What follows belongs to an exercise in optimizing a design on an open flow for small area, a short achievable clock period and few clock cycles per item; a production flow would make more cautious choices. Only simulation tests tie the RTL to the original design; equivalence was not proved. Some runs may be left out. An edit can pass the tests and still lose a function that they never use.

**Run 1: metal 2**

(1 px per µm)
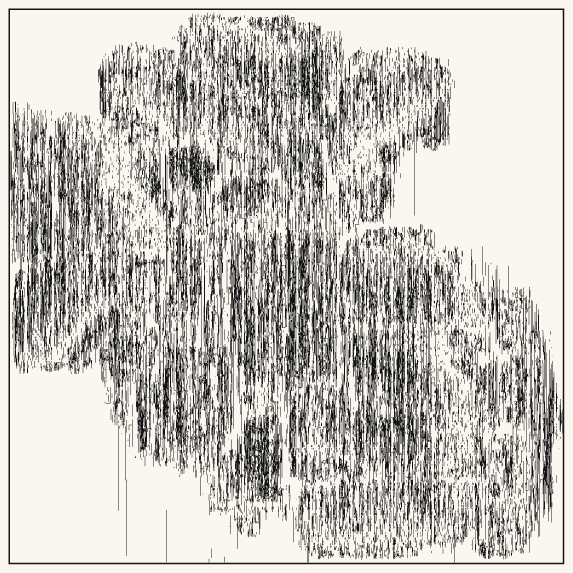
**Run 1: layout detail**

Region (256, 256) to (296, 296) µm. Cells in gray, sequential cells in the stronger gray; small squares are vias.
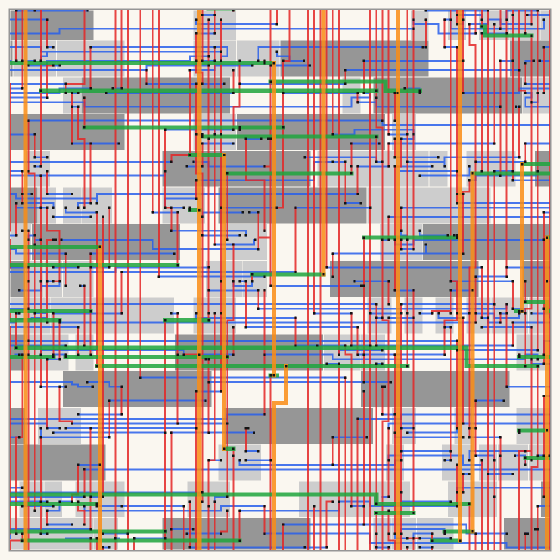
**Run 1: path with the least slack**

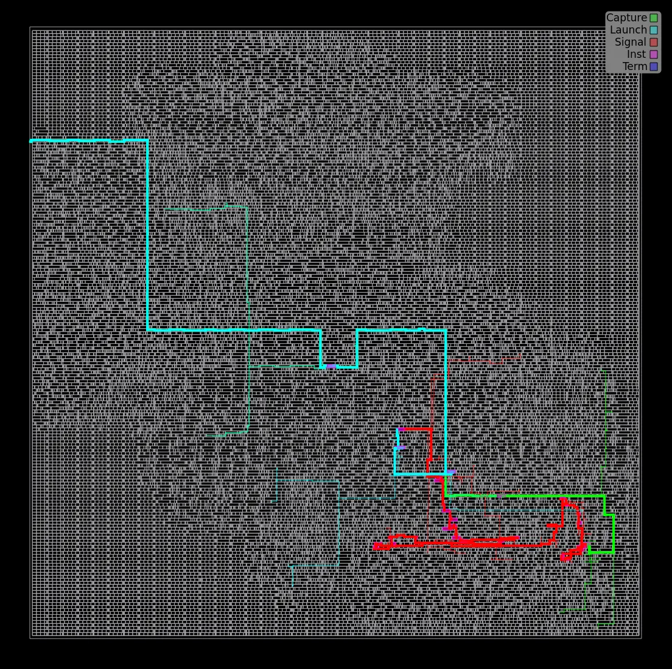
==> flow/design.v <==
module controlFSM(clk, reset, input_valid, output_ready, addr_x, wr_en_x,addr_w,
                 clear_acc, en_acc, input_ready, output_valid, countToP);
    parameter M = 12;
    parameter N = 12;
    parameter P = 1;
    localparam LOGSIZE_M = $clog2(M*N);  
    localparam LOGSIZE_N = $clog2(N);
    localparam LOGSIZE_P = $clog2(P);
    localparam JUMP = N*(P-1) + 1; 
    input clk;
    input reset;
    input input_valid;
    input output_ready;
    output logic unsigned [LOGSIZE_N-1 : 0] addr_x;  
    output logic unsigned [LOGSIZE_M-1 : 0] addr_w;  
    output logic wr_en_x;  
    output logic clear_acc;
    output logic en_acc;
    output logic input_ready;
    output logic output_valid;
    logic unsigned [LOGSIZE_N : 0] countLoad;  
    logic unsigned [LOGSIZE_M : 0] countComp;  
    logic unsigned [LOGSIZE_N - 1: 0] countVec;
    logic unsigned iterationDone;
    logic unsigned loadingDone;
    logic unsigned [LOGSIZE_M : 0] out_index_count; 
    logic unsigned temp;
    logic unsigned [LOGSIZE_N-1 : 0] countToN;
    output logic unsigned [LOGSIZE_P-1 : 0] countToP;
    typedef enum logic [1:0] {Loading, Compute} State;
    State currentState, nextState;
    always_ff @(posedge clk) begin
        if(reset) begin
            currentState <= Loading;
        end
        else currentState <= nextState;
    end
    always_comb begin
        case (currentState)
            Loading: begin
                if(countLoad == N) begin
                    loadingDone = 1;
                    nextState = Compute;  
                end 
                else begin
                    nextState = Loading;
                    loadingDone = 0;
                end
            end
            Compute: begin
                loadingDone = 0;
                if(out_index_count == M) nextState = Loading;
                else nextState = Compute;
            end
            default: begin
                nextState = Loading;
                loadingDone = 0;
            end
        endcase
    end
    always_comb begin
        if (currentState == Loading) begin
            addr_w = 0;
            if(countLoad < N) begin
                input_ready = 1;
                wr_en_x = 1;
            end
            else begin
                input_ready = 0;
                wr_en_x = 0;
            end
            if(input_valid && input_ready) begin
                if(countLoad < N) begin
                    wr_en_x = 1; 
                    addr_x = countLoad;
                end
                else begin
                    wr_en_x = 0;
                    addr_x = 0;
                end
            end
            else begin
                wr_en_x = 0;
                addr_x = 0;
            end
        end
        else if (currentState == Compute) begin
            wr_en_x = 0;
            input_ready = 0;
            addr_w = countComp;
            addr_x = countVec;
        end
        else begin
            input_ready = 0;
            wr_en_x = 0;
            addr_x = 0;
            addr_w = 0;
        end
    end
    always_ff @(posedge clk) begin
        if(currentState == Loading) begin
            if(reset) countLoad <= 0;
            countComp <= 0;
            countVec <= 0;
            countToN <= 0;
            countToP <= 0;
            en_acc <= 0;
            clear_acc <= 1; 
            output_valid <= 0;
            iterationDone <= 0;
            temp <= 0;
            out_index_count <= 0;
            if(loadingDone == 1)begin
                countLoad <= 0;
            end
            if(input_valid && input_ready)
                countLoad <= countLoad + 1;  
        end
        if(currentState == Compute)begin
            if(iterationDone) begin
                countVec <= 0;
                countToN <= 0;
                en_acc <= 0;
                output_valid <= 1;
                if(output_ready && output_valid)begin
                    countToP <= countToP + 1;                    
                    if(countToP == P-1) begin
                        clear_acc <= 1;
                        countToP <= 0;
                        output_valid <= 0;
                        iterationDone <= 0;
                    end
                    temp <= 1;
                    out_index_count <= out_index_count + 1;
                end 
            end
            else begin
                clear_acc <= 0;
                if(countComp == 0 || temp || countVec != 0 ) begin  
                    if(countToN == N-1) begin
                        countComp <= countComp + JUMP;
                    end
                    else begin
                        countToN <= countToN + 1;
                        countComp <= countComp + 1;
                    end
                    if(countVec == N-1) countVec <= 0;
                    else countVec <= countVec + 1;
                    en_acc <= 1;
                    output_valid <= 0;
                    temp <= 0; 
                end        
                else begin
                    iterationDone <= 1;
                end
            end 
        end
    end
endmodule
module datapath(clk, reset, clear_acc, en_acc,
                output_data, output_ready, output_valid, m_out, v_out);
    parameter WIDTH = 12;
    parameter R = 0;
    input clk, reset;
    input unsigned clear_acc, en_acc;
    output logic signed [WIDTH-1 : 0] output_data;
    input logic output_ready;
    input logic output_valid;
    input logic signed [WIDTH - 1 : 0] v_out;
    input logic signed [WIDTH - 1 : 0] m_out;
    logic signed [WIDTH : 0] result;
    logic signed [WIDTH : 0] intermediate;
    always_comb begin
        if((v_out * m_out) > 2**(WIDTH-1) -1) intermediate = 2**(WIDTH-1) -1;
        else if((v_out * m_out) < -(2**(WIDTH-1))) intermediate = -(2**(WIDTH-1));
        else intermediate = (v_out * m_out); 
    end
    always_ff @(posedge clk) begin
        if(clear_acc) begin
        end
        else if (en_acc) begin
            if(result > 2**(WIDTH-1) -1) begin 
                output_data <= 2**(WIDTH-1) -1;
            end
            else if(result < -(2**(WIDTH-1))) begin
                if(R == 1) output_data <= 0;
                else begin                    
                    output_data <= -(2**(WIDTH-1));
                end
            end
            else begin
                if(R == 1 && result < 0)
                    output_data <= 0;
                else output_data <= result;                
            end
        end
    end
    always_ff @(posedge clk) begin
        if(clear_acc) begin
            result <= 0;
        end
        else if(en_acc) begin
            if((result + intermediate)  > 2**(WIDTH-1) -1) begin
                result <=  2**(WIDTH-1) -1;
            end
            else if ((result + intermediate) < -(2**(WIDTH-1))) begin
                result <= -(2**(WIDTH-1));
            end    
            else result <= intermediate + result;
        end
    end
endmodule
module memory(clk, data_in, data_out, addr, wr_en);
    parameter                   WIDTH = 16;  
    parameter                   SIZE = 64;   
    localparam                  LOGSIZE = $clog2(SIZE);  
    input [WIDTH-1 : 0]         data_in;
    output logic [WIDTH-1 : 0]  data_out;
    input [LOGSIZE-1 : 0]       addr;
    input                       clk;
    input                       wr_en;
    logic [SIZE-1 : 0][WIDTH-1 : 0] mem;
    always_ff @(posedge clk) begin
        data_out <= mem[addr];
        if(wr_en) 
            mem[addr] <= data_in;
    end
endmodule
module net_4_8_12_16_16_1_10(clk, reset, input_valid, input_ready, input_data, output_valid, output_ready, output_data);
	input clk, reset, input_valid, output_ready;
	input signed [15 : 0] input_data;
	output signed [15 : 0] output_data;
	output output_valid, input_ready;
	logic signed [15 : 0] layer1_output_data;
	logic unsigned layer1_output_valid;
	logic unsigned layer2_input_ready;
	logic signed [15 : 0] layer2_output_data;
	logic unsigned layer2_output_valid;
	logic unsigned layer3_input_ready;
l1_fc_8_4_16_1_2	layer1(.clk(clk), .reset(reset), .input_valid(input_valid), 
					.input_data(input_data), .input_ready(input_ready), .output_data(layer1_output_data), 
					.output_valid(layer1_output_valid), .output_ready(layer2_input_ready));
l2_fc_12_8_16_1_3	layer2(.clk(clk), .reset(reset), .input_data(layer1_output_data), .input_valid(layer1_output_valid), 
					 .input_ready(layer2_input_ready), .output_data(layer2_output_data), .output_valid(layer2_output_valid), .output_ready(layer3_input_ready));
l3_fc3_16_12_16_1_4	layer3(.clk(clk), .reset(reset), .input_data(layer2_output_data), .input_valid(layer2_output_valid), 
					 .input_ready(layer3_input_ready), .output_data(output_data), .output_valid(output_valid), .output_ready(output_ready));
endmodule
module l1_fc_8_4_16_1_2(clk, reset, input_valid, input_ready, input_data, output_valid, output_ready, output_data);
	parameter M = 8;
	parameter N = 4;
	parameter T = 16;
	parameter R = 1;
	localparam LOGSIZE_M = $clog2(M*N);
	localparam LOGSIZE_N = $clog2(N);
	input clk, reset, input_valid, output_ready;
	input signed [T-1 : 0] input_data;
	output signed [T-1 : 0] output_data;
	output output_valid, input_ready;
	logic unsigned [0 : 0] sel;
	logic signed [T-1 : 0] parallel_out0;
	logic signed [T-1 : 0] parallel_out1;
	logic unsigned[1 : 0] addr_x;
	logic signed [15 : 0] v_out;
	logic unsigned wr_en_x;
	logic unsigned[4 : 0] addr;
	logic unsigned[4 : 0] addr_w0;
	logic signed [15 : 0] m_out0;
	logic unsigned[4 : 0] addr_w1;
	logic signed [15 : 0] m_out1;
	logic unsigned clear_acc;
	logic unsigned en_acc;
	always_comb begin
		addr_w0 = addr + 0;
		addr_w1 = addr + 4;
	end
	controlFSM #(8,4,2) controlMod(.clk(clk), .reset(reset), .input_valid(input_valid), .output_ready(output_ready),
									.addr_x(addr_x) , .wr_en_x(wr_en_x),.addr_w(addr), .en_acc(en_acc), .clear_acc(clear_acc),
									.input_ready(input_ready), .output_valid(output_valid), .countToP(sel));
	memory #(16, 4 )  vector(.clk(clk), .data_in(input_data), .data_out(v_out), .addr(addr_x), .wr_en(wr_en_x));
	l1_fc_8_4_16_1_2_mux #(16, 2) muxMod(.parallel_out0(parallel_out0), .parallel_out1(parallel_out1), .sel(sel), .f(output_data));
	datapath #(16, 1) datapathMod0(.clk(clk), .reset(reset), .m_out(m_out0), .v_out(v_out),.en_acc(en_acc),
									.output_data(parallel_out0), .clear_acc(clear_acc), .output_valid(output_valid),
									.output_ready(output_ready));
	datapath #(16, 1) datapathMod1(.clk(clk), .reset(reset), .m_out(m_out1), .v_out(v_out),.en_acc(en_acc),
									.output_data(parallel_out1), .clear_acc(clear_acc), .output_valid(output_valid),
									.output_ready(output_ready));
	l1_fc_8_4_16_1_2_W_rom  matrixRom(.clk(clk),.addr0(addr_w0), .addr1(addr_w1), .z0(m_out0), .z1(m_out1));
endmodule
module l1_fc_8_4_16_1_2_mux(parallel_out0, parallel_out1, sel, f);
	parameter T = 16;
	parameter P = 2;
	output signed [T-1 : 0] f;
	input logic unsigned [0 : 0] sel;
	input signed [T-1 : 0] parallel_out0;
	input signed [T-1 : 0] parallel_out1;
	logic unsigned [P*T-1 : 0] array;
	assign  array = {parallel_out0[15 : 0], parallel_out1[15: 0]};
	assign f = (sel == 0) ? parallel_out0 : 
			(sel == 1) ? parallel_out1 : 16'b0;
endmodule
module l1_fc_8_4_16_1_2_W_rom(clk, addr0, addr1, z0, z1);
	input clk;
	input [4:0] addr0;
	input [4:0] addr1;
	output logic signed [15:0] z0;
	output logic signed [15:0] z1;
	always_ff @(posedge clk) begin
		case(addr0)
		0: z0 <= -16'd6;
		1: z0 <= -16'd3;
		2: z0 <= 16'd6;
		3: z0 <= 16'd2;
		8: z0 <= -16'd1;
		9: z0 <= 16'd0;
		10: z0 <= 16'd1;
		11: z0 <= -16'd7;
		16: z0 <= 16'd3;
		17: z0 <= 16'd6;
		18: z0 <= -16'd1;
		19: z0 <= -16'd8;
		24: z0 <= 16'd5;
		25: z0 <= -16'd1;
		26: z0 <= 16'd7;
		27: z0 <= -16'd7;
		endcase
		case(addr1)
		4: z1 <= -16'd1;
		5: z1 <= 16'd3;
		6: z1 <= 16'd4;
		7: z1 <= -16'd3;
		12: z1 <= -16'd1;
		13: z1 <= 16'd3;
		14: z1 <= 16'd3;
		15: z1 <= -16'd7;
		20: z1 <= -16'd5;
		21: z1 <= -16'd4;
		22: z1 <= 16'd3;
		23: z1 <= 16'd5;
		28: z1 <= -16'd5;
		29: z1 <= -16'd4;
		30: z1 <= 16'd6;
		31: z1 <= -16'd2;
		endcase
	end
endmodule
module l2_fc_12_8_16_1_3(clk, reset, input_valid, input_ready, input_data, output_valid, output_ready, output_data);
	parameter M = 12;
	parameter N = 8;
	parameter T = 16;
	parameter R = 1;
	localparam LOGSIZE_M = $clog2(M*N);
	localparam LOGSIZE_N = $clog2(N);
	input clk, reset, input_valid, output_ready;
	input signed [T-1 : 0] input_data;
	output signed [T-1 : 0] output_data;
	output output_valid, input_ready;
	logic unsigned [1 : 0] sel;
	logic signed [T-1 : 0] parallel_out0;
	logic signed [T-1 : 0] parallel_out1;
	logic signed [T-1 : 0] parallel_out2;
	logic unsigned[2 : 0] addr_x;
	logic signed [15 : 0] v_out;
	logic unsigned wr_en_x;
	logic unsigned[6 : 0] addr;
	logic unsigned[6 : 0] addr_w0;
	logic signed [15 : 0] m_out0;
	logic unsigned[6 : 0] addr_w1;
	logic signed [15 : 0] m_out1;
	logic unsigned[6 : 0] addr_w2;
	logic signed [15 : 0] m_out2;
	logic unsigned clear_acc;
	logic unsigned en_acc;
	always_comb begin
		addr_w0 = addr + 0;
		addr_w1 = addr + 8;
		addr_w2 = addr + 16;
	end
	controlFSM #(12,8,3) controlMod(.clk(clk), .reset(reset), .input_valid(input_valid), .output_ready(output_ready),
									.addr_x(addr_x) , .wr_en_x(wr_en_x),.addr_w(addr), .en_acc(en_acc), .clear_acc(clear_acc),
									.input_ready(input_ready), .output_valid(output_valid), .countToP(sel));
	memory #(16, 8 )  vector(.clk(clk), .data_in(input_data), .data_out(v_out), .addr(addr_x), .wr_en(wr_en_x));
	l2_fc_12_8_16_1_3_mux #(16, 3) muxMod(.parallel_out0(parallel_out0), .parallel_out1(parallel_out1), .parallel_out2(parallel_out2), .sel(sel), .f(output_data));
	datapath #(16, 1) datapathMod0(.clk(clk), .reset(reset), .m_out(m_out0), .v_out(v_out),.en_acc(en_acc),
									.output_data(parallel_out0), .clear_acc(clear_acc), .output_valid(output_valid),
									.output_ready(output_ready));
	datapath #(16, 1) datapathMod1(.clk(clk), .reset(reset), .m_out(m_out1), .v_out(v_out),.en_acc(en_acc),
									.output_data(parallel_out1), .clear_acc(clear_acc), .output_valid(output_valid),
									.output_ready(output_ready));
	datapath #(16, 1) datapathMod2(.clk(clk), .reset(reset), .m_out(m_out2), .v_out(v_out),.en_acc(en_acc),
									.output_data(parallel_out2), .clear_acc(clear_acc), .output_valid(output_valid),
									.output_ready(output_ready));
	l2_fc_12_8_16_1_3_W_rom  matrixRom(.clk(clk),.addr0(addr_w0), .addr1(addr_w1), .addr2(addr_w2), .z0(m_out0), .z1(m_out1), .z2(m_out2));
endmodule
module l2_fc_12_8_16_1_3_mux(parallel_out0, parallel_out1, parallel_out2, sel, f);
	parameter T = 16;
	parameter P = 3;
	output signed [T-1 : 0] f;
	input logic unsigned [1 : 0] sel;
	input signed [T-1 : 0] parallel_out0;
	input signed [T-1 : 0] parallel_out1;
	input signed [T-1 : 0] parallel_out2;
	logic unsigned [P*T-1 : 0] array;
	assign  array = {parallel_out0[15 : 0], parallel_out1[15 : 0], parallel_out2[15: 0]};
	assign f = (sel == 0) ? parallel_out0 : 
			(sel == 1) ? parallel_out1 : 
			(sel == 2) ? parallel_out2 : 16'b0;
endmodule
module l2_fc_12_8_16_1_3_W_rom(clk, addr0, addr1, addr2, z0, z1, z2);
	input clk;
	input [6:0] addr0;
	input [6:0] addr1;
	input [6:0] addr2;
	output logic signed [15:0] z0;
	output logic signed [15:0] z1;
	output logic signed [15:0] z2;
	always_ff @(posedge clk) begin
		case(addr0)
		0: z0 <= 16'd1;
		1: z0 <= 16'd4;
		2: z0 <= -16'd8;
		3: z0 <= -16'd8;
		4: z0 <= 16'd0;
		5: z0 <= 16'd4;
		6: z0 <= -16'd3;
		7: z0 <= 16'd7;
		24: z0 <= 16'd1;
		25: z0 <= 16'd1;
		26: z0 <= -16'd1;
		27: z0 <= 16'd4;
		28: z0 <= 16'd5;
		29: z0 <= -16'd3;
		30: z0 <= -16'd6;
		31: z0 <= -16'd2;
		48: z0 <= -16'd6;
		49: z0 <= -16'd6;
		50: z0 <= 16'd3;
		51: z0 <= 16'd3;
		52: z0 <= -16'd4;
		53: z0 <= -16'd3;
		54: z0 <= -16'd7;
		55: z0 <= 16'd5;
		72: z0 <= 16'd2;
		73: z0 <= -16'd5;
		74: z0 <= 16'd0;
		75: z0 <= 16'd7;
		76: z0 <= -16'd7;
		77: z0 <= -16'd4;
		78: z0 <= 16'd6;
		79: z0 <= -16'd4;
		endcase
		case(addr1)
		8: z1 <= -16'd3;
		9: z1 <= 16'd7;
		10: z1 <= -16'd8;
		11: z1 <= 16'd4;
		12: z1 <= 16'd2;
		13: z1 <= 16'd3;
		14: z1 <= 16'd5;
		15: z1 <= -16'd2;
		32: z1 <= -16'd7;
		33: z1 <= -16'd5;
		34: z1 <= -16'd1;
		35: z1 <= 16'd1;
		36: z1 <= 16'd7;
		37: z1 <= 16'd4;
		38: z1 <= 16'd1;
		39: z1 <= -16'd4;
		56: z1 <= 16'd7;
		57: z1 <= 16'd0;
		58: z1 <= 16'd1;
		59: z1 <= 16'd4;
		60: z1 <= 16'd5;
		61: z1 <= 16'd4;
		62: z1 <= -16'd5;
		63: z1 <= 16'd6;
		80: z1 <= -16'd2;
		81: z1 <= 16'd1;
		82: z1 <= 16'd7;
		83: z1 <= 16'd2;
		84: z1 <= 16'd7;
		85: z1 <= -16'd8;
		86: z1 <= -16'd1;
		87: z1 <= 16'd6;
		endcase
		case(addr2)
		16: z2 <= 16'd1;
		17: z2 <= -16'd4;
		18: z2 <= -16'd2;
		19: z2 <= 16'd5;
		20: z2 <= 16'd0;
		21: z2 <= -16'd7;
		22: z2 <= 16'd2;
		23: z2 <= -16'd2;
		40: z2 <= 16'd3;
		41: z2 <= 16'd1;
		42: z2 <= -16'd8;
		43: z2 <= -16'd2;
		44: z2 <= -16'd3;
		45: z2 <= 16'd6;
		46: z2 <= 16'd4;
		47: z2 <= 16'd6;
		64: z2 <= 16'd7;
		65: z2 <= 16'd2;
		66: z2 <= 16'd0;
		67: z2 <= 16'd6;
		68: z2 <= -16'd2;
		69: z2 <= -16'd7;
		70: z2 <= -16'd5;
		71: z2 <= -16'd6;
		88: z2 <= 16'd0;
		89: z2 <= -16'd7;
		90: z2 <= 16'd2;
		91: z2 <= -16'd3;
		92: z2 <= 16'd5;
		93: z2 <= 16'd5;
		94: z2 <= -16'd5;
		95: z2 <= 16'd4;
		endcase
	end
endmodule
module l3_fc3_16_12_16_1_4(clk, reset, input_valid, input_ready, input_data, output_valid, output_ready, output_data);
	parameter M = 16;
	parameter N = 12;
	parameter T = 16;
	parameter R = 1;
	localparam LOGSIZE_M = $clog2(M*N);
	localparam LOGSIZE_N = $clog2(N);
	input clk, reset, input_valid, output_ready;
	input signed [T-1 : 0] input_data;
	output signed [T-1 : 0] output_data;
	output output_valid, input_ready;
	logic unsigned [1 : 0] sel;
	logic signed [T-1 : 0] parallel_out0;
	logic signed [T-1 : 0] parallel_out1;
	logic signed [T-1 : 0] parallel_out2;
	logic signed [T-1 : 0] parallel_out3;
	logic unsigned[3 : 0] addr_x;
	logic signed [15 : 0] v_out;
	logic unsigned wr_en_x;
	logic unsigned[7 : 0] addr;
	logic unsigned[7 : 0] addr_w0;
	logic signed [15 : 0] m_out0;
	logic unsigned[7 : 0] addr_w1;
	logic signed [15 : 0] m_out1;
	logic unsigned[7 : 0] addr_w2;
	logic signed [15 : 0] m_out2;
	logic unsigned[7 : 0] addr_w3;
	logic signed [15 : 0] m_out3;
	logic unsigned clear_acc;
	logic unsigned en_acc;
	always_comb begin
		addr_w0 = addr + 0;
		addr_w1 = addr + 12;
		addr_w2 = addr + 24;
		addr_w3 = addr + 36;
	end
	controlFSM #(16,12,4) controlMod(.clk(clk), .reset(reset), .input_valid(input_valid), .output_ready(output_ready),
									.addr_x(addr_x) , .wr_en_x(wr_en_x),.addr_w(addr), .en_acc(en_acc), .clear_acc(clear_acc),
									.input_ready(input_ready), .output_valid(output_valid), .countToP(sel));
	memory #(16, 12 )  vector(.clk(clk), .data_in(input_data), .data_out(v_out), .addr(addr_x), .wr_en(wr_en_x));
	l3_fc3_16_12_16_1_4_mux #(16, 4) muxMod(.parallel_out0(parallel_out0), .parallel_out1(parallel_out1), .parallel_out2(parallel_out2), .parallel_out3(parallel_out3), .sel(sel), .f(output_data));
	datapath #(16, 1) datapathMod0(.clk(clk), .reset(reset), .m_out(m_out0), .v_out(v_out),.en_acc(en_acc),
									.output_data(parallel_out0), .clear_acc(clear_acc), .output_valid(output_valid),
									.output_ready(output_ready));
	datapath #(16, 1) datapathMod1(.clk(clk), .reset(reset), .m_out(m_out1), .v_out(v_out),.en_acc(en_acc),
									.output_data(parallel_out1), .clear_acc(clear_acc), .output_valid(output_valid),
									.output_ready(output_ready));
	datapath #(16, 1) datapathMod2(.clk(clk), .reset(reset), .m_out(m_out2), .v_out(v_out),.en_acc(en_acc),
									.output_data(parallel_out2), .clear_acc(clear_acc), .output_valid(output_valid),
									.output_ready(output_ready));
	datapath #(16, 1) datapathMod3(.clk(clk), .reset(reset), .m_out(m_out3), .v_out(v_out),.en_acc(en_acc),
									.output_data(parallel_out3), .clear_acc(clear_acc), .output_valid(output_valid),
									.output_ready(output_ready));
	l3_fc3_16_12_16_1_4_W_rom  matrixRom(.clk(clk),.addr0(addr_w0), .addr1(addr_w1), .addr2(addr_w2), .addr3(addr_w3), .z0(m_out0), .z1(m_out1), .z2(m_out2), .z3(m_out3));
endmodule
module l3_fc3_16_12_16_1_4_mux(parallel_out0, parallel_out1, parallel_out2, parallel_out3, sel, f);
	parameter T = 16;
	parameter P = 4;
	output signed [T-1 : 0] f;
	input logic unsigned [1 : 0] sel;
	input signed [T-1 : 0] parallel_out0;
	input signed [T-1 : 0] parallel_out1;
	input signed [T-1 : 0] parallel_out2;
	input signed [T-1 : 0] parallel_out3;
	logic unsigned [P*T-1 : 0] array;
	assign  array = {parallel_out0[15 : 0], parallel_out1[15 : 0], parallel_out2[15 : 0], parallel_out3[15: 0]};
	assign f = (sel == 0) ? parallel_out0 : 
			(sel == 1) ? parallel_out1 : 
			(sel == 2) ? parallel_out2 : 
			(sel == 3) ? parallel_out3 : 16'b0;
endmodule
module l3_fc3_16_12_16_1_4_W_rom(clk, addr0, addr1, addr2, addr3, z0, z1, z2, z3);
	input clk;
	input [7:0] addr0;
	input [7:0] addr1;
	input [7:0] addr2;
	input [7:0] addr3;
	output logic signed [15:0] z0;
	output logic signed [15:0] z1;
	output logic signed [15:0] z2;
	output logic signed [15:0] z3;
	always_ff @(posedge clk) begin
		case(addr0)
		0: z0 <= -16'd1;
		1: z0 <= 16'd3;
		2: z0 <= 16'd2;
		3: z0 <= 16'd6;
		4: z0 <= 16'd4;
		5: z0 <= 16'd5;
		6: z0 <= -16'd8;
		7: z0 <= -16'd1;
		8: z0 <= -16'd7;
		9: z0 <= 16'd0;
		10: z0 <= -16'd2;
		11: z0 <= -16'd6;
		48: z0 <= -16'd2;
		49: z0 <= 16'd4;
		50: z0 <= 16'd3;
		51: z0 <= 16'd3;
		52: z0 <= -16'd8;
		53: z0 <= -16'd2;
		54: z0 <= 16'd1;
		55: z0 <= -16'd2;
		56: z0 <= 16'd3;
		57: z0 <= 16'd3;
		58: z0 <= 16'd0;
		59: z0 <= 16'd6;
		96: z0 <= -16'd3;
		97: z0 <= -16'd4;
		98: z0 <= 16'd6;
		99: z0 <= 16'd7;
		100: z0 <= 16'd2;
		101: z0 <= 16'd4;
		102: z0 <= 16'd1;
		103: z0 <= 16'd3;
		104: z0 <= -16'd4;
		105: z0 <= -16'd8;
		106: z0 <= 16'd5;
		107: z0 <= 16'd5;
		144: z0 <= -16'd6;
		145: z0 <= 16'd1;
		146: z0 <= 16'd3;
		147: z0 <= 16'd2;
		148: z0 <= 16'd5;
		149: z0 <= 16'd7;
		150: z0 <= -16'd7;
		151: z0 <= -16'd7;
		152: z0 <= 16'd5;
		153: z0 <= 16'd0;
		154: z0 <= 16'd6;
		155: z0 <= 16'd6;
		endcase
		case(addr1)
		12: z1 <= 16'd4;
		13: z1 <= -16'd4;
		14: z1 <= -16'd2;
		15: z1 <= -16'd6;
		16: z1 <= 16'd6;
		17: z1 <= -16'd3;
		18: z1 <= 16'd5;
		19: z1 <= 16'd5;
		20: z1 <= -16'd3;
		21: z1 <= -16'd4;
		22: z1 <= 16'd3;
		23: z1 <= 16'd5;
		60: z1 <= -16'd7;
		61: z1 <= -16'd1;
		62: z1 <= 16'd1;
		63: z1 <= -16'd5;
		64: z1 <= -16'd8;
		65: z1 <= -16'd7;
		66: z1 <= -16'd7;
		67: z1 <= -16'd2;
		68: z1 <= 16'd2;
		69: z1 <= -16'd2;
		70: z1 <= 16'd6;
		71: z1 <= 16'd2;
		108: z1 <= -16'd2;
		109: z1 <= 16'd4;
		110: z1 <= 16'd3;
		111: z1 <= 16'd0;
		112: z1 <= -16'd1;
		113: z1 <= -16'd3;
		114: z1 <= 16'd3;
		115: z1 <= -16'd1;
		116: z1 <= 16'd0;
		117: z1 <= -16'd5;
		118: z1 <= -16'd5;
		119: z1 <= -16'd1;
		156: z1 <= -16'd6;
		157: z1 <= -16'd6;
		158: z1 <= -16'd3;
		159: z1 <= -16'd8;
		160: z1 <= -16'd3;
		161: z1 <= 16'd2;
		162: z1 <= 16'd0;
		163: z1 <= -16'd3;
		164: z1 <= 16'd1;
		165: z1 <= 16'd4;
		166: z1 <= 16'd1;
		167: z1 <= 16'd1;
		endcase
		case(addr2)
		24: z2 <= -16'd3;
		25: z2 <= -16'd3;
		26: z2 <= -16'd6;
		27: z2 <= -16'd6;
		28: z2 <= -16'd5;
		29: z2 <= -16'd2;
		30: z2 <= 16'd6;
		31: z2 <= 16'd2;
		32: z2 <= -16'd7;
		33: z2 <= 16'd1;
		34: z2 <= 16'd0;
		35: z2 <= 16'd6;
		72: z2 <= -16'd7;
		73: z2 <= 16'd0;
		74: z2 <= -16'd1;
		75: z2 <= -16'd7;
		76: z2 <= 16'd0;
		77: z2 <= -16'd2;
		78: z2 <= 16'd7;
		79: z2 <= 16'd6;
		80: z2 <= -16'd6;
		81: z2 <= 16'd2;
		82: z2 <= 16'd2;
		83: z2 <= -16'd6;
		120: z2 <= -16'd4;
		121: z2 <= 16'd6;
		122: z2 <= -16'd1;
		123: z2 <= 16'd4;
		124: z2 <= -16'd7;
		125: z2 <= 16'd2;
		126: z2 <= -16'd4;
		127: z2 <= -16'd2;
		128: z2 <= 16'd6;
		129: z2 <= -16'd5;
		130: z2 <= -16'd3;
		131: z2 <= 16'd0;
		168: z2 <= 16'd4;
		169: z2 <= 16'd2;
		170: z2 <= 16'd7;
		171: z2 <= 16'd1;
		172: z2 <= -16'd2;
		173: z2 <= 16'd5;
		174: z2 <= 16'd5;
		175: z2 <= 16'd0;
		176: z2 <= -16'd1;
		177: z2 <= 16'd1;
		178: z2 <= -16'd5;
		179: z2 <= -16'd4;
		endcase
		case(addr3)
		36: z3 <= -16'd2;
		37: z3 <= 16'd0;
		38: z3 <= -16'd3;
		39: z3 <= -16'd1;
		40: z3 <= -16'd8;
		41: z3 <= 16'd3;
		42: z3 <= 16'd2;
		43: z3 <= 16'd4;
		44: z3 <= -16'd8;
		45: z3 <= -16'd8;
		46: z3 <= 16'd7;
		47: z3 <= 16'd6;
		84: z3 <= -16'd8;
		85: z3 <= -16'd5;
		86: z3 <= 16'd0;
		87: z3 <= 16'd4;
		88: z3 <= 16'd6;
		89: z3 <= -16'd7;
		90: z3 <= 16'd2;
		91: z3 <= -16'd8;
		92: z3 <= 16'd0;
		93: z3 <= -16'd5;
		94: z3 <= -16'd5;
		95: z3 <= 16'd0;
		132: z3 <= 16'd7;
		133: z3 <= 16'd7;
		134: z3 <= -16'd5;
		135: z3 <= -16'd4;
		136: z3 <= 16'd7;
		137: z3 <= -16'd8;
		138: z3 <= -16'd7;
		139: z3 <= -16'd2;
		140: z3 <= 16'd5;
		141: z3 <= 16'd4;
		142: z3 <= 16'd6;
		143: z3 <= -16'd4;
		180: z3 <= 16'd0;
		181: z3 <= -16'd4;
		182: z3 <= -16'd3;
		183: z3 <= -16'd3;
		184: z3 <= 16'd5;
		185: z3 <= -16'd5;
		186: z3 <= -16'd5;
		187: z3 <= 16'd7;
		188: z3 <= -16'd2;
		189: z3 <= 16'd0;
		190: z3 <= -16'd8;
		191: z3 <= 16'd3;
		endcase
	end
endmodule
==> flow/run.sh <==
#!/bin/bash
# synth_recipe.tcl (not shown) runs the flow's synth.tcl, then flattens the netlist and writes it again
# the make line also repeats each setting of config.mk as NAME=value (left out here)
make -C /OpenROAD-flow-scripts/flow DESIGN_CONFIG=/design/flow/config.mk WORK_HOME=/design/flow/orfs CLKGATE_MAP_FILE= SYNTH_SCRIPT=/design/flow/synth_recipe.tcl finish
==> flow/config.mk <==
export PLATFORM = sky130hd
export DESIGN_NAME = net_4_8_12_16_16_1_10
export DESIGN_NICKNAME = net_4_8_12_16_16_1_10
export VERILOG_FILES = /design/flow/design.v
export SDC_FILE = /design/flow/constraint.sdc
export NUM_CORES = 4
export LEC_CHECK = 0
export CAP_MARGIN = 20
export CORE_MARGIN = 2
export CORE_UTILIZATION = 40
export SLEW_MARGIN = 20
==> flow/constraint.sdc <==
create_clock -name core_clock -period 12.0 [get_ports {clk}]
set_input_delay 2.4000 -clock core_clock [delete_from_list [all_inputs] [get_ports {clk}]]
set_output_delay 2.4000 -clock core_clock [all_outputs]
set_load 0.01 [all_outputs]
==> impl_metrics.ini, run 1 <==
[outcome]
status = no timing/DRC/antenna violations

[setup_path]
slowest_stage = fa_1
worstPathMaxFanout = 17

[routing]
drc_errors = 0
drtIter0Drc = 6633
routed-via-count = 90000
routedWlPerCell_um = 18.5
ant_nets = 0
viasPerCell = 5.20

[floorplanning]
die_h_um = 553
fp.dieArea_mm2 = 0.306
io_pins = 38

[yosys]
avgSynthCellArea_um2 = 9.01
ys_top_cells_by_area = fa_1 (29%), edfxtp_1 (14%), ha_1 (10%)
yosys.area.top_type = fa_1
yosysWarningCount = 13
synth_top_area_share = 0.293

[sta]
setup_violations = 0
fmax_mhz = 87.6

[global_route]
busiest_layer = met2

[final_layout]
stdcell_count = 17300
final_cell_mix = inv_1 (2809), fa_1 (1763), nand2_1 (1278), ha_1 (972), nor2_1 (912)

[place]
place_hpwl_um = 258000
placed_area_mm2 = 0.126

[hold_path]
min_path_cells = 2
Testbench counts for the RTL of run 1, summed over its fixed seeds: cycles 15,224, items 128.
Back to the opening pictures, 'metal 2':
12966 nets have wire on it. The layer holds 47% of the routed length. The longest straight run is 140 µm.

Back to the opening pictures, 'layout detail':
met2: marked red. met4: marked orange. met1: marked blue. met3: marked green.
80 logic cells have their middle in the window. Netlist names of flops here include layer3.vector.mem (17). Most frequent: edfxtp_1 (17), a22o_1 (16), nand2_1 (11). Sequential cells in the window: 17.

Back to the opening pictures, 'path with the least slack':
Util after Layout: 0.431
setup TNS: 0 ns
minimum clock period: 11.41 ns

-- run 1: final cells by class --
cell class | instances | area [µm²] | share of cell area
tap | 3958 | 4950 | 0.0383
inverter | 2828 | 10600 | 0.0822
timing repair buffer | 245 | 1950 | 0.0151
multi-input combinational | 9174 | 85100 | 0.659
clock inverter | 49 | 552 | 0.00427
clock buffer | 147 | 2910 | 0.0225
sequential | 864 | 23100 | 0.178
antenna | 32 | 80.1 | 0.000620
-- run 1: sequential cells by signal, summed over array words and instances, names as in the netlist, 17 cells and up --
register and count:
layer3.datapathMod3.result 17, layer3.vector.mem 192, layer2.vector.mem 128, layer2.datapathMod1.result 17
layer3.datapathMod2.result 17, layer1.datapathMod1.result 17, layer1.datapathMod0.result 17, layer3.datapathMod0.result 17
layer3.datapathMod1.result 17, layer2.datapathMod2.result 17, layer1.vector.mem 64, layer2.datapathMod0.result 17
-- run 1: critical path, delay by kind of cell (launching register included) --
kind	cells	cell delay, ns
compound gates	13	3.65
xor+xnor	1	0.18
fa+ha+maj	8	3.91
buf+inv	9	1.14
flops	1	0.49
simple gates	6	1.94
-- run 1: stage by stage --
stage / utilization / hold slack, ns
2_1_floorplan: - / 0.453
3_3_place_gp: 0.419 / 0.465
3_5_place_dp: 0.419 / 0.472
4_1_cts: 0.431 / 0.478
5_1_grt: 0.431 / 0.495
6_report: 0.431 / 0.480
-- run 1: cell families after synthesis --
family	share of synthesized area
AOI/OAI and AO/OA	0.129
xor gates and xnor gates	0.0358
adders and majority gates	0.395
buffers and inverters	0.104
DFF	0.191
muxes	0.00899
other	0.0000311
and+or+nand+nor	0.136
-- run 1: how the worst max path moves through the flow --
stage                                      to                      start  cells past startpoint  slack [ns]
6_report       layer3.datapathMod3.result[11]  layer3.vector.data_out[7]                     37        0.59
5_1_grt         layer2.datapathMod2.result[8]  layer2.vector.data_out[7]                     39       -0.01
4_1_cts        layer1.datapathMod0.result[13]    layer1.matrixRom.z0[14]                     39        0.18
3_5_place_dp    layer1.datapathMod0.result[7]    layer1.matrixRom.z0[14]                     39        0.27
3_3_place_gp   layer1.datapathMod0.result[14]    layer1.matrixRom.z0[14]                     37        0.33
2_1_floorplan  layer3.datapathMod0.result[10]    layer3.matrixRom.z0[14]                     42        1.19
-- run 1: metal layers --
layer,vias to the layer above,part of all wire
li1,42900,-
met5,-,0
met3,387,0.052
met2,2323,0.47
met4,0,0.031
met1,44400,0.45
## Run 2: files that changed since run 1, shown whole
==> flow/design.v <==
module net_4_8_12_16_16_1_10(clk, reset, input_valid, input_ready, input_data, output_valid, output_ready, output_data);
	input clk, reset, input_valid, output_ready;
	input signed [15 : 0] input_data;
	output signed [15 : 0] output_data;
	output output_valid, input_ready;
	logic [3:0] pos;           
	logic [2:0] vf;            
	logic [2:0] cnt;           
	logic in_rdy;
	logic sv;                  
	logic fv;                  
	logic go;
	assign go = ~sv;
	logic in_xfer, launch, wrap, idle, new_valid;
	logic [2:0] cnt_n;
	logic [3:0] pos_n;
	logic [2:0] vf_n;
	assign in_xfer = input_valid & in_rdy;
	assign cnt_n = cnt + {2'b0, in_xfer};
	assign idle = ~vf[0] & ~vf[1] & ~(vf[2] & (pos <= 4'd8));
	assign wrap = go & (pos == 4'd15);
	assign launch = go & (cnt_n == 3'd4) & (wrap | idle);
	assign new_valid = (pos >= 4'd9) ? vf[1] : vf[2];
	always_comb begin
		pos_n = pos;
		vf_n = vf;
		if (launch) begin
			pos_n = 4'd0;
			vf_n = {vf[1:0], 1'b1};
		end else if (wrap) begin
			pos_n = 4'd0;
			vf_n = {vf[1:0], 1'b0};
		end else if (go) begin
			pos_n = pos + 4'd1;
		end
	end
	always_ff @(posedge clk) begin
		if (reset) begin
			pos <= 4'd0;
			vf <= 3'd0;
			cnt <= 3'd0;
			in_rdy <= 1'b1;
		end else begin
			pos <= pos_n;
			vf <= vf_n;
			cnt <= launch ? 3'd0 : cnt_n;
			in_rdy <= ~launch & (cnt_n != 3'd4) & (~vf_n[0] | (pos_n >= 4'd11));
		end
	end
	function automatic logic signed [15:0] mulsat(input logic signed [3:0] wt, input logic signed [15:0] x);
		logic signed [19:0] m;
		m = wt * x;
		if (m[19:15] == 5'b00000 || m[19:15] == 5'b11111) mulsat = m[15:0];
		else mulsat = m[19] ? 16'sh8000 : 16'sh7fff;
	endfunction
	function automatic logic signed [15:0] addsat(input logic signed [15:0] a, input logic signed [15:0] b);
		logic signed [16:0] s;
		s = a + b;
		if (s[16] == s[15]) addsat = s[15:0];
		else addsat = s[16] ? 16'sh8000 : 16'sh7fff;
	endfunction
	function automatic logic [14:0] addrelu(input logic signed [15:0] a, input logic signed [15:0] b);
		logic signed [16:0] s;
		s = a + b;
		if (s[16]) addrelu = 15'd0;
		else if (s[15]) addrelu = 15'h7fff;
		else addrelu = s[14:0];
	endfunction
	logic signed [15:0] x1_0;
	logic signed [3:0] w1_0;
	logic signed [15:0] p1_0;
	logic signed [15:0] x1_1;
	logic signed [3:0] w1_1;
	logic signed [15:0] p1_1;
	logic signed [15:0] x1_2;
	logic signed [3:0] w1_2;
	logic signed [15:0] p1_2;
	logic signed [15:0] x1_3;
	logic signed [3:0] w1_3;
	logic signed [15:0] p1_3;
	logic signed [15:0] a1_1;
	logic signed [15:0] a1_2;
	logic [14:0] y1;
	logic [14:0] x2_0;
	logic signed [3:0] w2_0;
	logic signed [15:0] p2_0;
	logic [14:0] x2_1;
	logic signed [3:0] w2_1;
	logic signed [15:0] p2_1;
	logic [14:0] x2_2;
	logic signed [3:0] w2_2;
	logic signed [15:0] p2_2;
	logic [14:0] x2_3;
	logic signed [3:0] w2_3;
	logic signed [15:0] p2_3;
	logic [14:0] x2_4;
	logic signed [3:0] w2_4;
	logic signed [15:0] p2_4;
	logic [14:0] x2_5;
	logic signed [3:0] w2_5;
	logic signed [15:0] p2_5;
	logic [14:0] x2_6;
	logic signed [3:0] w2_6;
	logic signed [15:0] p2_6;
	logic [14:0] x2_7;
	logic signed [3:0] w2_7;
	logic signed [15:0] p2_7;
	logic signed [15:0] a2_1;
	logic signed [15:0] a2_2;
	logic signed [15:0] a2_3;
	logic signed [15:0] a2_4;
	logic signed [15:0] a2_5;
	logic signed [15:0] a2_6;
	logic [14:0] y2;
	logic [14:0] x3_0;
	logic signed [3:0] w3_0;
	logic signed [15:0] p3_0;
	logic [14:0] x3_1;
	logic signed [3:0] w3_1;
	logic signed [15:0] p3_1;
	logic [14:0] x3_2;
	logic signed [3:0] w3_2;
	logic signed [15:0] p3_2;
	logic [14:0] x3_3;
	logic signed [3:0] w3_3;
	logic signed [15:0] p3_3;
	logic [14:0] x3_4;
	logic signed [3:0] w3_4;
	logic signed [15:0] p3_4;
	logic [14:0] x3_5;
	logic signed [3:0] w3_5;
	logic signed [15:0] p3_5;
	logic [14:0] x3_6;
	logic signed [3:0] w3_6;
	logic signed [15:0] p3_6;
	logic [14:0] x3_7;
	logic signed [3:0] w3_7;
	logic signed [15:0] p3_7;
	logic [14:0] x3_8;
	logic signed [3:0] w3_8;
	logic signed [15:0] p3_8;
	logic [14:0] x3_9;
	logic signed [3:0] w3_9;
	logic signed [15:0] p3_9;
	logic [14:0] x3_10;
	logic signed [3:0] w3_10;
	logic signed [15:0] p3_10;
	logic [14:0] x3_11;
	logic signed [3:0] w3_11;
	logic signed [15:0] p3_11;
	logic signed [15:0] a3_0;
	logic signed [15:0] a3_1;
	logic signed [15:0] a3_2;
	logic signed [15:0] a3_3;
	logic signed [15:0] a3_4;
	logic signed [15:0] a3_5;
	logic signed [15:0] a3_6;
	logic signed [15:0] a3_7;
	logic signed [15:0] a3_8;
	logic signed [15:0] a3_9;
	logic signed [15:0] a3_10;
	logic [14:0] y3;
	always_ff @(posedge clk) begin
		if (in_xfer && cnt == 3'd0) x1_0 <= input_data;
		if (in_xfer && cnt == 3'd1) x1_1 <= input_data;
		if (in_xfer && cnt == 3'd2) x1_2 <= input_data;
		if (in_xfer && cnt == 3'd3) x1_3 <= input_data;
	end
	always_ff @(posedge clk) begin
		if (go && pos == 4'd4) x2_0 <= y1;
		if (go && pos == 4'd5) x2_1 <= y1;
		if (go && pos == 4'd6) x2_2 <= y1;
		if (go && pos == 4'd7) x2_3 <= y1;
		if (go && pos == 4'd8) x2_4 <= y1;
		if (go && pos == 4'd9) x2_5 <= y1;
		if (go && pos == 4'd10) x2_6 <= y1;
		if (go && pos == 4'd11) x2_7 <= y1;
	end
	always_ff @(posedge clk) begin
		if (go && pos == 4'd13) x3_0 <= y2;
		if (go && pos == 4'd14) x3_1 <= y2;
		if (go && pos == 4'd15) x3_2 <= y2;
		if (go && pos == 4'd0) x3_3 <= y2;
		if (go && pos == 4'd1) x3_4 <= y2;
		if (go && pos == 4'd2) x3_5 <= y2;
		if (go && pos == 4'd3) x3_6 <= y2;
		if (go && pos == 4'd4) x3_7 <= y2;
		if (go && pos == 4'd5) x3_8 <= y2;
		if (go && pos == 4'd6) x3_9 <= y2;
		if (go && pos == 4'd7) x3_10 <= y2;
		if (go && pos == 4'd8) x3_11 <= y2;
	end
	always_comb begin
		case (pos)
			4'd0: w1_0 = 4'sd0;
			4'd1: w1_0 = -4'sd6;
			4'd2: w1_0 = -4'sd1;
			4'd3: w1_0 = -4'sd1;
			4'd4: w1_0 = -4'sd1;
			4'd5: w1_0 = 4'sd3;
			4'd6: w1_0 = -4'sd5;
			4'd7: w1_0 = 4'sd5;
			4'd8: w1_0 = -4'sd5;
			4'd9: w1_0 = 4'sd0;
			4'd10: w1_0 = 4'sd0;
			4'd11: w1_0 = 4'sd0;
			4'd12: w1_0 = 4'sd0;
			4'd13: w1_0 = 4'sd0;
			4'd14: w1_0 = 4'sd0;
			4'd15: w1_0 = 4'sd0;
			default: w1_0 = 4'sd0;
		endcase
	end
	assign p1_0 = mulsat(w1_0, x1_0);
	always_comb begin
		case (pos)
			4'd0: w1_1 = 4'sd0;
			4'd1: w1_1 = -4'sd3;
			4'd2: w1_1 = 4'sd3;
			4'd3: w1_1 = 4'sd0;
			4'd4: w1_1 = 4'sd3;
			4'd5: w1_1 = 4'sd6;
			4'd6: w1_1 = -4'sd4;
			4'd7: w1_1 = -4'sd1;
			4'd8: w1_1 = -4'sd4;
			4'd9: w1_1 = 4'sd0;
			4'd10: w1_1 = 4'sd0;
			4'd11: w1_1 = 4'sd0;
			4'd12: w1_1 = 4'sd0;
			4'd13: w1_1 = 4'sd0;
			4'd14: w1_1 = 4'sd0;
			4'd15: w1_1 = 4'sd0;
			default: w1_1 = 4'sd0;
		endcase
	end
	assign p1_1 = mulsat(w1_1, x1_1);
	always_comb begin
		case (pos)
			4'd0: w1_2 = 4'sd0;
			4'd1: w1_2 = 4'sd0;
			4'd2: w1_2 = 4'sd6;
			4'd3: w1_2 = 4'sd4;
			4'd4: w1_2 = 4'sd1;
			4'd5: w1_2 = 4'sd3;
			4'd6: w1_2 = -4'sd1;
			4'd7: w1_2 = 4'sd3;
			4'd8: w1_2 = 4'sd7;
			4'd9: w1_2 = 4'sd6;
			4'd10: w1_2 = 4'sd0;
			4'd11: w1_2 = 4'sd0;
			4'd12: w1_2 = 4'sd0;
			4'd13: w1_2 = 4'sd0;
			4'd14: w1_2 = 4'sd0;
			4'd15: w1_2 = 4'sd0;
			default: w1_2 = 4'sd0;
		endcase
	end
	assign p1_2 = mulsat(w1_2, x1_2);
	always_comb begin
		case (pos)
			4'd0: w1_3 = 4'sd0;
			4'd1: w1_3 = 4'sd0;
			4'd2: w1_3 = 4'sd0;
			4'd3: w1_3 = 4'sd2;
			4'd4: w1_3 = -4'sd3;
			4'd5: w1_3 = -4'sd7;
			4'd6: w1_3 = -4'sd7;
			4'd7: w1_3 = -4'sd8;
			4'd8: w1_3 = 4'sd5;
			4'd9: w1_3 = -4'sd7;
			4'd10: w1_3 = -4'sd2;
			4'd11: w1_3 = 4'sd0;
			4'd12: w1_3 = 4'sd0;
			4'd13: w1_3 = 4'sd0;
			4'd14: w1_3 = 4'sd0;
			4'd15: w1_3 = 4'sd0;
			default: w1_3 = 4'sd0;
		endcase
	end
	assign p1_3 = mulsat(w1_3, x1_3);
	always_comb begin
		case (pos)
			4'd0: w2_0 = -4'sd2;
			4'd1: w2_0 = 4'sd0;
			4'd2: w2_0 = 4'sd0;
			4'd3: w2_0 = 4'sd0;
			4'd4: w2_0 = 4'sd0;
			4'd5: w2_0 = 4'sd0;
			4'd6: w2_0 = 4'sd1;
			4'd7: w2_0 = -4'sd3;
			4'd8: w2_0 = 4'sd1;
			4'd9: w2_0 = 4'sd1;
			4'd10: w2_0 = -4'sd7;
			4'd11: w2_0 = 4'sd3;
			4'd12: w2_0 = -4'sd6;
			4'd13: w2_0 = 4'sd7;
			4'd14: w2_0 = 4'sd7;
			4'd15: w2_0 = 4'sd2;
			default: w2_0 = 4'sd0;
		endcase
	end
	assign p2_0 = mulsat(w2_0, {1'b0, x2_0});
	always_comb begin
		case (pos)
			4'd0: w2_1 = 4'sd1;
			4'd1: w2_1 = -4'sd7;
			4'd2: w2_1 = 4'sd0;
			4'd3: w2_1 = 4'sd0;
			4'd4: w2_1 = 4'sd0;
			4'd5: w2_1 = 4'sd0;
			4'd6: w2_1 = 4'sd4;
			4'd7: w2_1 = 4'sd7;
			4'd8: w2_1 = -4'sd4;
			4'd9: w2_1 = 4'sd1;
			4'd10: w2_1 = -4'sd5;
			4'd11: w2_1 = 4'sd1;
			4'd12: w2_1 = -4'sd6;
			4'd13: w2_1 = 4'sd0;
			4'd14: w2_1 = 4'sd2;
			4'd15: w2_1 = -4'sd5;
			default: w2_1 = 4'sd0;
		endcase
	end
	assign p2_1 = mulsat(w2_1, {1'b0, x2_1});
	always_comb begin
		case (pos)
			4'd0: w2_2 = 4'sd0;
			4'd1: w2_2 = 4'sd7;
			4'd2: w2_2 = 4'sd2;
			4'd3: w2_2 = 4'sd0;
			4'd4: w2_2 = 4'sd0;
			4'd5: w2_2 = 4'sd0;
			4'd6: w2_2 = 4'sd0;
			4'd7: w2_2 = -4'sd8;
			4'd8: w2_2 = -4'sd8;
			4'd9: w2_2 = -4'sd2;
			4'd10: w2_2 = -4'sd1;
			4'd11: w2_2 = -4'sd1;
			4'd12: w2_2 = -4'sd8;
			4'd13: w2_2 = 4'sd3;
			4'd14: w2_2 = 4'sd1;
			4'd15: w2_2 = 4'sd0;
			default: w2_2 = 4'sd0;
		endcase
	end
	assign p2_2 = mulsat(w2_2, {1'b0, x2_2});
	always_comb begin
		case (pos)
			4'd0: w2_3 = 4'sd6;
			4'd1: w2_3 = 4'sd7;
			4'd2: w2_3 = 4'sd2;
			4'd3: w2_3 = -4'sd3;
			4'd4: w2_3 = 4'sd0;
			4'd5: w2_3 = 4'sd0;
			4'd6: w2_3 = 4'sd0;
			4'd7: w2_3 = 4'sd0;
			4'd8: w2_3 = -4'sd8;
			4'd9: w2_3 = 4'sd4;
			4'd10: w2_3 = 4'sd5;
			4'd11: w2_3 = 4'sd4;
			4'd12: w2_3 = 4'sd1;
			4'd13: w2_3 = -4'sd2;
			4'd14: w2_3 = 4'sd3;
			4'd15: w2_3 = 4'sd4;
			default: w2_3 = 4'sd0;
		endcase
	end
	assign p2_3 = mulsat(w2_3, {1'b0, x2_3});
	always_comb begin
		case (pos)
			4'd0: w2_4 = 4'sd5;
			4'd1: w2_4 = -4'sd2;
			4'd2: w2_4 = -4'sd7;
			4'd3: w2_4 = 4'sd7;
			4'd4: w2_4 = 4'sd5;
			4'd5: w2_4 = 4'sd0;
			4'd6: w2_4 = 4'sd0;
			4'd7: w2_4 = 4'sd0;
			4'd8: w2_4 = 4'sd0;
			4'd9: w2_4 = 4'sd0;
			4'd10: w2_4 = 4'sd2;
			4'd11: w2_4 = 4'sd0;
			4'd12: w2_4 = 4'sd5;
			4'd13: w2_4 = 4'sd7;
			4'd14: w2_4 = -4'sd3;
			4'd15: w2_4 = -4'sd4;
			default: w2_4 = 4'sd0;
		endcase
	end
	assign p2_4 = mulsat(w2_4, {1'b0, x2_4});
	always_comb begin
		case (pos)
			4'd0: w2_5 = -4'sd3;
			4'd1: w2_5 = 4'sd4;
			4'd2: w2_5 = -4'sd7;
			4'd3: w2_5 = -4'sd4;
			4'd4: w2_5 = -4'sd8;
			4'd5: w2_5 = 4'sd5;
			4'd6: w2_5 = 4'sd0;
			4'd7: w2_5 = 4'sd0;
			4'd8: w2_5 = 4'sd0;
			4'd9: w2_5 = 4'sd0;
			4'd10: w2_5 = 4'sd4;
			4'd11: w2_5 = 4'sd3;
			4'd12: w2_5 = -4'sd7;
			4'd13: w2_5 = -4'sd3;
			4'd14: w2_5 = 4'sd4;
			4'd15: w2_5 = 4'sd6;
			default: w2_5 = 4'sd0;
		endcase
	end
	assign p2_5 = mulsat(w2_5, {1'b0, x2_5});
	always_comb begin
		case (pos)
			4'd0: w2_6 = 4'sd4;
			4'd1: w2_6 = -4'sd7;
			4'd2: w2_6 = -4'sd5;
			4'd3: w2_6 = -4'sd5;
			4'd4: w2_6 = 4'sd6;
			4'd5: w2_6 = -4'sd1;
			4'd6: w2_6 = -4'sd5;
			4'd7: w2_6 = 4'sd0;
			4'd8: w2_6 = 4'sd0;
			4'd9: w2_6 = 4'sd0;
			4'd10: w2_6 = 4'sd0;
			4'd11: w2_6 = -4'sd3;
			4'd12: w2_6 = 4'sd5;
			4'd13: w2_6 = 4'sd2;
			4'd14: w2_6 = -4'sd6;
			4'd15: w2_6 = 4'sd1;
			default: w2_6 = 4'sd0;
		endcase
	end
	assign p2_6 = mulsat(w2_6, {1'b0, x2_6});
	always_comb begin
		case (pos)
			4'd0: w2_7 = -4'sd4;
			4'd1: w2_7 = 4'sd6;
			4'd2: w2_7 = 4'sd5;
			4'd3: w2_7 = 4'sd6;
			4'd4: w2_7 = -4'sd6;
			4'd5: w2_7 = -4'sd4;
			4'd6: w2_7 = 4'sd6;
			4'd7: w2_7 = 4'sd4;
			4'd8: w2_7 = 4'sd0;
			4'd9: w2_7 = 4'sd0;
			4'd10: w2_7 = 4'sd0;
			4'd11: w2_7 = 4'sd0;
			4'd12: w2_7 = 4'sd7;
			4'd13: w2_7 = -4'sd2;
			4'd14: w2_7 = -4'sd2;
			4'd15: w2_7 = -4'sd2;
			default: w2_7 = 4'sd0;
		endcase
	end
	assign p2_7 = mulsat(w2_7, {1'b0, x2_7});
	always_comb begin
		case (pos)
			4'd0: w3_0 = -4'sd3;
			4'd1: w3_0 = -4'sd2;
			4'd2: w3_0 = -4'sd2;
			4'd3: w3_0 = -4'sd7;
			4'd4: w3_0 = -4'sd7;
			4'd5: w3_0 = -4'sd8;
			4'd6: w3_0 = -4'sd3;
			4'd7: w3_0 = -4'sd2;
			4'd8: w3_0 = -4'sd4;
			4'd9: w3_0 = 4'sd7;
			4'd10: w3_0 = -4'sd6;
			4'd11: w3_0 = -4'sd6;
			4'd12: w3_0 = 4'sd4;
			4'd13: w3_0 = 4'sd0;
			4'd14: w3_0 = -4'sd1;
			4'd15: w3_0 = 4'sd4;
			default: w3_0 = 4'sd0;
		endcase
	end
	assign p3_0 = mulsat(w3_0, {1'b0, x3_0});
	always_comb begin
		case (pos)
			4'd0: w3_1 = -4'sd4;
			4'd1: w3_1 = -4'sd3;
			4'd2: w3_1 = 4'sd0;
			4'd3: w3_1 = 4'sd4;
			4'd4: w3_1 = -4'sd1;
			4'd5: w3_1 = 4'sd0;
			4'd6: w3_1 = -4'sd5;
			4'd7: w3_1 = -4'sd4;
			4'd8: w3_1 = 4'sd4;
			4'd9: w3_1 = 4'sd6;
			4'd10: w3_1 = 4'sd7;
			4'd11: w3_1 = 4'sd1;
			4'd12: w3_1 = -4'sd6;
			4'd13: w3_1 = 4'sd2;
			4'd14: w3_1 = -4'sd4;
			4'd15: w3_1 = 4'sd3;
			default: w3_1 = 4'sd0;
		endcase
	end
	assign p3_1 = mulsat(w3_1, {1'b0, x3_1});
	always_comb begin
		case (pos)
			4'd0: w3_2 = 4'sd2;
			4'd1: w3_2 = -4'sd2;
			4'd2: w3_2 = -4'sd6;
			4'd3: w3_2 = -4'sd3;
			4'd4: w3_2 = 4'sd3;
			4'd5: w3_2 = 4'sd1;
			4'd6: w3_2 = -4'sd1;
			4'd7: w3_2 = 4'sd0;
			4'd8: w3_2 = 4'sd6;
			4'd9: w3_2 = 4'sd3;
			4'd10: w3_2 = -4'sd1;
			4'd11: w3_2 = -4'sd5;
			4'd12: w3_2 = 4'sd3;
			4'd13: w3_2 = -4'sd3;
			4'd14: w3_2 = 4'sd7;
			4'd15: w3_2 = -4'sd3;
			default: w3_2 = 4'sd0;
		endcase
	end
	assign p3_2 = mulsat(w3_2, {1'b0, x3_2});
	always_comb begin
		case (pos)
			4'd0: w3_3 = -4'sd3;
			4'd1: w3_3 = 4'sd6;
			4'd2: w3_3 = -4'sd6;
			4'd3: w3_3 = -4'sd6;
			4'd4: w3_3 = -4'sd1;
			4'd5: w3_3 = 4'sd3;
			4'd6: w3_3 = -4'sd5;
			4'd7: w3_3 = -4'sd7;
			4'd8: w3_3 = 4'sd4;
			4'd9: w3_3 = 4'sd7;
			4'd10: w3_3 = 4'sd0;
			4'd11: w3_3 = 4'sd4;
			4'd12: w3_3 = -4'sd4;
			4'd13: w3_3 = 4'sd2;
			4'd14: w3_3 = -4'sd8;
			4'd15: w3_3 = 4'sd1;
			default: w3_3 = 4'sd0;
		endcase
	end
	assign p3_3 = mulsat(w3_3, {1'b0, x3_3});
	always_comb begin
		case (pos)
			4'd0: w3_4 = -4'sd2;
			4'd1: w3_4 = 4'sd5;
			4'd2: w3_4 = 4'sd4;
			4'd3: w3_4 = 4'sd6;
			4'd4: w3_4 = -4'sd5;
			4'd5: w3_4 = -4'sd8;
			4'd6: w3_4 = -4'sd8;
			4'd7: w3_4 = -4'sd8;
			4'd8: w3_4 = 4'sd0;
			4'd9: w3_4 = 4'sd6;
			4'd10: w3_4 = 4'sd2;
			4'd11: w3_4 = -4'sd1;
			4'd12: w3_4 = -4'sd7;
			4'd13: w3_4 = 4'sd7;
			4'd14: w3_4 = 4'sd5;
			4'd15: w3_4 = -4'sd3;
			default: w3_4 = 4'sd0;
		endcase
	end
	assign p3_4 = mulsat(w3_4, {1'b0, x3_4});
	always_comb begin
		case (pos)
			4'd0: w3_5 = 4'sd2;
			4'd1: w3_5 = 4'sd5;
			4'd2: w3_5 = -4'sd5;
			4'd3: w3_5 = 4'sd5;
			4'd4: w3_5 = -4'sd3;
			4'd5: w3_5 = -4'sd2;
			4'd6: w3_5 = 4'sd3;
			4'd7: w3_5 = -4'sd2;
			4'd8: w3_5 = -4'sd7;
			4'd9: w3_5 = -4'sd2;
			4'd10: w3_5 = -4'sd7;
			4'd11: w3_5 = 4'sd4;
			4'd12: w3_5 = -4'sd3;
			4'd13: w3_5 = 4'sd2;
			4'd14: w3_5 = -4'sd8;
			4'd15: w3_5 = 4'sd7;
			default: w3_5 = 4'sd0;
		endcase
	end
	assign p3_5 = mulsat(w3_5, {1'b0, x3_5});
	always_comb begin
		case (pos)
			4'd0: w3_6 = -4'sd7;
			4'd1: w3_6 = 4'sd0;
			4'd2: w3_6 = 4'sd5;
			4'd3: w3_6 = -4'sd5;
			4'd4: w3_6 = -4'sd8;
			4'd5: w3_6 = 4'sd5;
			4'd6: w3_6 = 4'sd6;
			4'd7: w3_6 = 4'sd2;
			4'd8: w3_6 = 4'sd1;
			4'd9: w3_6 = -4'sd7;
			4'd10: w3_6 = 4'sd7;
			4'd11: w3_6 = 4'sd2;
			4'd12: w3_6 = 4'sd1;
			4'd13: w3_6 = 4'sd3;
			4'd14: w3_6 = -4'sd4;
			4'd15: w3_6 = -4'sd7;
			default: w3_6 = 4'sd0;
		endcase
	end
	assign p3_6 = mulsat(w3_6, {1'b0, x3_6});
	always_comb begin
		case (pos)
			4'd0: w3_7 = -4'sd2;
			4'd1: w3_7 = -4'sd7;
			4'd2: w3_7 = -4'sd3;
			4'd3: w3_7 = 4'sd0;
			4'd4: w3_7 = 4'sd7;
			4'd5: w3_7 = -4'sd1;
			4'd6: w3_7 = 4'sd5;
			4'd7: w3_7 = 4'sd2;
			4'd8: w3_7 = 4'sd4;
			4'd9: w3_7 = -4'sd2;
			4'd10: w3_7 = -4'sd2;
			4'd11: w3_7 = 4'sd6;
			4'd12: w3_7 = -4'sd8;
			4'd13: w3_7 = 4'sd3;
			4'd14: w3_7 = -4'sd1;
			4'd15: w3_7 = -4'sd2;
			default: w3_7 = 4'sd0;
		endcase
	end
	assign p3_7 = mulsat(w3_7, {1'b0, x3_7});
	always_comb begin
		case (pos)
			4'd0: w3_8 = 4'sd6;
			4'd1: w3_8 = 4'sd5;
			4'd2: w3_8 = 4'sd5;
			4'd3: w3_8 = 4'sd1;
			4'd4: w3_8 = -4'sd1;
			4'd5: w3_8 = -4'sd2;
			4'd6: w3_8 = -4'sd7;
			4'd7: w3_8 = -4'sd3;
			4'd8: w3_8 = -4'sd7;
			4'd9: w3_8 = -4'sd8;
			4'd10: w3_8 = 4'sd3;
			4'd11: w3_8 = 4'sd2;
			4'd12: w3_8 = -4'sd6;
			4'd13: w3_8 = 4'sd0;
			4'd14: w3_8 = -4'sd4;
			4'd15: w3_8 = 4'sd0;
			default: w3_8 = 4'sd0;
		endcase
	end
	assign p3_8 = mulsat(w3_8, {1'b0, x3_8});
	always_comb begin
		case (pos)
			4'd0: w3_9 = -4'sd5;
			4'd1: w3_9 = -4'sd5;
			4'd2: w3_9 = 4'sd4;
			4'd3: w3_9 = 4'sd0;
			4'd4: w3_9 = 4'sd4;
			4'd5: w3_9 = 4'sd1;
			4'd6: w3_9 = 4'sd0;
			4'd7: w3_9 = 4'sd0;
			4'd8: w3_9 = -4'sd4;
			4'd9: w3_9 = 4'sd1;
			4'd10: w3_9 = -4'sd8;
			4'd11: w3_9 = 4'sd3;
			4'd12: w3_9 = -4'sd2;
			4'd13: w3_9 = 4'sd2;
			4'd14: w3_9 = -4'sd5;
			4'd15: w3_9 = -4'sd8;
			default: w3_9 = 4'sd0;
		endcase
	end
	assign p3_9 = mulsat(w3_9, {1'b0, x3_9});
	always_comb begin
		case (pos)
			4'd0: w3_10 = 4'sd5;
			4'd1: w3_10 = -4'sd5;
			4'd2: w3_10 = -4'sd3;
			4'd3: w3_10 = 4'sd6;
			4'd4: w3_10 = 4'sd6;
			4'd5: w3_10 = 4'sd1;
			4'd6: w3_10 = -4'sd5;
			4'd7: w3_10 = -4'sd8;
			4'd8: w3_10 = -4'sd2;
			4'd9: w3_10 = 4'sd3;
			4'd10: w3_10 = 4'sd0;
			4'd11: w3_10 = 4'sd7;
			4'd12: w3_10 = 4'sd0;
			4'd13: w3_10 = 4'sd6;
			4'd14: w3_10 = 4'sd2;
			4'd15: w3_10 = -4'sd5;
			default: w3_10 = 4'sd0;
		endcase
	end
	assign p3_10 = mulsat(w3_10, {1'b0, x3_10});
	always_comb begin
		case (pos)
			4'd0: w3_11 = 4'sd0;
			4'd1: w3_11 = 4'sd5;
			4'd2: w3_11 = -4'sd1;
			4'd3: w3_11 = 4'sd0;
			4'd4: w3_11 = -4'sd4;
			4'd5: w3_11 = 4'sd6;
			4'd6: w3_11 = 4'sd1;
			4'd7: w3_11 = -4'sd4;
			4'd8: w3_11 = 4'sd3;
			4'd9: w3_11 = -4'sd6;
			4'd10: w3_11 = 4'sd5;
			4'd11: w3_11 = 4'sd6;
			4'd12: w3_11 = 4'sd6;
			4'd13: w3_11 = 4'sd6;
			4'd14: w3_11 = 4'sd2;
			4'd15: w3_11 = -4'sd6;
			default: w3_11 = 4'sd0;
		endcase
	end
	assign p3_11 = mulsat(w3_11, {1'b0, x3_11});
	always_ff @(posedge clk) begin
		if (go) begin
			a1_1 <= addsat(p1_0, p1_1);
			a1_2 <= addsat(a1_1, p1_2);
			y1 <= addrelu(a1_2, p1_3);
		end
	end
	always_ff @(posedge clk) begin
		if (go) begin
			a2_1 <= addsat(p2_0, p2_1);
			a2_2 <= addsat(a2_1, p2_2);
			a2_3 <= addsat(a2_2, p2_3);
			a2_4 <= addsat(a2_3, p2_4);
			a2_5 <= addsat(a2_4, p2_5);
			a2_6 <= addsat(a2_5, p2_6);
			y2 <= addrelu(a2_6, p2_7);
		end
	end
	always_ff @(posedge clk) begin
		if (go) begin
			a3_0 <= p3_0;
			a3_1 <= addsat(a3_0, p3_1);
			a3_2 <= addsat(a3_1, p3_2);
			a3_3 <= addsat(a3_2, p3_3);
			a3_4 <= addsat(a3_3, p3_4);
			a3_5 <= addsat(a3_4, p3_5);
			a3_6 <= addsat(a3_5, p3_6);
			a3_7 <= addsat(a3_6, p3_7);
			a3_8 <= addsat(a3_7, p3_8);
			a3_9 <= addsat(a3_8, p3_9);
			a3_10 <= addsat(a3_9, p3_10);
		end
	end
	logic [14:0] s;
	logic [14:0] y3_new;
	logic y3_free;
	assign y3_new = addrelu(a3_10, p3_11);
	assign y3_free = ~fv | output_ready;
	always_ff @(posedge clk) begin
		if (y3_free) y3 <= sv ? s : y3_new;
		if (!y3_free && go) s <= y3_new;
	end
	always_ff @(posedge clk) begin
		if (reset) begin
			fv <= 1'b0;
			sv <= 1'b0;
		end else if (!y3_free) begin
			if (go) sv <= new_valid;
		end else if (sv) begin
			fv <= 1'b1;
			sv <= 1'b0;
		end else begin
			fv <= new_valid;
		end
	end
	assign output_valid = fv;
	assign output_data = {1'b0, y3};
	assign input_ready = in_rdy;
endmodule
**Run 2: cells colored by class**

(1 px per µm)
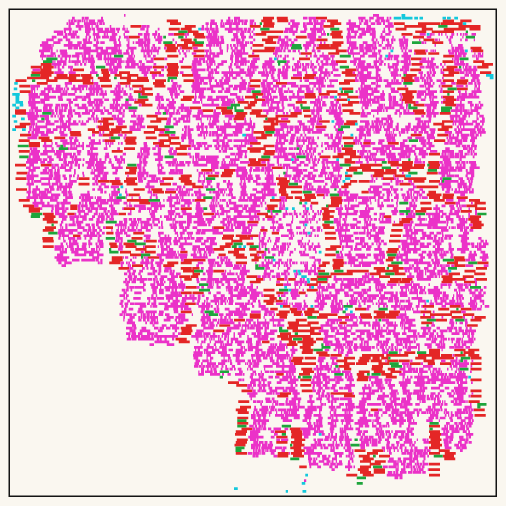
all other logic: marked magenta, cells 8416, share of their area 70%. flops: marked red, cells 837, share of their area 25%. other buffers and delay cells: marked cyan, cells 86, share of their area 0.77%. clock drivers and dummy loads: marked green, cells 198, share of their area 3.9%.

==> run 2 against run 1 <==
Net effect:
- core utilization up 0.35 points
- count of clock-buffer cells in the layout decreased by 26
- critical path type unchanged
- highest routed layer is now met5
- critical endpoint is now a3_5[5]
- largest cell class unchanged
- maximum frequency up 31%
- final cell count is 27% lower
- flip-flop and latch count decreased by 27
==> impl_metrics.ini, run 2 <==
[yosys]
ys_top_cells_by_area = edfxtp_1 (24%), ha_1 (17%), fa_1 (15%)
yosys.area.top_type = edfxtp_1
synth_top_area_share = 0.236
synth_top_family_by_area = adder cells
seq_area_frac_synth = 0.259
synth_most_common_cell = ha_1
synth-simple-area-share = 0.158
syn_area_mm2 = 0.0927
synth_compound_area_frac = 0.162
synthTopCellsByCount = ha_1 (1279), and2_1 (998), a21oi_1 (839)
synth_xor_xnor_area_share = 0.0569
synth_fa_ha_area_frac = 0.329
synth_mux_area_frac = 0.00244
yosysWarningCount = 1
avgSynthCellArea_um2 = 9.77

[final_layout]
area_growth_pct = 7.94
final_cell_mix = ha_1 (1279), and2_1 (998), a21oi_1 (837), nor2_1 (770), edfxtp_1 (728)
fin_util = 0.435

[routing]
drc_errors = 0
viasPerCell = 5.48
drtIter0Drc = 4135
routed-via-count = 68900
routedWlPerCell_um = 19.0
ant_nets = 0

[setup_path]
worstPathMaxFanout = 15
cp.arrival_ns = 9.20
cpMostUsedCell = fa_1
slowest_stage = nor2_1
startpoint = w3_5[1]
crit_path_end = a3_5[5]
critPathKind = reg -> reg

[hold_path]
holdCritPathClass = reg -> reg

[sta]
setup_tns_ns = 0
setup_violations = 0
min_period_ns = 8.71
fmax_mhz = 115
hold_viol = 0
timing.final.max_slew_violations = 0

[floorplanning]
fp.dieArea_mm2 = 0.236
rows = 176
io_pins = 38
die_h_um = 486

[global_route]
track_usage = 0.201

[outcome]
status = no timing/DRC/antenna violations

[place]
place_hpwl_um = 190000
gp_congestion = 0.915
placed_area_mm2 = 0.0963

[clock_network]
cts_htree_levels = 3
Testbench counts for the RTL of run 2, summed over its fixed seeds: cycles 2,288, items 128.
**Run 2: metal 3**

(1 px per µm)
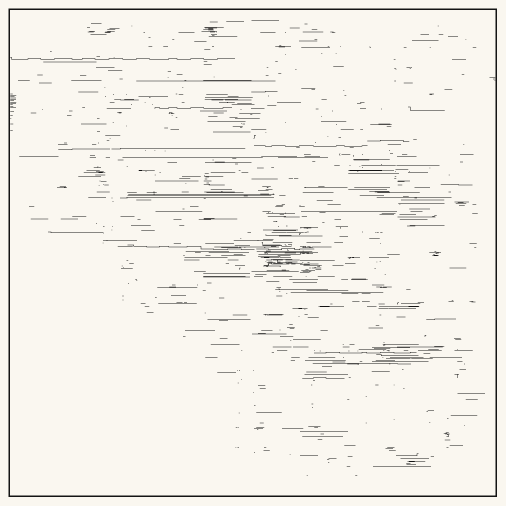
507 nets have wire on it. The longest straight run is 147 µm. The wires run mostly horizontal. The layer carries 10200 µm of wire. The layer holds 4.3% of the routed length.

-- run 2: cell count changes in the layout (fill, tap and decap cells not counted), moves of 142 or more --
| cell | delta |
|---|---|
| nand2_1 | -838 |
| ha_1 | +307 |
| fa_1 | -1070 |
| a22o_1 | -225 |
| inv_1 | -2282 |
| and2_1 | +648 |
| nand3_1 | -149 |
| edfxtp_1 | +152 |
| a21oi_1 | +333 |
| nor2_1 | -142 |
| buf_4 | -154 |
| dfxtp_1 | -178 |
-- run 2: cell type report --
cell class | instances | area, µm² | share of cell area
tap | 3026 | 3790 | 0.0378
clock buffer | 121 | 2810 | 0.0281
clock inverter | 77 | 936 | 0.00935
inverter | 529 | 1990 | 0.0199
multi-input combinational | 7887 | 65800 | 0.657
sequential | 837 | 24000 | 0.240
timing repair buffer | 86 | 746 | 0.00745
antenna | 7 | 17.5 | 0.000175
-- run 2: how the worst min path moves through the flow --
stage | start | to | depth (start not counted)
CTS | y2[8] | x3_9[8] | 0
detailed placement | y2[8] | x3_9[8] | 0
floorplan | vf[2] | vf[2] | 2
global placement | y2[8] | x3_9[8] | 0
finish | y2[8] | x3_9[8] | 0
global route | y2[8] | x3_9[8] | 0
-- run 2: layer usage --
| layer | up-vias | global-route usage | part of all wire |
|---|---|---|---|
| met2 | 1375 | 0.343 | 0.47 |
| li1 | 33600 | - | - |
| met3 | 380 | 0.0248 | 0.043 |
| met5 | - | 0 | 0.00052 |
| met1 | 33500 | 0.266 | 0.45 |
| met4 | 18 | 0.0638 | 0.033 |
-- run 2: metrics by stage --
step,hold slack (ns),setup slack [ns],instances
floorplan,0.471,2.88,9497
global placement,0.450,3.64,12400
detailed placement,0.454,3.45,12400
CTS,0.471,3.39,12600
global route,0.483,2.52,12600
finish,0.476,3.29,12600
-- run 2: worst max-delay path, delay by kind of cell, from the launching register on --
family                   cells  cell delay [ns]
adder cells (fa/ha/maj)      7             2.81
AND/OR/NAND/NOR              4             1.56
AO/OA/AOI/OAI               14             2.72
XOR/XNOR                     1             0.57
flip-flops                   1             0.62
buffers and inverters        2             0.13
## Run 3: large edit since run 2, in outline
flow/design.v: 779 -> 831 lines; modules unchanged: 0
  net_4_8_12_16_16_1_10: edited, 779 -> 831 lines
**Run 3: layout detail**

Region (212, 212) to (252, 252) µm. Cells in gray, sequential cells in the stronger gray; small squares are vias.
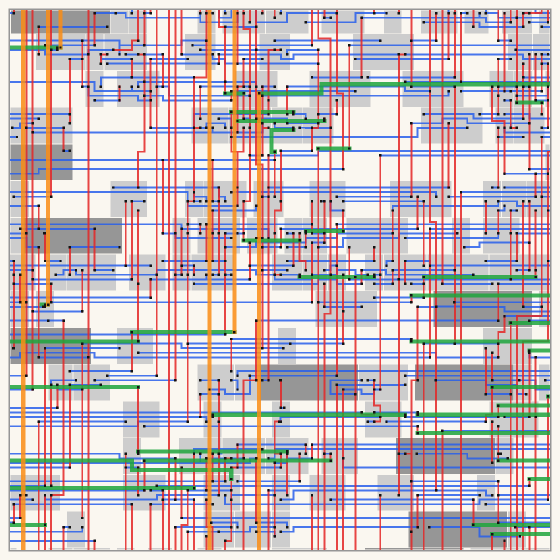

==> run 3 against run 2 <==
Net effect:
- still clean on timing, DRC and antenna
- maximum frequency down 6.2%
- wire length increased by 3.1%
- register-to-register slack lost 0.58 ns
- cell area down 7.1%
- die area down 8.3%
- worst hold slack worse by 0.079 ns
- critical path depth shrank 2
- sequential share of layout area increased by 5.4 points
- critical endpoint is now p1_0[4]
- largest cell class unchanged
==> impl_metrics.ini, run 3 <==
[outcome]
status = no timing/DRC/antenna violations

[setup_path]
regToRegEndpoint = p1_0[4]
path_buf_inv = 5
slowest_stage = nand2_1
critPathKind = reg -> reg
worstPathMaxFanout = 37
crit_path_end = p1_0[4]
cp.arrival_ns = 9.90
startpoint = pos[0]
cpMostUsedCell = ha_1
crit_family = simple AND/OR/NAND/NOR gates
crit_cells = 26

[sta]
setup_tns_ns = 0
timing.final.max_slew_violations = 0
fmax_mhz = 108
hold_viol = 0
worstMarginPinSlew_ns = 1.15
whs_ns = 0.397

[floorplanning]
fp.dieArea_mm2 = 0.216
io_pins = 38
rows = 169

[yosys]
synthTopCellsByCount = nand2_1 (915), ha_1 (795), a21oi_1 (743)
yosysWarningCount = 1
yosys.area.top_type = dfxtp_1
avgSynthCellArea_um2 = 8.76
syn_area_mm2 = 0.0850
synth_top_area_share = 0.171
synth_most_common_cell = nand2_1
seq_area_frac_synth = 0.322

[final_layout]
fill_cells = 20500
area_growth_pct = 9.49

[clock_network]
cts_root_buf = clkbuf_16
cts_hold_buf = 0
cts_made_buffers = 133
cts_htree_levels = 4

[hold_path]
holdCritPathClass = reg -> reg
worstHoldStart = p3_0[15]

[routing]
routed-via-count = 70700
dr.pass1.iters = 6
drc_errors = 0
ant_nets = 0
viasPerCell = 5.65
drtIter0Drc = 5236
routedWlPerCell_um = 19.6

[global_route]
track_usage = 0.220

[place]
gp_congestion = 0.956
Testbench counts for the RTL of run 3, summed over its fixed seeds: cycles 2,296, items 128.
**Run 3: path with the least slack**

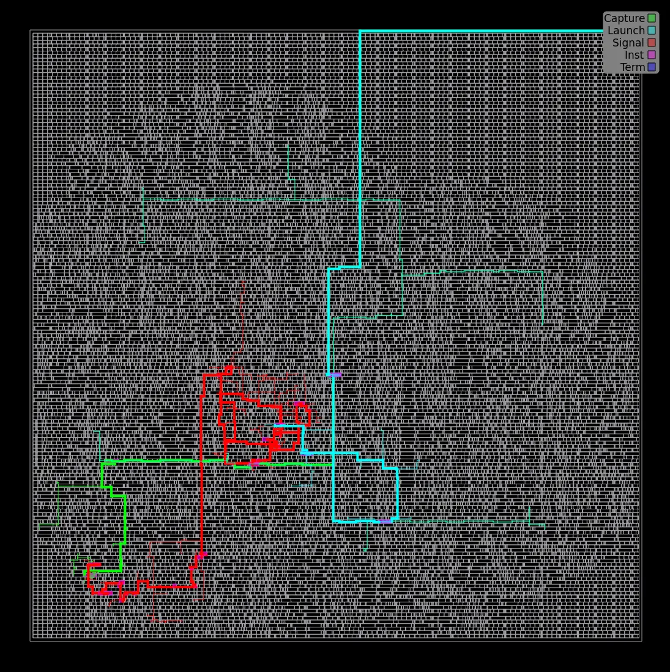
fin worst setup slack: 2.72 ns
minimum clock period: 9.28 ns
Finished Layout Cells: 12500

==> run 3: cell count changes after synthesis, sizes merged, moves of 238 or more <==
| cell | previous run | this run |
|---|---|---|
| fa | 693 | 42 |
| nand2 | 440 | 916 |
| xnor2 | 353 | 656 |
| o22ai | 31 | 286 |
| ha | 1279 | 795 |
| and2 | 998 | 124 |
| dfxtp | 109 | 725 |
| o221ai | 7 | 245 |
| edfxtp | 728 | 429 |
| mux2i | 17 | 302 |
==> run 3: logic make-up (layout without fill, tap and decap cells) <==
group / after synthesis / count (layout) / synth area share
compound gates: 2879 / 2879 / 0.227
simple gates: 2516 / 2516 / 0.140
flops: 1154 / 1154 / 0.322
buf+inv: 1061 / 1063 / 0.0489
xor+xnor: 936 / 936 / 0.0969
fa+ha+maj: 837 / 837 / 0.127
mux: 316 / 316 / 0.0374
other cells: 1 / 4 / 0.0000441
==> run 3: how the worst min path moves through the flow <==
stage	cells after the start	end	slack (ns)
after floorplan	0	a3_0[0]	0.39
after global placement	0	a3_0[15]	0.39
after detailed placement	0	a3_0[6]	0.39
after CTS	0	a3_0[9]	0.40
after global routing	0	a3_0[9]	0.41
final	0	a3_0[15]	0.40
==> run 3: per-stage QoR <==
step	setup WS (ns)	util	instances	area, µm²
after detailed placement	2.58	0.418	12300	88400
final	2.72	0.439	12500	93000
after global placement	2.80	0.418	12300	88400
after floorplan	0.0111	-	9700	85000
after global routing	2.05	0.439	12500	93000
after CTS	2.57	0.439	12500	92900
==> run 3: layout make-up <==
cell class	instances	area (µm²)	share of cell area
well taps	2821	3530	0.0379
repair buffers	177	1440	0.0155
clock buffers	187	3820	0.0411
multi-input cells	7485	53700	0.578
inverters	642	2410	0.0259
diodes	3	7.51	0.0000807
flip-flops and latches	1154	27400	0.295
clock inverters	57	668	0.00718
==> run 3: metal layers <==
layer	global-route usage	routed length (µm)	vias to the layer above
met5	0	0	-
met4	0.0752	8190	0
met3	0.0316	12600	409
met2	0.371	115000	1803
met1	0.287	110000	33300
li1	-	-	35200
## Run 4: large edit since run 3, in outline
flow/design.v: 831 -> 528 lines; modules unchanged: 0
  net_4_8_12_16_16_1_10: edited, 831 -> 528 lines
**Run 4: metal 3**

(1 px per µm)
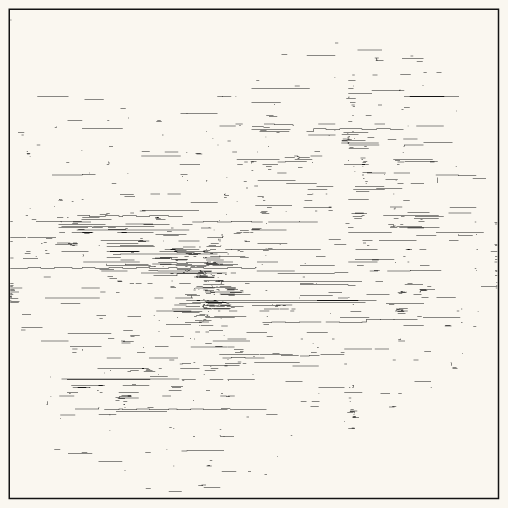
met3 usage: 0.0277
vias: 69800

==> run 4 against run 3 <==
Net effect:
- still clean
- cell area grew 9.7%
- count of clock-buffer cells in the layout grew 10
- clock skew grew 0.0064 ns
- maximum frequency grew 82%
- global-route usage shrank 2.3 points
- sequential share of layout area grew 5.8 points
- register-to-register slack gained 4.2 ns
- critical path type unchanged
- largest cell class unchanged
- highest routed layer is now met5
==> impl_metrics.ini, run 4 <==
[setup_path]
crit_path_end = a2_1[7]
regToRegEndpoint = a2_1[7]
worstPathMaxFanout = 18

[yosys]
avgSynthCellArea_um2 = 9.98
syn_area_mm2 = 0.0936
synthTopCellsByCount = edfxtp_1 (979), ha_1 (859), xnor2_1 (766)
synth_top_area_share = 0.314
seq_area_frac_synth = 0.384
yosys.area.top_type = edfxtp_1
yosysWarningCount = 1
synth_most_common_cell = edfxtp_1

[routing]
wl_met3_um = 11200
drc_errors = 0
top_layer_used = met5
viasPerCell = 5.61
met1Wirelength_um = 109000
drtIter0Drc = 5530
dr.pass1.iters = 6
wl_met2_um = 113000
routedWlPerCell_um = 19.3

[clock_network]
cts_root_buf = clkbuf_16
cts_hold_buf = 0

[global_route]
track_usage = 0.198
use_met1 = 0.263
gr-usage-met2 = 0.332
busiest_layer = met2

[hold_path]
min_path_cells = 0

[sta]
fmax_mhz = 196
worstMarginPinSlew_ns = 1.16
hold_viol = 0
timing.final.max_slew_violations = 0

[floorplanning]
io_pins = 38
rows = 177
fp.dieArea_mm2 = 0.238

[place]
gp_congestion = 0.913
placed_cells = 12100

[outcome]
status = no timing/DRC/antenna violations

[final_layout]
stdcell_count = 12400
Testbench counts for the RTL of run 4, summed over its fixed seeds: cycles 2,296, items 128.
**Run 4: cells colored by class**

(1 px per µm)
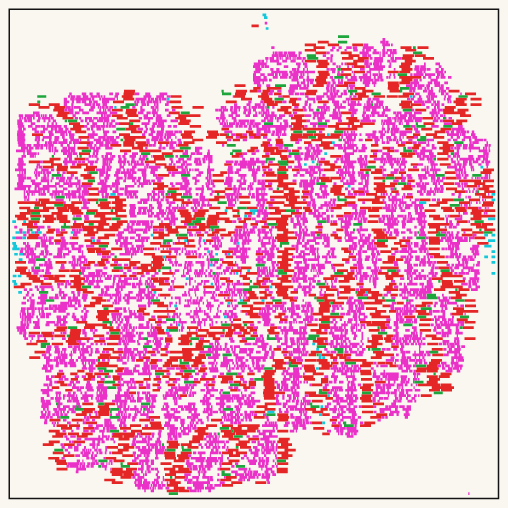
other buffers and delay cells: marked cyan, cells 90, share of their area 0.82%. clock drivers and dummy loads: marked green, cells 285, share of their area 5.3%. all other logic: marked magenta, cells 7705, share of their area 57%. flops: marked red, cells 1307, share of their area 37%.
sequential share of cell area: 0.352
Final Cell Area: 0.102 mm²
Util after Layout: 0.439

## run 4: cell types whose count changed in the layout (fill, tap and decap cells not counted), moves of 90 or more
cell      delta
edfxtp_1   +550
o22ai_1    -269
inv_1      -341
mux2i_1    -183
nand2_1    -226
o21ai_0    +141
a22o_1     +264
buf_4       -90
dfxtp_1    -399
nand2b_1   +369
xnor2_1    +113
o221ai_1   -233
mux2_2     +299
## run 4: worst max-delay path: stages (launching register included)
cell and delay (ns):
edfxtp_1 0.90, xnor2_1 0.20, nand2b_1 0.10, fa_1 0.44, ha_1 0.24, fa_1 0.49
a211o_1 0.28, a21oi_1 0.17, o21ai_0 0.17, a211oi_1 0.36, o21bai_1 0.12, mux2i_1 0.13
a2111o_1 0.46, nor2_1 0.53, o21ai_0 0.22
## run 4: kinds of logic after synthesis
family / count (synthesis) / share of synthesized area
muxes: 432 / 0.0504
buffers and inverters: 659 / 0.0268
AOI/OAI and AO/OA: 2580 / 0.185
other: 1 / 0.0000401
and+or+nand+nor: 2415 / 0.126
xor gates and xnor gates: 1007 / 0.0942
adders and majority gates: 973 / 0.133
DFF: 1307 / 0.384
## run 4: worst min path at each step
stage              from       end
2_1_floorplan   p3_0[0]   a3_0[0]
3_3_place_gp    p3_0[0]   a3_0[0]
3_5_place_dp    p3_0[8]   a3_0[8]
4_1_cts        p3_0[16]  a3_0[16]
5_1_grt         p3_0[4]   a3_0[4]
6_report       p3_0[16]  a3_0[16]
## run 4: area by class of cell
cell class / count / area (µm²)
Antenna cell: 11 / 27.5
Timing Repair Buffer: 90 / 806
Tap cell: 3043 / 3810
Sequential cell: 1307 / 36000
Clock buffer: 197 / 4220
Inverter: 297 / 1120
Fill cell: 21900 / 130000
Clock inverter: 88 / 968
Multi-Input combinational cell: 7408 / 55200
## run 4: per-stage QoR
stage	cell area, µm²	TNS [ns]	hold WS (ns)	worst slack [ns]
6_report	102000	0	0.418	6.89
5_1_grt	102000	0	0.431	6.44
4_1_cts	102000	0	0.418	6.83
3_5_place_dp	96800	0	0.405	6.90
3_3_place_gp	96800	0	0.406	6.92
2_1_floorplan	93600	-2177.73	0.400	-2.27
==> run 5: changes to the inputs <==
--- a/flow/config.mk
+++ b/flow/config.mk
@@ -7,5 +7,5 @@
 export LEC_CHECK = 0
-export CAP_MARGIN = 20
+export CAP_MARGIN = 50
 export CORE_MARGIN = 2
-export CORE_UTILIZATION = 40
-export SLEW_MARGIN = 20
+export CORE_UTILIZATION = 60
+export SLEW_MARGIN = 70
**Run 5: layout detail**

Region (179, 179) to (219, 219) µm. Cells in gray, sequential cells in the stronger gray; small squares are vias.
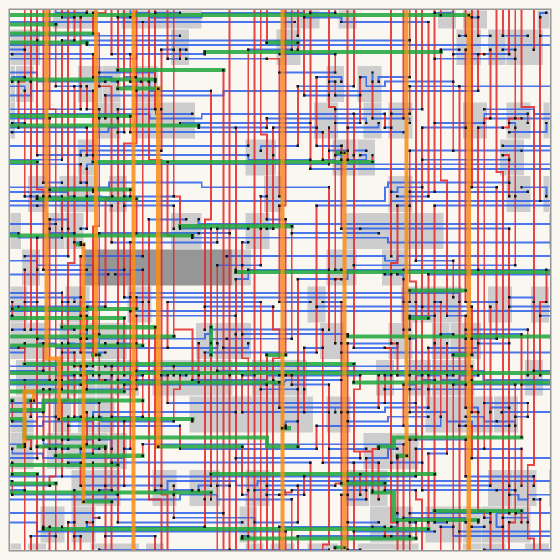
met4: marked orange. met1: marked blue. met3: marked green. met2: marked red.
109 logic cells have their middle in the window. Netlist names of flops here include k3_8 (1). Sequential cells in the window: 1. Most frequent: nand2_1 (25), o21ai_0 (18), nor2_1 (13).

==> run 5 against run 4 <==
Net effect:
- still clean
- first-iteration DRC count grew 2.1%
- worst hold slack lost 0.011 ns
- final cell count shrank 5.9%
- global-route usage grew 9.2 points
- count of clock-buffer cells in the layout grew 13
- cell area grew 1.5%
- die area shrank 33%
- maximum frequency grew 10%
- area after synthesis is the same
- largest cell class unchanged
- highest routed layer unchanged
==> impl_metrics.ini, run 5 <==
[outcome]
status = no timing/DRC/antenna violations

[routing]
met1Wirelength_um = 104000
top_layer_used = met5
wl_met3_um = 11400
wl_met2_um = 112000
dr.pass1.iters = 9

[setup_path]
worstPathCellList = buf_4, buf_2, buf_2, xnor2_1, nand2b_1, fa_1, inv_1, fa_1, nor2b_1, o31ai_1, a21oi_1, nor2_1, o21ai_0, o41ai_1, o21ai_0, xnor2_2, clkdlybuf4s18_2, buf_2, a21oi_1
worstPathMaxFanout = 7
path_buf_inv = 6
regToRegEndpoint = y2[1]
crit_family = compound AO/OA/AOI/OAI gates

[yosys]
synth_top_area_share = 0.314
seq_area_frac_synth = 0.384
synthTopCellsByCount = edfxtp_1 (979), ha_1 (859), xnor2_1 (766)
yosys.area.top_type = edfxtp_1

[global_route]
use_met1 = 0.388
gr-usage-met3 = 0.0348
track_usage = 0.290

[sta]
worstMarginPinSlew_ns = 0.491
whs_ns = 0.407
hold_viol = 0

[hold_path]
holdPathEnd = a3_0[15]
worstHoldStart = p3_0[15]

[clock_network]
cts_hold_buf = 0

[place]
gp_congestion = 0.931
**Run 5: cells colored by class**

(1 px per µm)
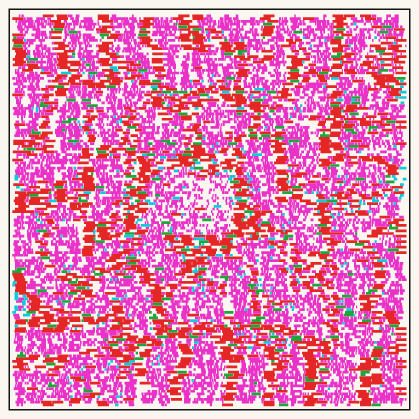
clock drivers and dummy loads: marked green, cells 281, share of their area 5.0%. flops: marked red, cells 1307, share of their area 36%. other buffers and delay cells: marked cyan, cells 370, share of their area 2.9%. all other logic: marked magenta, cells 7705, share of their area 57%.
core area: 0.154 mm²
FP Rows: 144
Final Cell Area: 0.104 mm²
Util after Layout: 0.671
sequential share of cell area: 0.347

## run 5: changes by cell type in the layout (fill, tap and decap cells not counted), moves of 15 or more
cell	before	now
o41ai_1	24	9
nor2_1	506	489
buf_4	48	97
xnor2_2	2	19
xnor2_1	764	747
clkinv_1	25	6
o21ai_0	543	525
xor2_1	239	223
buf_6	0	15
buf_2	2	178
## run 5: area by class of cell
class                           count  area, µm²  share of cell area
Multi-Input combinational cell   7408      56000               0.541
Sequential cell                  1307      36000               0.347
Clock buffer                      210       4410              0.0426
Timing Repair Buffer              370       2890              0.0278
Tap cell                         2044       2560              0.0247
Inverter                          297       1120              0.0108
Clock inverter                     71        637             0.00614
Antenna cell                        5       12.5            0.000121
## run 5: kinds of logic (layout without fill, tap and decap cells)
group,count (synthesis),count (layout),share of synthesized area
simple gates,2415,2415,0.126
compound gates,2580,2580,0.185
xor+xnor,1007,1007,0.0942
other cells,1,6,0.0000401
buf+inv,659,948,0.0268
flops,1307,1307,0.384
mux,432,432,0.0504
fa+ha+maj,973,973,0.133
## run 5: worst max-delay path by stage
stage | startpoint | end | slack, ns | cells after the start
after CTS | p2_7[16] | y2[1] | 7.33 | 19
after floorplan | sv | in_rdy | -2.27 | 8
final | p2_7[16] | y2[1] | 7.36 | 19
after detailed placement | p2_7[16] | y2[1] | 7.37 | 19
after global placement | k1_0[4] | p1_0[15] | 6.99 | 15
after global routing | p3_1[16] | a3_1[4] | 6.96 | 17
## run 5: through the flow
step	TNS, ns	instance area, µm²	instances	setup WS (ns)
floorplan	-2177.73	93600	9374	-2.27
global placement	0	95600	11100	6.99
detailed placement	0	98000	11400	7.37
CTS	0	103000	11700	7.33
global route	0	104000	11700	6.96
finish	0	104000	11700	7.36
==> run 6: changes to the inputs <==
--- a/flow/design.v
+++ b/flow/design.v
@@ -23,2 +23,4 @@
 	assign cnt_n = launch ? 3'd0 : cnt + {2'b0, in_xfer};
+	logic rdy_room;
+	assign rdy_room = ~vf_n[0] | (pos_n >= 4'd11);
 	assign new_valid = (pos >= 4'd9) ? vf[1] : vf[2];
@@ -49,3 +51,3 @@
 			cnt <= cnt_n;
-			in_rdy <= (cnt_n != 3'd4) & (~vf_n[0] | (pos_n >= 4'd11));
+			in_rdy <= in_xfer ? (cnt != 3'd3) & rdy_room : (launch | (cnt != 3'd4)) & rdy_room;
 		end
@@ -515,9 +517,5 @@
 			sv <= 1'b0;
-		end else if (!y3_free) begin
-			if (go) sv <= new_valid;
-		end else if (sv) begin
-			fv <= 1'b1;
-			sv <= 1'b0;
 		end else begin
-			fv <= new_valid;
+			fv <= (output_ready | ~fv) ? (sv | new_valid) : 1'b1;
+			sv <= (output_ready | ~fv) ? 1'b0 : (go ? new_valid : sv);
 		end
--- a/flow/config.mk
+++ b/flow/config.mk
@@ -7,2 +7,3 @@
 export LEC_CHECK = 0
+export ABC_AREA = 1
 export CAP_MARGIN = 50
**Run 6: metal 2**

(1 px per µm)
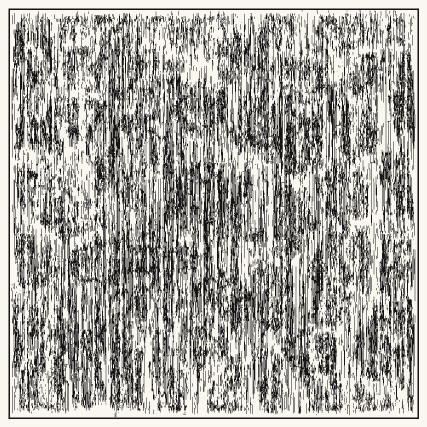
vias: 87200
GR Util met2: 0.546
WL final: 280000 µm

==> run 6 against run 5 <==
Net effect:
- highest routed layer unchanged
- critical path type is now reg -> out
- flip-flop and latch count is the same
- die area grew 4.3%
- worst setup slack improved by 0.30 ns
==> impl_metrics.ini, run 6 <==
[floorplanning]
die_w_um = 407
rows = 148
coreArea_mm2 = 0.162

[setup_path]
path_buf_inv = 1
worstPathMaxFanout = 2
worstPathCellList = clkdlybuf4s50_1
crit_family = buffers and inverters

[yosys]
synthTopCellsByCount = nand2_1 (3320), inv_1 (1391), a21oi_1 (988)
seq_area_frac_synth = 0.368
yosys.area.top_type = edfxtp_1
synth_top_area_share = 0.301

[global_route]
track_usage = 0.329

[sta]
hold_viol = 0
setup_tns_ns = 0
skew_ns = 0.0318
whs_ns = 0.419

[clock_network]
cts_hold_buf = 0
cts_made_buffers = 148
cts_root_buf = clkbuf_16

[final_layout]
num-nets-final = 13500

[outcome]
status = no timing/DRC/antenna violations

[place]
gp_congestion = 1.00

[routing]
drc_errors = 0
Testbench counts for the RTL of run 6, summed over its fixed seeds: cycles 2,296, items 128.
**Run 6: metal 3**

(1 px per µm)
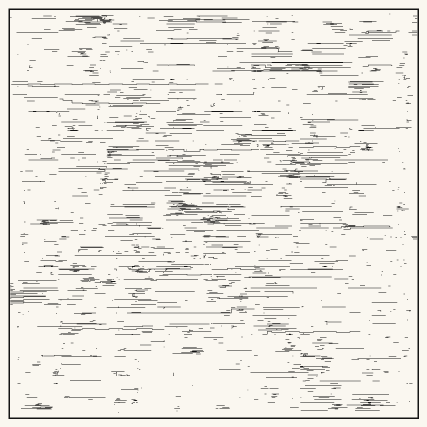
met3 usage: 0.0442

run 6: cell type report:
| cell class | count | area [µm²] | share of cell area |
|---|---|---|---|
| antenna | 4 | 10.0 | 0.0000943 |
| clock buffer | 195 | 4100 | 0.0386 |
| clock inverter | 81 | 779 | 0.00734 |
| inverter | 1406 | 5380 | 0.0507 |
| multi-input combinational | 9484 | 55300 | 0.521 |
| sequential | 1307 | 36000 | 0.339 |
| tap | 2175 | 2720 | 0.0256 |
| timing repair buffer | 210 | 1880 | 0.0178 |
run 6: path summary, 6_finish.rpt:
path                 start          end  slack (ns)  cells after the start
hold / removal     p3_0[5]      a3_0[5]        0.42                      0
setup / recovery    in_rdy  input_ready        7.66                      1
setup reg to reg  p1_1[16]      a1_1[7]        8.26                     15
hold reg to reg    p3_0[5]      a3_0[5]        0.42                      0
run 6: cell families after synthesis:
| group | after synthesis | share of synthesized area |
|---|---|---|
| XOR/XNOR | 594 | 0.0534 |
| other | 1 | 0.0000384 |
| AO/OA/AOI/OAI | 3007 | 0.180 |
| AND/OR/NAND/NOR | 4968 | 0.206 |
| flip-flops | 1307 | 0.368 |
| adder cells (fa/ha/maj) | 914 | 0.121 |
| buffers and inverters | 1806 | 0.0710 |
run 6: stage by stage:
| stage | utilization | setup slack [ns] | area (µm²) | instances |
|---|---|---|---|---|
| after floorplan | - | 3.86 | 97700 | 12600 |
| after global placement | 0.613 | 7.54 | 99400 | 14400 |
| after detailed placement | 0.622 | 7.81 | 101000 | 14600 |
| after CTS | 0.652 | 7.63 | 106000 | 14900 |
| after global routing | 0.654 | 7.66 | 106000 | 14900 |
| final | 0.654 | 7.66 | 106000 | 14900 |
run 6: routing by layer:
layer | global-route usage | up-vias | share of wire
li1 | - | 43300 | -
met1 | 0.436 | 40400 | 0.43
met2 | 0.546 | 2970 | 0.46
met3 | 0.0442 | 555 | 0.065
met4 | 0.128 | 2 | 0.041
met5 | 0 | - | 0.000046
==> run 7: changes to the inputs <==
==> flow/flow/run.sh (new file) <==
#!/bin/bash
set -euo pipefail
export BUFFER_PORTS_ARGS="-buffer_cell sky130_fd_sc_hd__buf_4"
export SETUP_SLACK_MARGIN=8.6
bash standard.sh > standard.log 2>&1
==> flow/standard.sh (new file) <==
#!/bin/bash
# synth_recipe.tcl (not shown) runs the flow's synth.tcl, then flattens the netlist and writes it again
# the make line also repeats each setting of config.mk as NAME=value (left out here)
make -C /OpenROAD-flow-scripts/flow DESIGN_CONFIG=/design/flow/config.mk WORK_HOME=/design/flow/orfs CLKGATE_MAP_FILE= SYNTH_SCRIPT=/design/flow/synth_recipe.tcl "${@:-finish}"
removed: flow/run.sh
**Run 7: cells colored by class**

(1 px per µm)
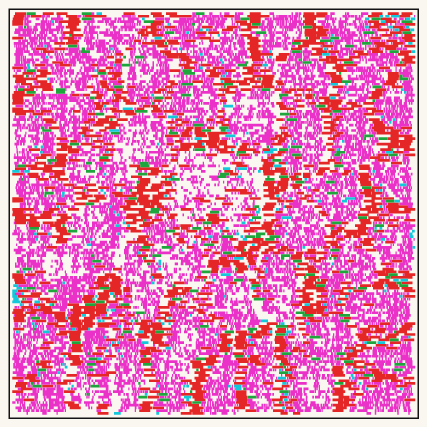
other buffers and delay cells: marked cyan, cells 297, share of their area 2.5%. flops: marked red, cells 1307, share of their area 34%. clock drivers and dummy loads: marked green, cells 271, share of their area 4.8%. all other logic: marked magenta, cells 10909, share of their area 58%.

==> run 7 against run 6 <==
Net effect:
- maximum frequency grew 15%
- critical path depth did not move
- flip-flop and latch count stayed put
- global-route usage rose by 0.55 points
- critical endpoint is now output_data[3]
- worst hold slack got worse by 0.0084 ns
- register-to-register slack better by 0.41 ns
- still clean
- area after synthesis unchanged
==> impl_metrics.ini, run 7 <==
[outcome]
status = no timing/DRC/antenna violations

[yosys]
synthTopCellsByCount = nand2_1 (3320), inv_1 (1391), a21oi_1 (988)
ys_top_cells_by_area = edfxtp_1 (30%), nand2_1 (13%), ha_1 (11%)
seq_area_frac_synth = 0.368
synth_top_area_share = 0.301

[routing]
drc_errors = 0
routed_wl_um = 286000
routed-via-count = 88400

[final_layout]
num-nets-final = 13600
fin_area_mm2 = 0.108
area_growth_pct = 10.6

[setup_path]
worstPathCellList = buf_6
path_buf_inv = 1
worstPathMaxFanout = 1
slowest_delay_ns = 0.41
crit_family = flip-flops

[sta]
worstMarginPinSlew_ns = 0.532
setup_tns_ns = 0
skew_ns = 0.0290
hold_viol = 0

[place]
placed_area_mm2 = 0.101
gp_congestion = 0.974
placed_cells = 14600

[clock_network]
cts_hold_buf = 0
cts_made_buffers = 147
cts_root_buf = clkbuf_16

[floorplanning]
rows = 148
coreArea_mm2 = 0.162
die_w_um = 407
io_pins = 38

[global_route]
track_usage = 0.335

[pwr]
**Run 7: path with the least slack**

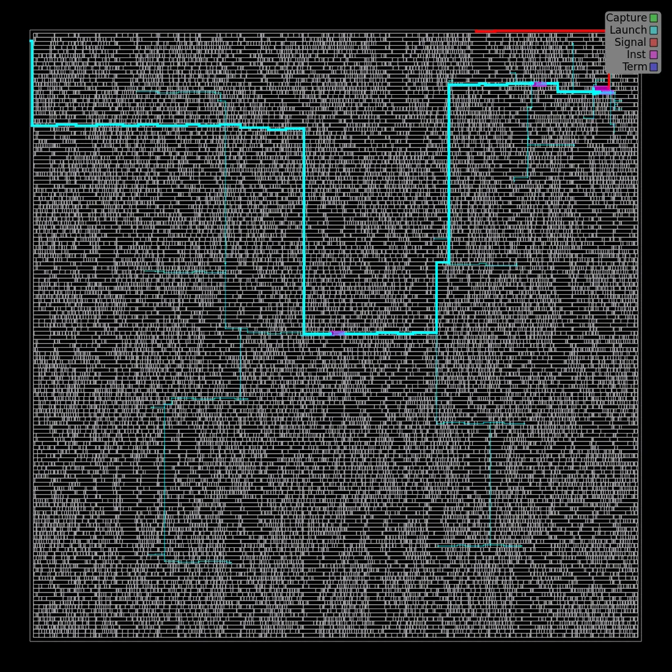
Finished Layout Cells: 15000
fin worst setup slack: 8.22 ns
Util after Layout: 0.666
minimum clock period: 3.78 ns

run 7: cell counts after synthesis:
Identical to the previous run, type by type.
run 7: worst paths after layout:
| path | cells after the start | slack [ns] | to | startpoint |
|---|---|---|---|---|
| max | 1 | 8.22 | output_data[3] | y3[3] |
| min reg2reg | 0 | 0.41 | p2_2[16] | k2_2[5] |
| max reg2reg | 15 | 8.67 | k3_1[1] | pos[0] |
| min | 0 | 0.41 | p2_2[16] | k2_2[5] |
run 7: kinds of logic (layout without fill, tap and decap cells):
logic type | Yosys count | in the layout | share of synthesized area
xor+xnor | 594 | 594 | 0.0534
compound gates | 3007 | 3007 | 0.180
flops | 1307 | 1307 | 0.368
fa+ha+maj | 914 | 914 | 0.121
buf+inv | 1806 | 1992 | 0.0710
simple gates | 4968 | 4969 | 0.206
other cells | 1 | 5 | 0.0000384
run 7: area by class of cell:
| type | instances | area (µm²) |
|---|---|---|
| inverter | 1406 | 5500 |
| clock buffer | 188 | 4060 |
| timing repair inverter | 18 | 92.6 |
| clock inverter | 83 | 1020 |
| sequential | 1307 | 36000 |
| timing repair buffer | 297 | 2670 |
| antenna | 4 | 10.0 |
| multi-input combinational | 9485 | 55900 |
| tap | 2175 | 2720 |
| fill | 13800 | 54200 |
run 7: timing repair:
| action | in CTS | in global routing |
|---|---|---|
| pin swaps | 0 | 10 |
| setup endpoints to repair | 242 | 376 |
| cloned | 2 | 17 |
| gates resized for setup | 63 | 177 |
| setup buffers | 9 | 69 |
run 7: metrics by stage:
| step | hold slack (ns) | setup WS [ns] |
|---|---|---|
| CTS | 0.417 | 8.16 |
| floorplan | 0.400 | 8.38 |
| detailed placement | 0.405 | 8.13 |
| finish | 0.411 | 8.22 |
| global placement | 0.403 | 7.67 |
| global route | 0.429 | 8.18 |
run 7: per-layer routing:
layer | up-vias | track usage | share of wire
li1 | 43500 | - | -
met1 | 41300 | 0.450 | 0.43
met2 | 3118 | 0.551 | 0.46
met3 | 532 | 0.0451 | 0.071
met4 | 2 | 0.123 | 0.039
met5 | - | 0 | 0.000045
==> run 8: changes to the inputs <==
--- a/flow/design.v
+++ b/flow/design.v
@@ -9,2 +9,3 @@
 	logic [2:0] cnt;           
+	logic lch;                 
 	logic in_rdy;
@@ -12,6 +13,5 @@
 	logic fv;                  
-	logic go;
-	assign go = ~sv;
+	logic go;                  
+	logic starve;              
 	logic in_xfer, launch, wrap, idle, new_valid;
-	logic [2:0] cnt_n;
 	logic [3:0] pos_n;
@@ -21,7 +21,4 @@
 	assign wrap = go & (pos == 4'd15);
-	assign launch = go & (cnt == 3'd4) & (wrap | idle);
-	assign cnt_n = launch ? 3'd0 : cnt + {2'b0, in_xfer};
-	logic rdy_room;
-	assign rdy_room = ~vf_n[0] | (pos_n >= 4'd11);
-	assign new_valid = (pos >= 4'd9) ? vf[1] : vf[2];
+	assign launch = go & ~lch & (cnt != 3'd0) & (wrap | idle);
+	assign new_valid = go & ((pos >= 4'd9) ? vf[1] : vf[2]);
 	always_comb begin
@@ -39,2 +36,21 @@
 	end
+	function automatic logic [5:0] nxt(input logic xf, input logic [2:0] cnt, input logic lch,
+		input logic launch, input logic busy, input logic [3:0] pos_n);
+		logic [2:0] c;
+		logic l, r, st;
+		c = cnt + {2'b0, xf};
+		l = lch | launch;
+		if (l && c == 3'd4) begin
+			c = 3'd0;
+			l = 1'b0;
+		end
+		r = (c != 3'd4) & (l | ~busy | (pos_n >= 4'd11));
+		st = l & ((pos_n == 4'd0 && c < 3'd2) || (pos_n == 4'd1 && c < 3'd3) ||
+		          (pos_n == 4'd2 && c < 3'd4));
+		nxt = {c, l, r, st};
+	endfunction
+	logic [5:0] nx0, nx1, nx;
+	assign nx0 = nxt(1'b0, cnt, lch, launch, vf_n[0], pos_n);
+	assign nx1 = nxt(1'b1, cnt, lch, launch, vf_n[0], pos_n);
+	assign nx = in_xfer ? nx1 : nx0;
 	always_ff @(posedge clk) begin
@@ -45,3 +61,5 @@
 			cnt <= 3'd0;
+			lch <= 1'b0;
 			in_rdy <= 1'b1;
+			starve <= 1'b0;
 		end else begin
@@ -50,6 +68,6 @@
 			vf <= vf_n;
-			cnt <= cnt_n;
-			in_rdy <= in_xfer ? (cnt != 3'd3) & rdy_room : (launch | (cnt != 3'd4)) & rdy_room;
+			{cnt, lch, in_rdy, starve} <= nx;
 		end
 	end
+	assign go = ~sv & ~starve;
 	function automatic logic [16:0] prodq(input logic [5:0] k, input logic [14:0] x);
**Run 8: path with the least slack**

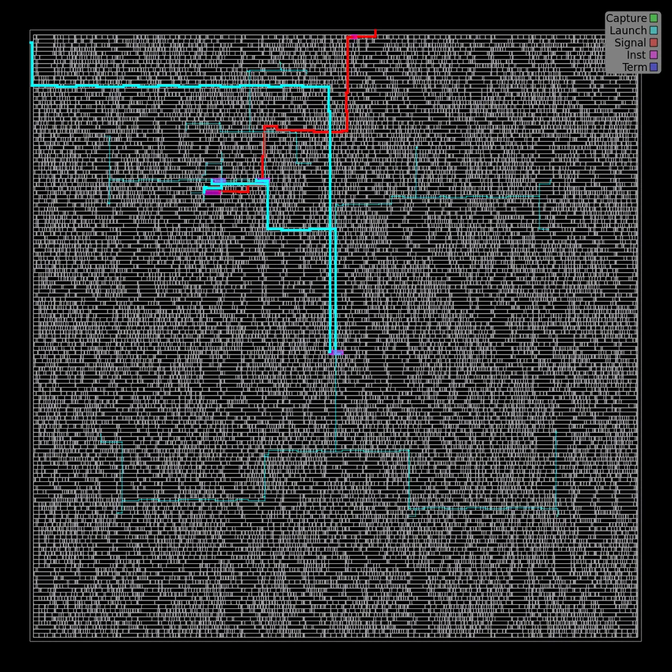
Finished Layout Cells: 14600
Util after Layout: 0.672

==> run 8 against run 7 <==
Net effect:
- critical path depth unchanged
- register-to-register slack better by 0.02 ns
- worst setup slack worse by 0.13 ns
- synthesized cell count down 3.1%
- still clean on timing, DRC and antenna
- worst hold slack better by 0.0074 ns
- maximum frequency down 3.2%
- die area down 0.80%
- count of clock-buffer cells in the layout up 1
- via count down 2.2%
==> impl_metrics.ini, run 8 <==
[clock_network]
cts_root_buf = clkbuf_16
cts_hold_buf = 0
cts_made_buffers = 149
postCtsResizedCells = 97
path_clk_slew_ns = 0.07
cts_htree_levels = 4
post_cts_buffers = 30

[floorplanning]
io_pins = 38
die_w_um = 406
coreArea_mm2 = 0.160
rows = 147

[routing]
met1Wirelength_um = 123000
wl_met3_um = 23700
routed-via-count = 86400
top_layer_used = met5
drc_errors = 0
wl_met2_um = 122000
routed_wl_um = 278000

[final_layout]
num-nets-final = 13300
area_growth_pct = 11.2
fin_area_mm2 = 0.108
fill_cells = 13600

[setup_path]
regToRegEndpoint = p1_1[11]
crit_cells = 1
path_buf_inv = 1
r2r_cells = 13
worstPathMaxFanout = 1
r2r-start = k1_0[4]
crit_family = flip-flops
start_kind = register
crit_path_end = output_data[0]
slowest_stage = edfxtp_1
slowest_delay_ns = 0.53
worstPathCellList = buf_6

[sta]
hold_viol = 0
fmax_mhz = 256
skew_ns = 0.0272
timing.final.max_slew_violations = 0
setup_tns_ns = 0
worstMarginPinSlew_ns = 0.520
min_period_ns = 3.91
whs_ns = 0.418

[yosys]
seq_area_frac_synth = 0.372
synth_compound_area_frac = 0.190
synthTopCellsByCount = nand2_1 (2959), inv_1 (1331), a21oi_1 (1044)
synth_xor_xnor_area_share = 0.0562
synth_mux_area_frac = 0
synth_fa_ha_area_frac = 0.123
synth_top_area_share = 0.303
synth_top_family_by_area = compound AO/OA/AOI/OAI gates
ys_top_cells_by_area = edfxtp_1 (30%), nand2_1 (11%), ha_1 (11%)
synth-simple-area-share = 0.188

[place]
placed_area_mm2 = 0.100
gp_congestion = 1.02

[outcome]
status = no timing/DRC/antenna violations

[global_route]
grt_pass1_wl_um = 429000
track_usage = 0.327

[pwr]
Testbench counts for the RTL of run 8, summed over its fixed seeds: cycles 2,272, items 128.
**Run 8: layout detail**

Region (183, 183) to (223, 223) µm. Cells in gray, sequential cells in the stronger gray; small squares are vias.
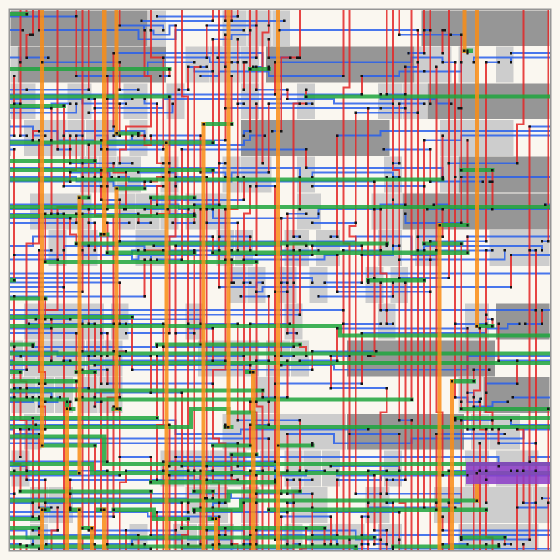
met1: marked blue. met2: marked red. met4: marked orange. met3: marked green. met5: marked purple.
Most frequent: nand2_1 (29), nor2_1 (20), o21ai_0 (14). 122 logic cells have their middle in the window. Sequential cells in the window: 10. Netlist names of flops here include k3_3 (3), k3_4 (2).

==> run 8: cell count changes in the layout (fill, tap and decap cells not counted), sizes merged, moves of 38 or more <==
cell    delta
a21o      -59
nand2    -334
o21ai    +169
buf       +50
nand3    -105
inv       -59
a21oi     +75
nor2      -97
o21bai    -42
o211ai    -38
==> run 8: worst min-delay path by stage <==
stage,cells past startpoint,to,slack [ns],from
6_report,0,p2_2[16],0.42,k2_2[5]
4_1_cts,0,p2_2[16],0.42,k2_2[5]
3_5_place_dp,0,a3_0[5],0.40,p3_0[5]
3_3_place_gp,0,a3_0[9],0.40,p3_0[9]
5_1_grt,0,a3_0[4],0.42,p3_0[4]
2_1_floorplan,0,a3_0[0],0.40,p3_0[0]
==> run 8: area by class of cell <==
type	instances	area [µm²]	share of cell area
Inverter	1350	5290	0.0491
Timing Repair Buffer	340	3160	0.0293
Multi-Input combinational cell	9141	55400	0.514
Antenna cell	2	5.00	0.0000465
Clock buffer	189	4160	0.0387
Clock inverter	86	845	0.00784
Timing Repair inverter	17	87.6	0.000813
Sequential cell	1309	36100	0.335
Tap cell	2160	2700	0.0251
==> run 8: worst reg2reg max path: stages, from the launching register on <==
cell and delay [ns]:
edfxtp_1 0.41, buf_4 0.21, buf_2 0.20, nand2_1 0.11, o211ai_1 0.14, fa_1 0.54, inv_1 0.07, fa_1 0.41
o21ai_2 0.20, a21boi_1 0.14, o21ai_1 0.19, nand2_1 0.10, a21oi_2 0.19, xor2_2 0.24
==> run 8: layer usage <==
| metal | vias to the layer above | global-route usage |
|---|---|---|
| met2 | 3235 | 0.510 |
| li1 | 42600 | - |
| met3 | 510 | 0.0564 |
| met4 | 4 | 0.0954 |
| met1 | 40100 | 0.466 |
| met5 | - | 0 |
==> run 8: through the flow <==
step	instances	setup WS, ns	util
6_report	14600	8.09	0.672
3_3_place_gp	14000	7.03	0.613
4_1_cts	14500	8.03	0.658
5_1_grt	14600	8.05	0.672
2_1_floorplan	12200	1.95	-
3_5_place_dp	14200	8.08	0.623
==> run 9: too many edits to list; what changed since run 8 <==
flow/design.v: 544 -> 544 lines; modules unchanged: 0
  net_4_8_12_16_16_1_10: edited, 544 -> 544 lines
**Run 9: path with the least slack**

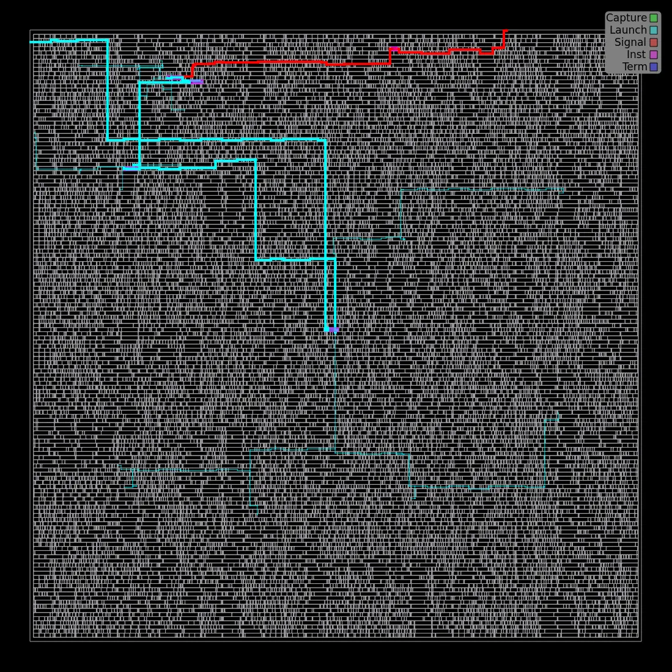
minimum clock period: 3.92 ns
Finished Layout Cells: 14600
fin worst setup slack: 8.08 ns
Util after Layout: 0.670

==> run 9 against run 8 <==
Net effect:
- still clean
- final cell count grew 0.22%
- core utilization shrank 0.22 points
- wire length grew 0.37%
- area after synthesis shrank 1.5%
- worst hold slack lost 0.010 ns
- cell area shrank 1.7%
- count of clock-buffer cells in the layout grew 12
==> impl_metrics.ini, run 9 <==
[setup_path]
crit_family = flip-flops
worstPathCellList = buf_6
path_buf_inv = 1
start_kind = register

[yosys]
synth-simple-area-share = 0.204
seq_area_frac_synth = 0.363

[sta]
hold_viol = 0
setup_tns_ns = 0

[global_route]
track_usage = 0.333
grt_pass1_wl_um = 431000

[final_layout]
clkCellAreaFrac = 0.0481
multi_input_area_share = 0.521
seq_cells = 1309
largest_class = multi-input combinational cells
num-nonclk-inverters = 1426
num-nets-final = 13400

[routing]
drc_errors = 0
routed_wl_um = 279000

[floorplanning]
n_tap_cell = 2072

[clock_network]
cts_hold_buf = 0
cts_htree_levels = 4
cts_root_buf = clkbuf_16

[outcome]
status = no timing/DRC/antenna violations

[hold_path]
min_path_cells = 0
Testbench counts for the RTL of run 9, summed over its fixed seeds: cycles 2,272, items 128.
**Run 9: layout detail**

Region (181, 181) to (221, 221) µm. Cells in gray, sequential cells in the stronger gray; small squares are vias.
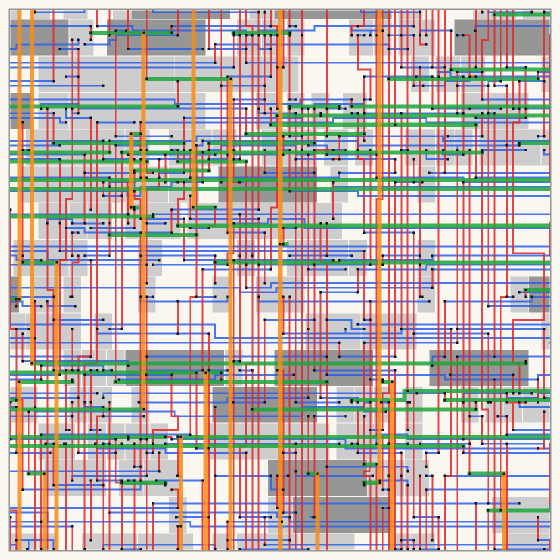
met3: marked green. met1: marked blue. met4: marked orange. met2: marked red.
Most frequent: inv_1 (15), nand2_1 (14), nor2_1 (12). Netlist names of flops here include k2_3 (2). 105 logic cells have their middle in the window. Sequential cells in the window: 10.

run 9: changes by cell type after synthesis, moves of 38 or more:
cell      before   now
nand3b_1      57   112
nand2_2       41     3
o21ai_2       67    22
nand2_1     2959  3198
a21oi_1     1044   961
o211ai_1      87   136
nand3_1      468   516
edfxtp_1     979   837
nor2_1       664   717
o221ai_1     236   193
inv_1       1331  1390
dfxtp_1      330   472
run 9: how the worst max path moves through the flow:
stage	to	depth (start not counted)	slack, ns	start
2_1_floorplan	in_rdy	12	3.00	sv
3_3_place_gp	a2_4[6]	6	6.87	sv
3_5_place_dp	a3_1[12]	16	8.14	p3_1[16]
4_1_cts	output_data[3]	1	8.06	y3[3]
5_1_grt	output_data[5]	1	8.07	y3[5]
6_report	output_data[3]	1	8.08	y3[3]
run 9: cells by family (layout without fill, tap and decap cells):
| family | count (synthesis) | count (layout) |
|---|---|---|
| fa+ha+maj | 911 | 911 |
| flops | 1309 | 1309 |
| other cells | 1 | 5 |
| xor+xnor | 591 | 591 |
| simple gates | 4772 | 4774 |
| compound gates | 2982 | 2982 |
| buf+inv | 1810 | 1982 |
run 9: stage by stage:
stage | instances | cell area [µm²]
finish | 14600 | 106000
global route | 14600 | 106000
CTS | 14500 | 104000
detailed placement | 14200 | 98500
global placement | 14100 | 97000
floorplan | 12400 | 95700
run 9: what timing repair did:
item,4_1_cts,5_1_grt
setup buffers,25,105
gates resized for setup,115,244
endpoints found under the setup margin,419,429
cloned,3,17
pin swaps,6,26
run 9: per-layer routing:
metal / track usage / part of all wire / vias up
met1: 0.476 / 0.45 / 40100
met5: 0 / 0.000097 / -
met3: 0.0508 / 0.080 / 524
met2: 0.515 / 0.44 / 3021
li1: - / - / 42600
met4: 0.111 / 0.035 / 4
==> run 10: changes to the inputs <==
--- a/flow/config.mk
+++ b/flow/config.mk
@@ -10,3 +10,3 @@
 export CORE_MARGIN = 2
-export CORE_UTILIZATION = 60
+export CORE_UTILIZATION = 65
 export SLEW_MARGIN = 70
**Run 10: layout detail**

Region (174, 174) to (214, 214) µm. Cells in gray, sequential cells in the stronger gray; small squares are vias.
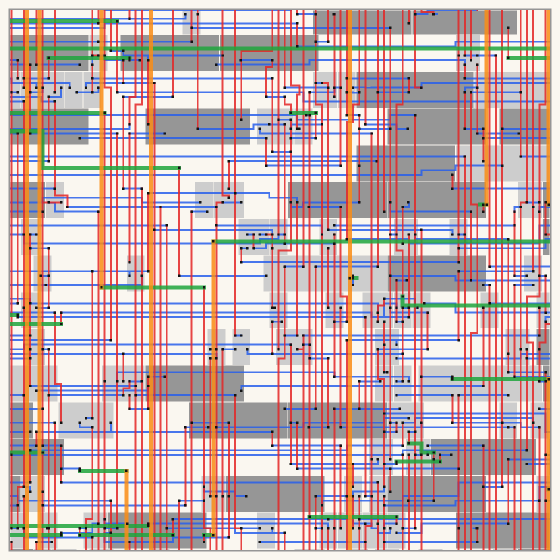
met1: marked blue. met2: marked red. met4: marked orange. met3: marked green.
Netlist names of flops here include k3_2 (4), k3_1 (2), k3_4 (2). 86 logic cells have their middle in the window. Most frequent: dfxtp_1 (17), nand2_1 (16), nand3_1 (10). Sequential cells in the window: 23.

==> run 10 against run 9 <==
Net effect:
- worst hold slack worse by 0.0013 ns
- via count is 1.1% higher
- critical endpoint is now output_data[2]
- non-clock buffer count is 5 higher
- synthesized cell count stayed put
- largest cell class unchanged
- core utilization is 5.5 points higher
- area after synthesis stayed put
==> impl_metrics.ini, run 10 <==
[setup_path]
cp-end-kind = primary output
startpoint = y3[2]
crit_family = flip-flops
cp.required_ns = 9.60
cp.arrival_ns = 1.46
path_buf_inv = 1
start_kind = register
worstPathCellList = buf_6
crit_cells = 1
crit_path_end = output_data[2]

[global_route]
use_met1 = 0.469
busiest_layer = met2
track_usage = 0.352
grt_pass1_wl_um = 425000
gr-usage-met2 = 0.579
grt_max_degree = 63

[yosys]
ys_top_cells_by_area = edfxtp_1 (26%), nand2_1 (13%), ha_1 (11%)
ys_ff_latch = 1309
yosysWarningCount = 1
seq_area_frac_synth = 0.363
yosys.area.top_type = edfxtp_1
synth_top_area_share = 0.263

[floorplanning]
fp.dieArea_mm2 = 0.150

[clock_network]
cts_root_buf = clkbuf_16
cts_hold_buf = 0
cts_htree_levels = 4
cts_tree = built

[place]
gp_congestion = 0.997

[sta]
hold_viol = 0
min_period_ns = 3.86
rsz0062_at_grt = true
skew_ns = 0.0319
setup_tns_ns = 0

[routing]
drc_errors = 0
dr.pass1.iters = 13

[final_layout]
area_growth_pct = 10.7
num-nets-final = 13400

[outcome]
status = no timing/DRC/antenna violations

[hold_path]
min_path_cells = 0
**Run 10: metal 3**

(1 px per µm)
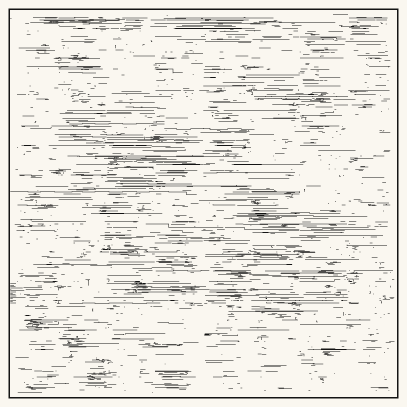
WL final: 275000 µm
met3 usage: 0.0483
vias: 87200

[run 10: cell counts after synthesis]
No cell type changed its count.
[run 10: final cells by class]
cell class | count | area share
sequential | 1309 | 0.329
clock buffer | 189 | 0.0389
timing repair inverter | 15 | 0.000723
antenna | 5 | 0.000118
inverter | 1408 | 0.0524
timing repair buffer | 288 | 0.0257
tap | 1917 | 0.0227
multi-input combinational | 9261 | 0.522
clock inverter | 79 | 0.00841
[run 10: worst min-delay path by stage]
stage	startpoint	end	slack (ns)
2_1_floorplan	k2_0[5]	p2_0[16]	0.39
3_3_place_gp	k3_4[5]	p3_4[16]	0.39
3_5_place_dp	k3_4[5]	p3_4[16]	0.39
4_1_cts	k3_4[5]	p3_4[16]	0.40
5_1_grt	k3_4[5]	p3_4[16]	0.42
6_report	k3_4[5]	p3_4[16]	0.41
[run 10: timing repair]
action                     in CTS  in global routing
gates cloned                    3                 16
pin swaps                       7                 27
gates resized for setup       120                236
setup endpoints to repair     345                405
buffers inserted               25                120
[run 10: layer usage]
metal,part of all wire,up-vias
li1,-,42500
met1,0.42,40500
met2,0.46,3481
met3,0.078,688
met4,0.044,0
met5,0,-
[run 10: metrics by stage]
| step | instance area [µm²] | hold slack (ns) | util | worst slack (ns) | instances |
|---|---|---|---|---|---|
| 4_1_cts | 104000 | 0.405 | 0.711 | 8.12 | 14300 |
| 5_1_grt | 106000 | 0.417 | 0.725 | 8.10 | 14500 |
| 2_1_floorplan | 95700 | 0.386 | - | 3.00 | 12400 |
| 6_report | 106000 | 0.407 | 0.725 | 8.14 | 14500 |
| 3_3_place_gp | 96800 | 0.392 | 0.664 | 7.53 | 14000 |
| 3_5_place_dp | 98200 | 0.390 | 0.674 | 7.96 | 14000 |
[run 10: cells by family after synthesis]
| family | count (synthesis) | synth area share |
|---|---|---|
| AND/OR/NAND/NOR | 4772 | 0.204 |
| flip-flops | 1309 | 0.363 |
| adder cells (fa/ha/maj) | 911 | 0.124 |
| other | 1 | 0.0000393 |
| AO/OA/AOI/OAI | 2982 | 0.182 |
| buffers and inverters | 1810 | 0.0735 |
| XOR/XNOR | 591 | 0.0543 |
==> run 11: changes to the inputs <==
--- a/flow/config.mk
+++ b/flow/config.mk
@@ -10,3 +10,3 @@
 export CORE_MARGIN = 2
-export CORE_UTILIZATION = 65
+export CORE_UTILIZATION = 70
 export SLEW_MARGIN = 70
**Run 11: cells colored by class**

(1 px per µm)
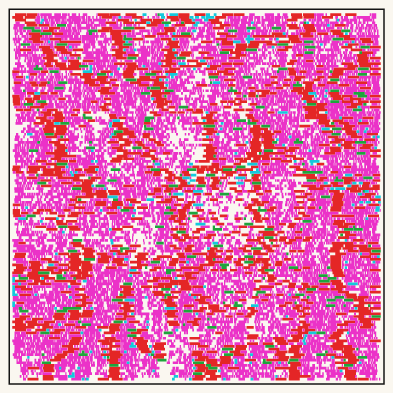
all other logic: marked magenta, cells 10687, share of their area 59%. clock drivers and dummy loads: marked green, cells 276, share of their area 4.9%. other buffers and delay cells: marked cyan, cells 275, share of their area 2.6%. flops: marked red, cells 1309, share of their area 34%.
core area: 0.135 mm²
Final Cell Area: 0.105 mm²
Util after Layout: 0.778

==> run 11 against run 10 <==
Net effect:
- wire length is 4.7% higher
- worst setup slack better by 0.10 ns
- worst hold slack better by 0.0045 ns
- area after synthesis stayed put
- register-to-register slack worse by 0.10 ns
- critical endpoint is now output_data[11]
- final cell count is 0.95% lower
- synthesized cell count stayed put
==> impl_metrics.ini, run 11 <==
[outcome]
status = no timing/DRC/antenna violations

[place]
gp_congestion = 1.02
placed_cells = 13900
placed_area_mm2 = 0.0978
post-place-ws_ns = 8.15

[final_layout]
stdcell_count = 14300
num-nets-final = 13400
area_growth_pct = 10.4

[yosys]
ys_top_cells_by_area = edfxtp_1 (26%), nand2_1 (13%), ha_1 (11%)
yosys.area.top_type = edfxtp_1
seq_area_frac_synth = 0.363
yosysWarningCount = 1
ys_ff_latch = 1309

[setup_path]
cp-end-kind = primary output
path_buf_inv = 1
cp.required_ns = 9.60
start_kind = register

[global_route]
track_usage = 0.394
grt_max_degree = 62

[sta]
rsz0062_at_grt = true
skew_ns = 0.0428
whs_ns = 0.411
min_period_ns = 3.76
setup_tns_ns = 0

[routing]
routed_wl_um = 288000
dr.pass1.iters = 9
routed-via-count = 89900

[clock_network]
cts_root_buf = clkbuf_16
cts_tree = built

[floorplanning]
fp.dieArea_mm2 = 0.139
**Run 11: layout detail**

Region (167, 167) to (207, 207) µm. Cells in gray, sequential cells in the stronger gray; small squares are vias.
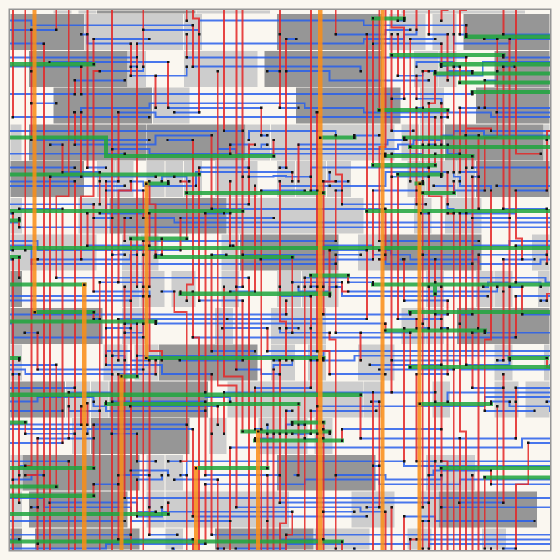
met1: marked blue. met4: marked orange. met3: marked green. met2: marked red.
Most frequent: nand2_1 (19), dfxtp_1 (17), nor2_1 (11). Netlist names of flops here include k2_0 (4), k2_1 (4), k3_2 (4). 111 logic cells have their middle in the window. Sequential cells in the window: 29.

[run 11: cell count changes in the layout (fill, tap and decap cells not counted), moves of 6 or more]
cell | before | now
buf_4 | 179 | 168
xor2_2 | 3 | 15
xor2_4 | 15 | 4
o21ai_1 | 276 | 282
clkinv_2 | 40 | 54
clkbuf_4 | 3 | 10
[run 11: cell type report]
| type | count | area (µm²) | area share |
|---|---|---|---|
| Sequential cell | 1309 | 34700 | 0.330 |
| Timing Repair Buffer | 275 | 2650 | 0.0251 |
| Tap cell | 1781 | 2230 | 0.0212 |
| Multi-Input combinational cell | 9260 | 55000 | 0.522 |
| Inverter | 1408 | 5490 | 0.0521 |
| Clock inverter | 92 | 1060 | 0.0101 |
| Timing Repair inverter | 19 | 93.8 | 0.000891 |
| Clock buffer | 184 | 4030 | 0.0382 |
| Antenna cell | 5 | 12.5 | 0.000119 |
[run 11: final timing paths]
check | slack [ns] | cells after the start | endpoint | start
max | 8.24 | 1 | output_data[11] | y3[11]
min | 0.41 | 0 | a3_0[3] | p3_0[3]
max reg2reg | 8.59 | 14 | a3_4[11] | p3_4[16]
min reg2reg | 0.41 | 0 | a3_0[3] | p3_0[3]
[run 11: cells by family after synthesis]
group | count (synthesis) | share of synthesized area
simple gates | 4772 | 0.204
other cells | 1 | 0.0000393
buf+inv | 1810 | 0.0735
xor+xnor | 591 | 0.0543
compound gates | 2982 | 0.182
flops | 1309 | 0.363
fa+ha+maj | 911 | 0.124
[run 11: worst reg2reg max path, delay by kind of cell, from the launching register on]
kind | cells | cell delay (ns)
adders and majority gates | 1 | 0.36
AOI/OAI and AO/OA | 3 | 0.44
and+or+nand+nor | 6 | 1.11
DFF | 1 | 0.50
buffers and inverters | 3 | 0.40
xor gates and xnor gates | 1 | 0.33
[run 11: routing by layer]
metal,up-vias,global-route usage,part of all wire
met1,41600,0.529,0.40
met4,4,0.177,0.049
li1,42500,-,-
met2,4911,0.620,0.45
met5,-,0,0.000094
met3,879,0.0732,0.10
[run 11: what timing repair did]
action / 4_1_cts / 5_1_grt
pin swaps: 10 / 24
cloned: 4 / 18
buffers inserted: 30 / 104
gates resized for setup: 122 / 223
hold buffers: 0 / 0
setup endpoints to repair: 398 / 402

## port drivers added, routing unchanged
The results above use ideal ports. As a check the final layouts listed here were re-extracted and re-timed, cells and wires unchanged. Step 1 (the two cells are an assumption about what drives the block):
set clk [get_ports {clk}]
set_driving_cell -lib_cell sky130_fd_sc_hd__clkbuf_16 $clk
set_driving_cell -lib_cell sky130_fd_sc_hd__buf_2 [delete_from_list [all_inputs] $clk]
Step 2 moves the port delays by t, midway between the first and last clock arrival at a register: inputs arrive t later, outputs are due t later. That takes back most of the time a late clock gives input paths. Three values: ideal, step 1, step 2; two values: the first two.
run	t (ns)	setup WS [ns]	worst register clock-pin slew, ns
run 1	0.847	0.590 / 0.590 / 0.590	0.08 / 0.08
run 2	0.834	3.295 / 3.295 / 3.295	0.07 / 0.07
run 3	0.865	2.717 / 2.717 / 2.717	0.06 / 0.06
run 4	0.904	6.892 / 6.892 / 6.892	0.07 / 0.07
run 5	0.857	7.359 / 7.359 / 7.359	0.07 / 0.07
run 6	0.902	7.661 / 7.567 / 7.778	0.07 / 0.07
run 7	0.894	8.217 / 8.124 / 8.140	0.07 / 0.07
run 8	0.870	8.091 / 7.996 / 8.064	0.07 / 0.07
run 9	0.857	8.081 / 7.988 / 8.185	0.07 / 0.07
run 10	0.853	8.139 / 8.060 / 8.346	0.07 / 0.07
run 11	0.875	8.242 / 8.162 / 8.163	0.07 / 0.07
After both steps setup and hold are still met in every run listed. The setup slack of run 11, which loses most, moves by -0.080 ns with the drivers and by -0.079 ns with both steps.
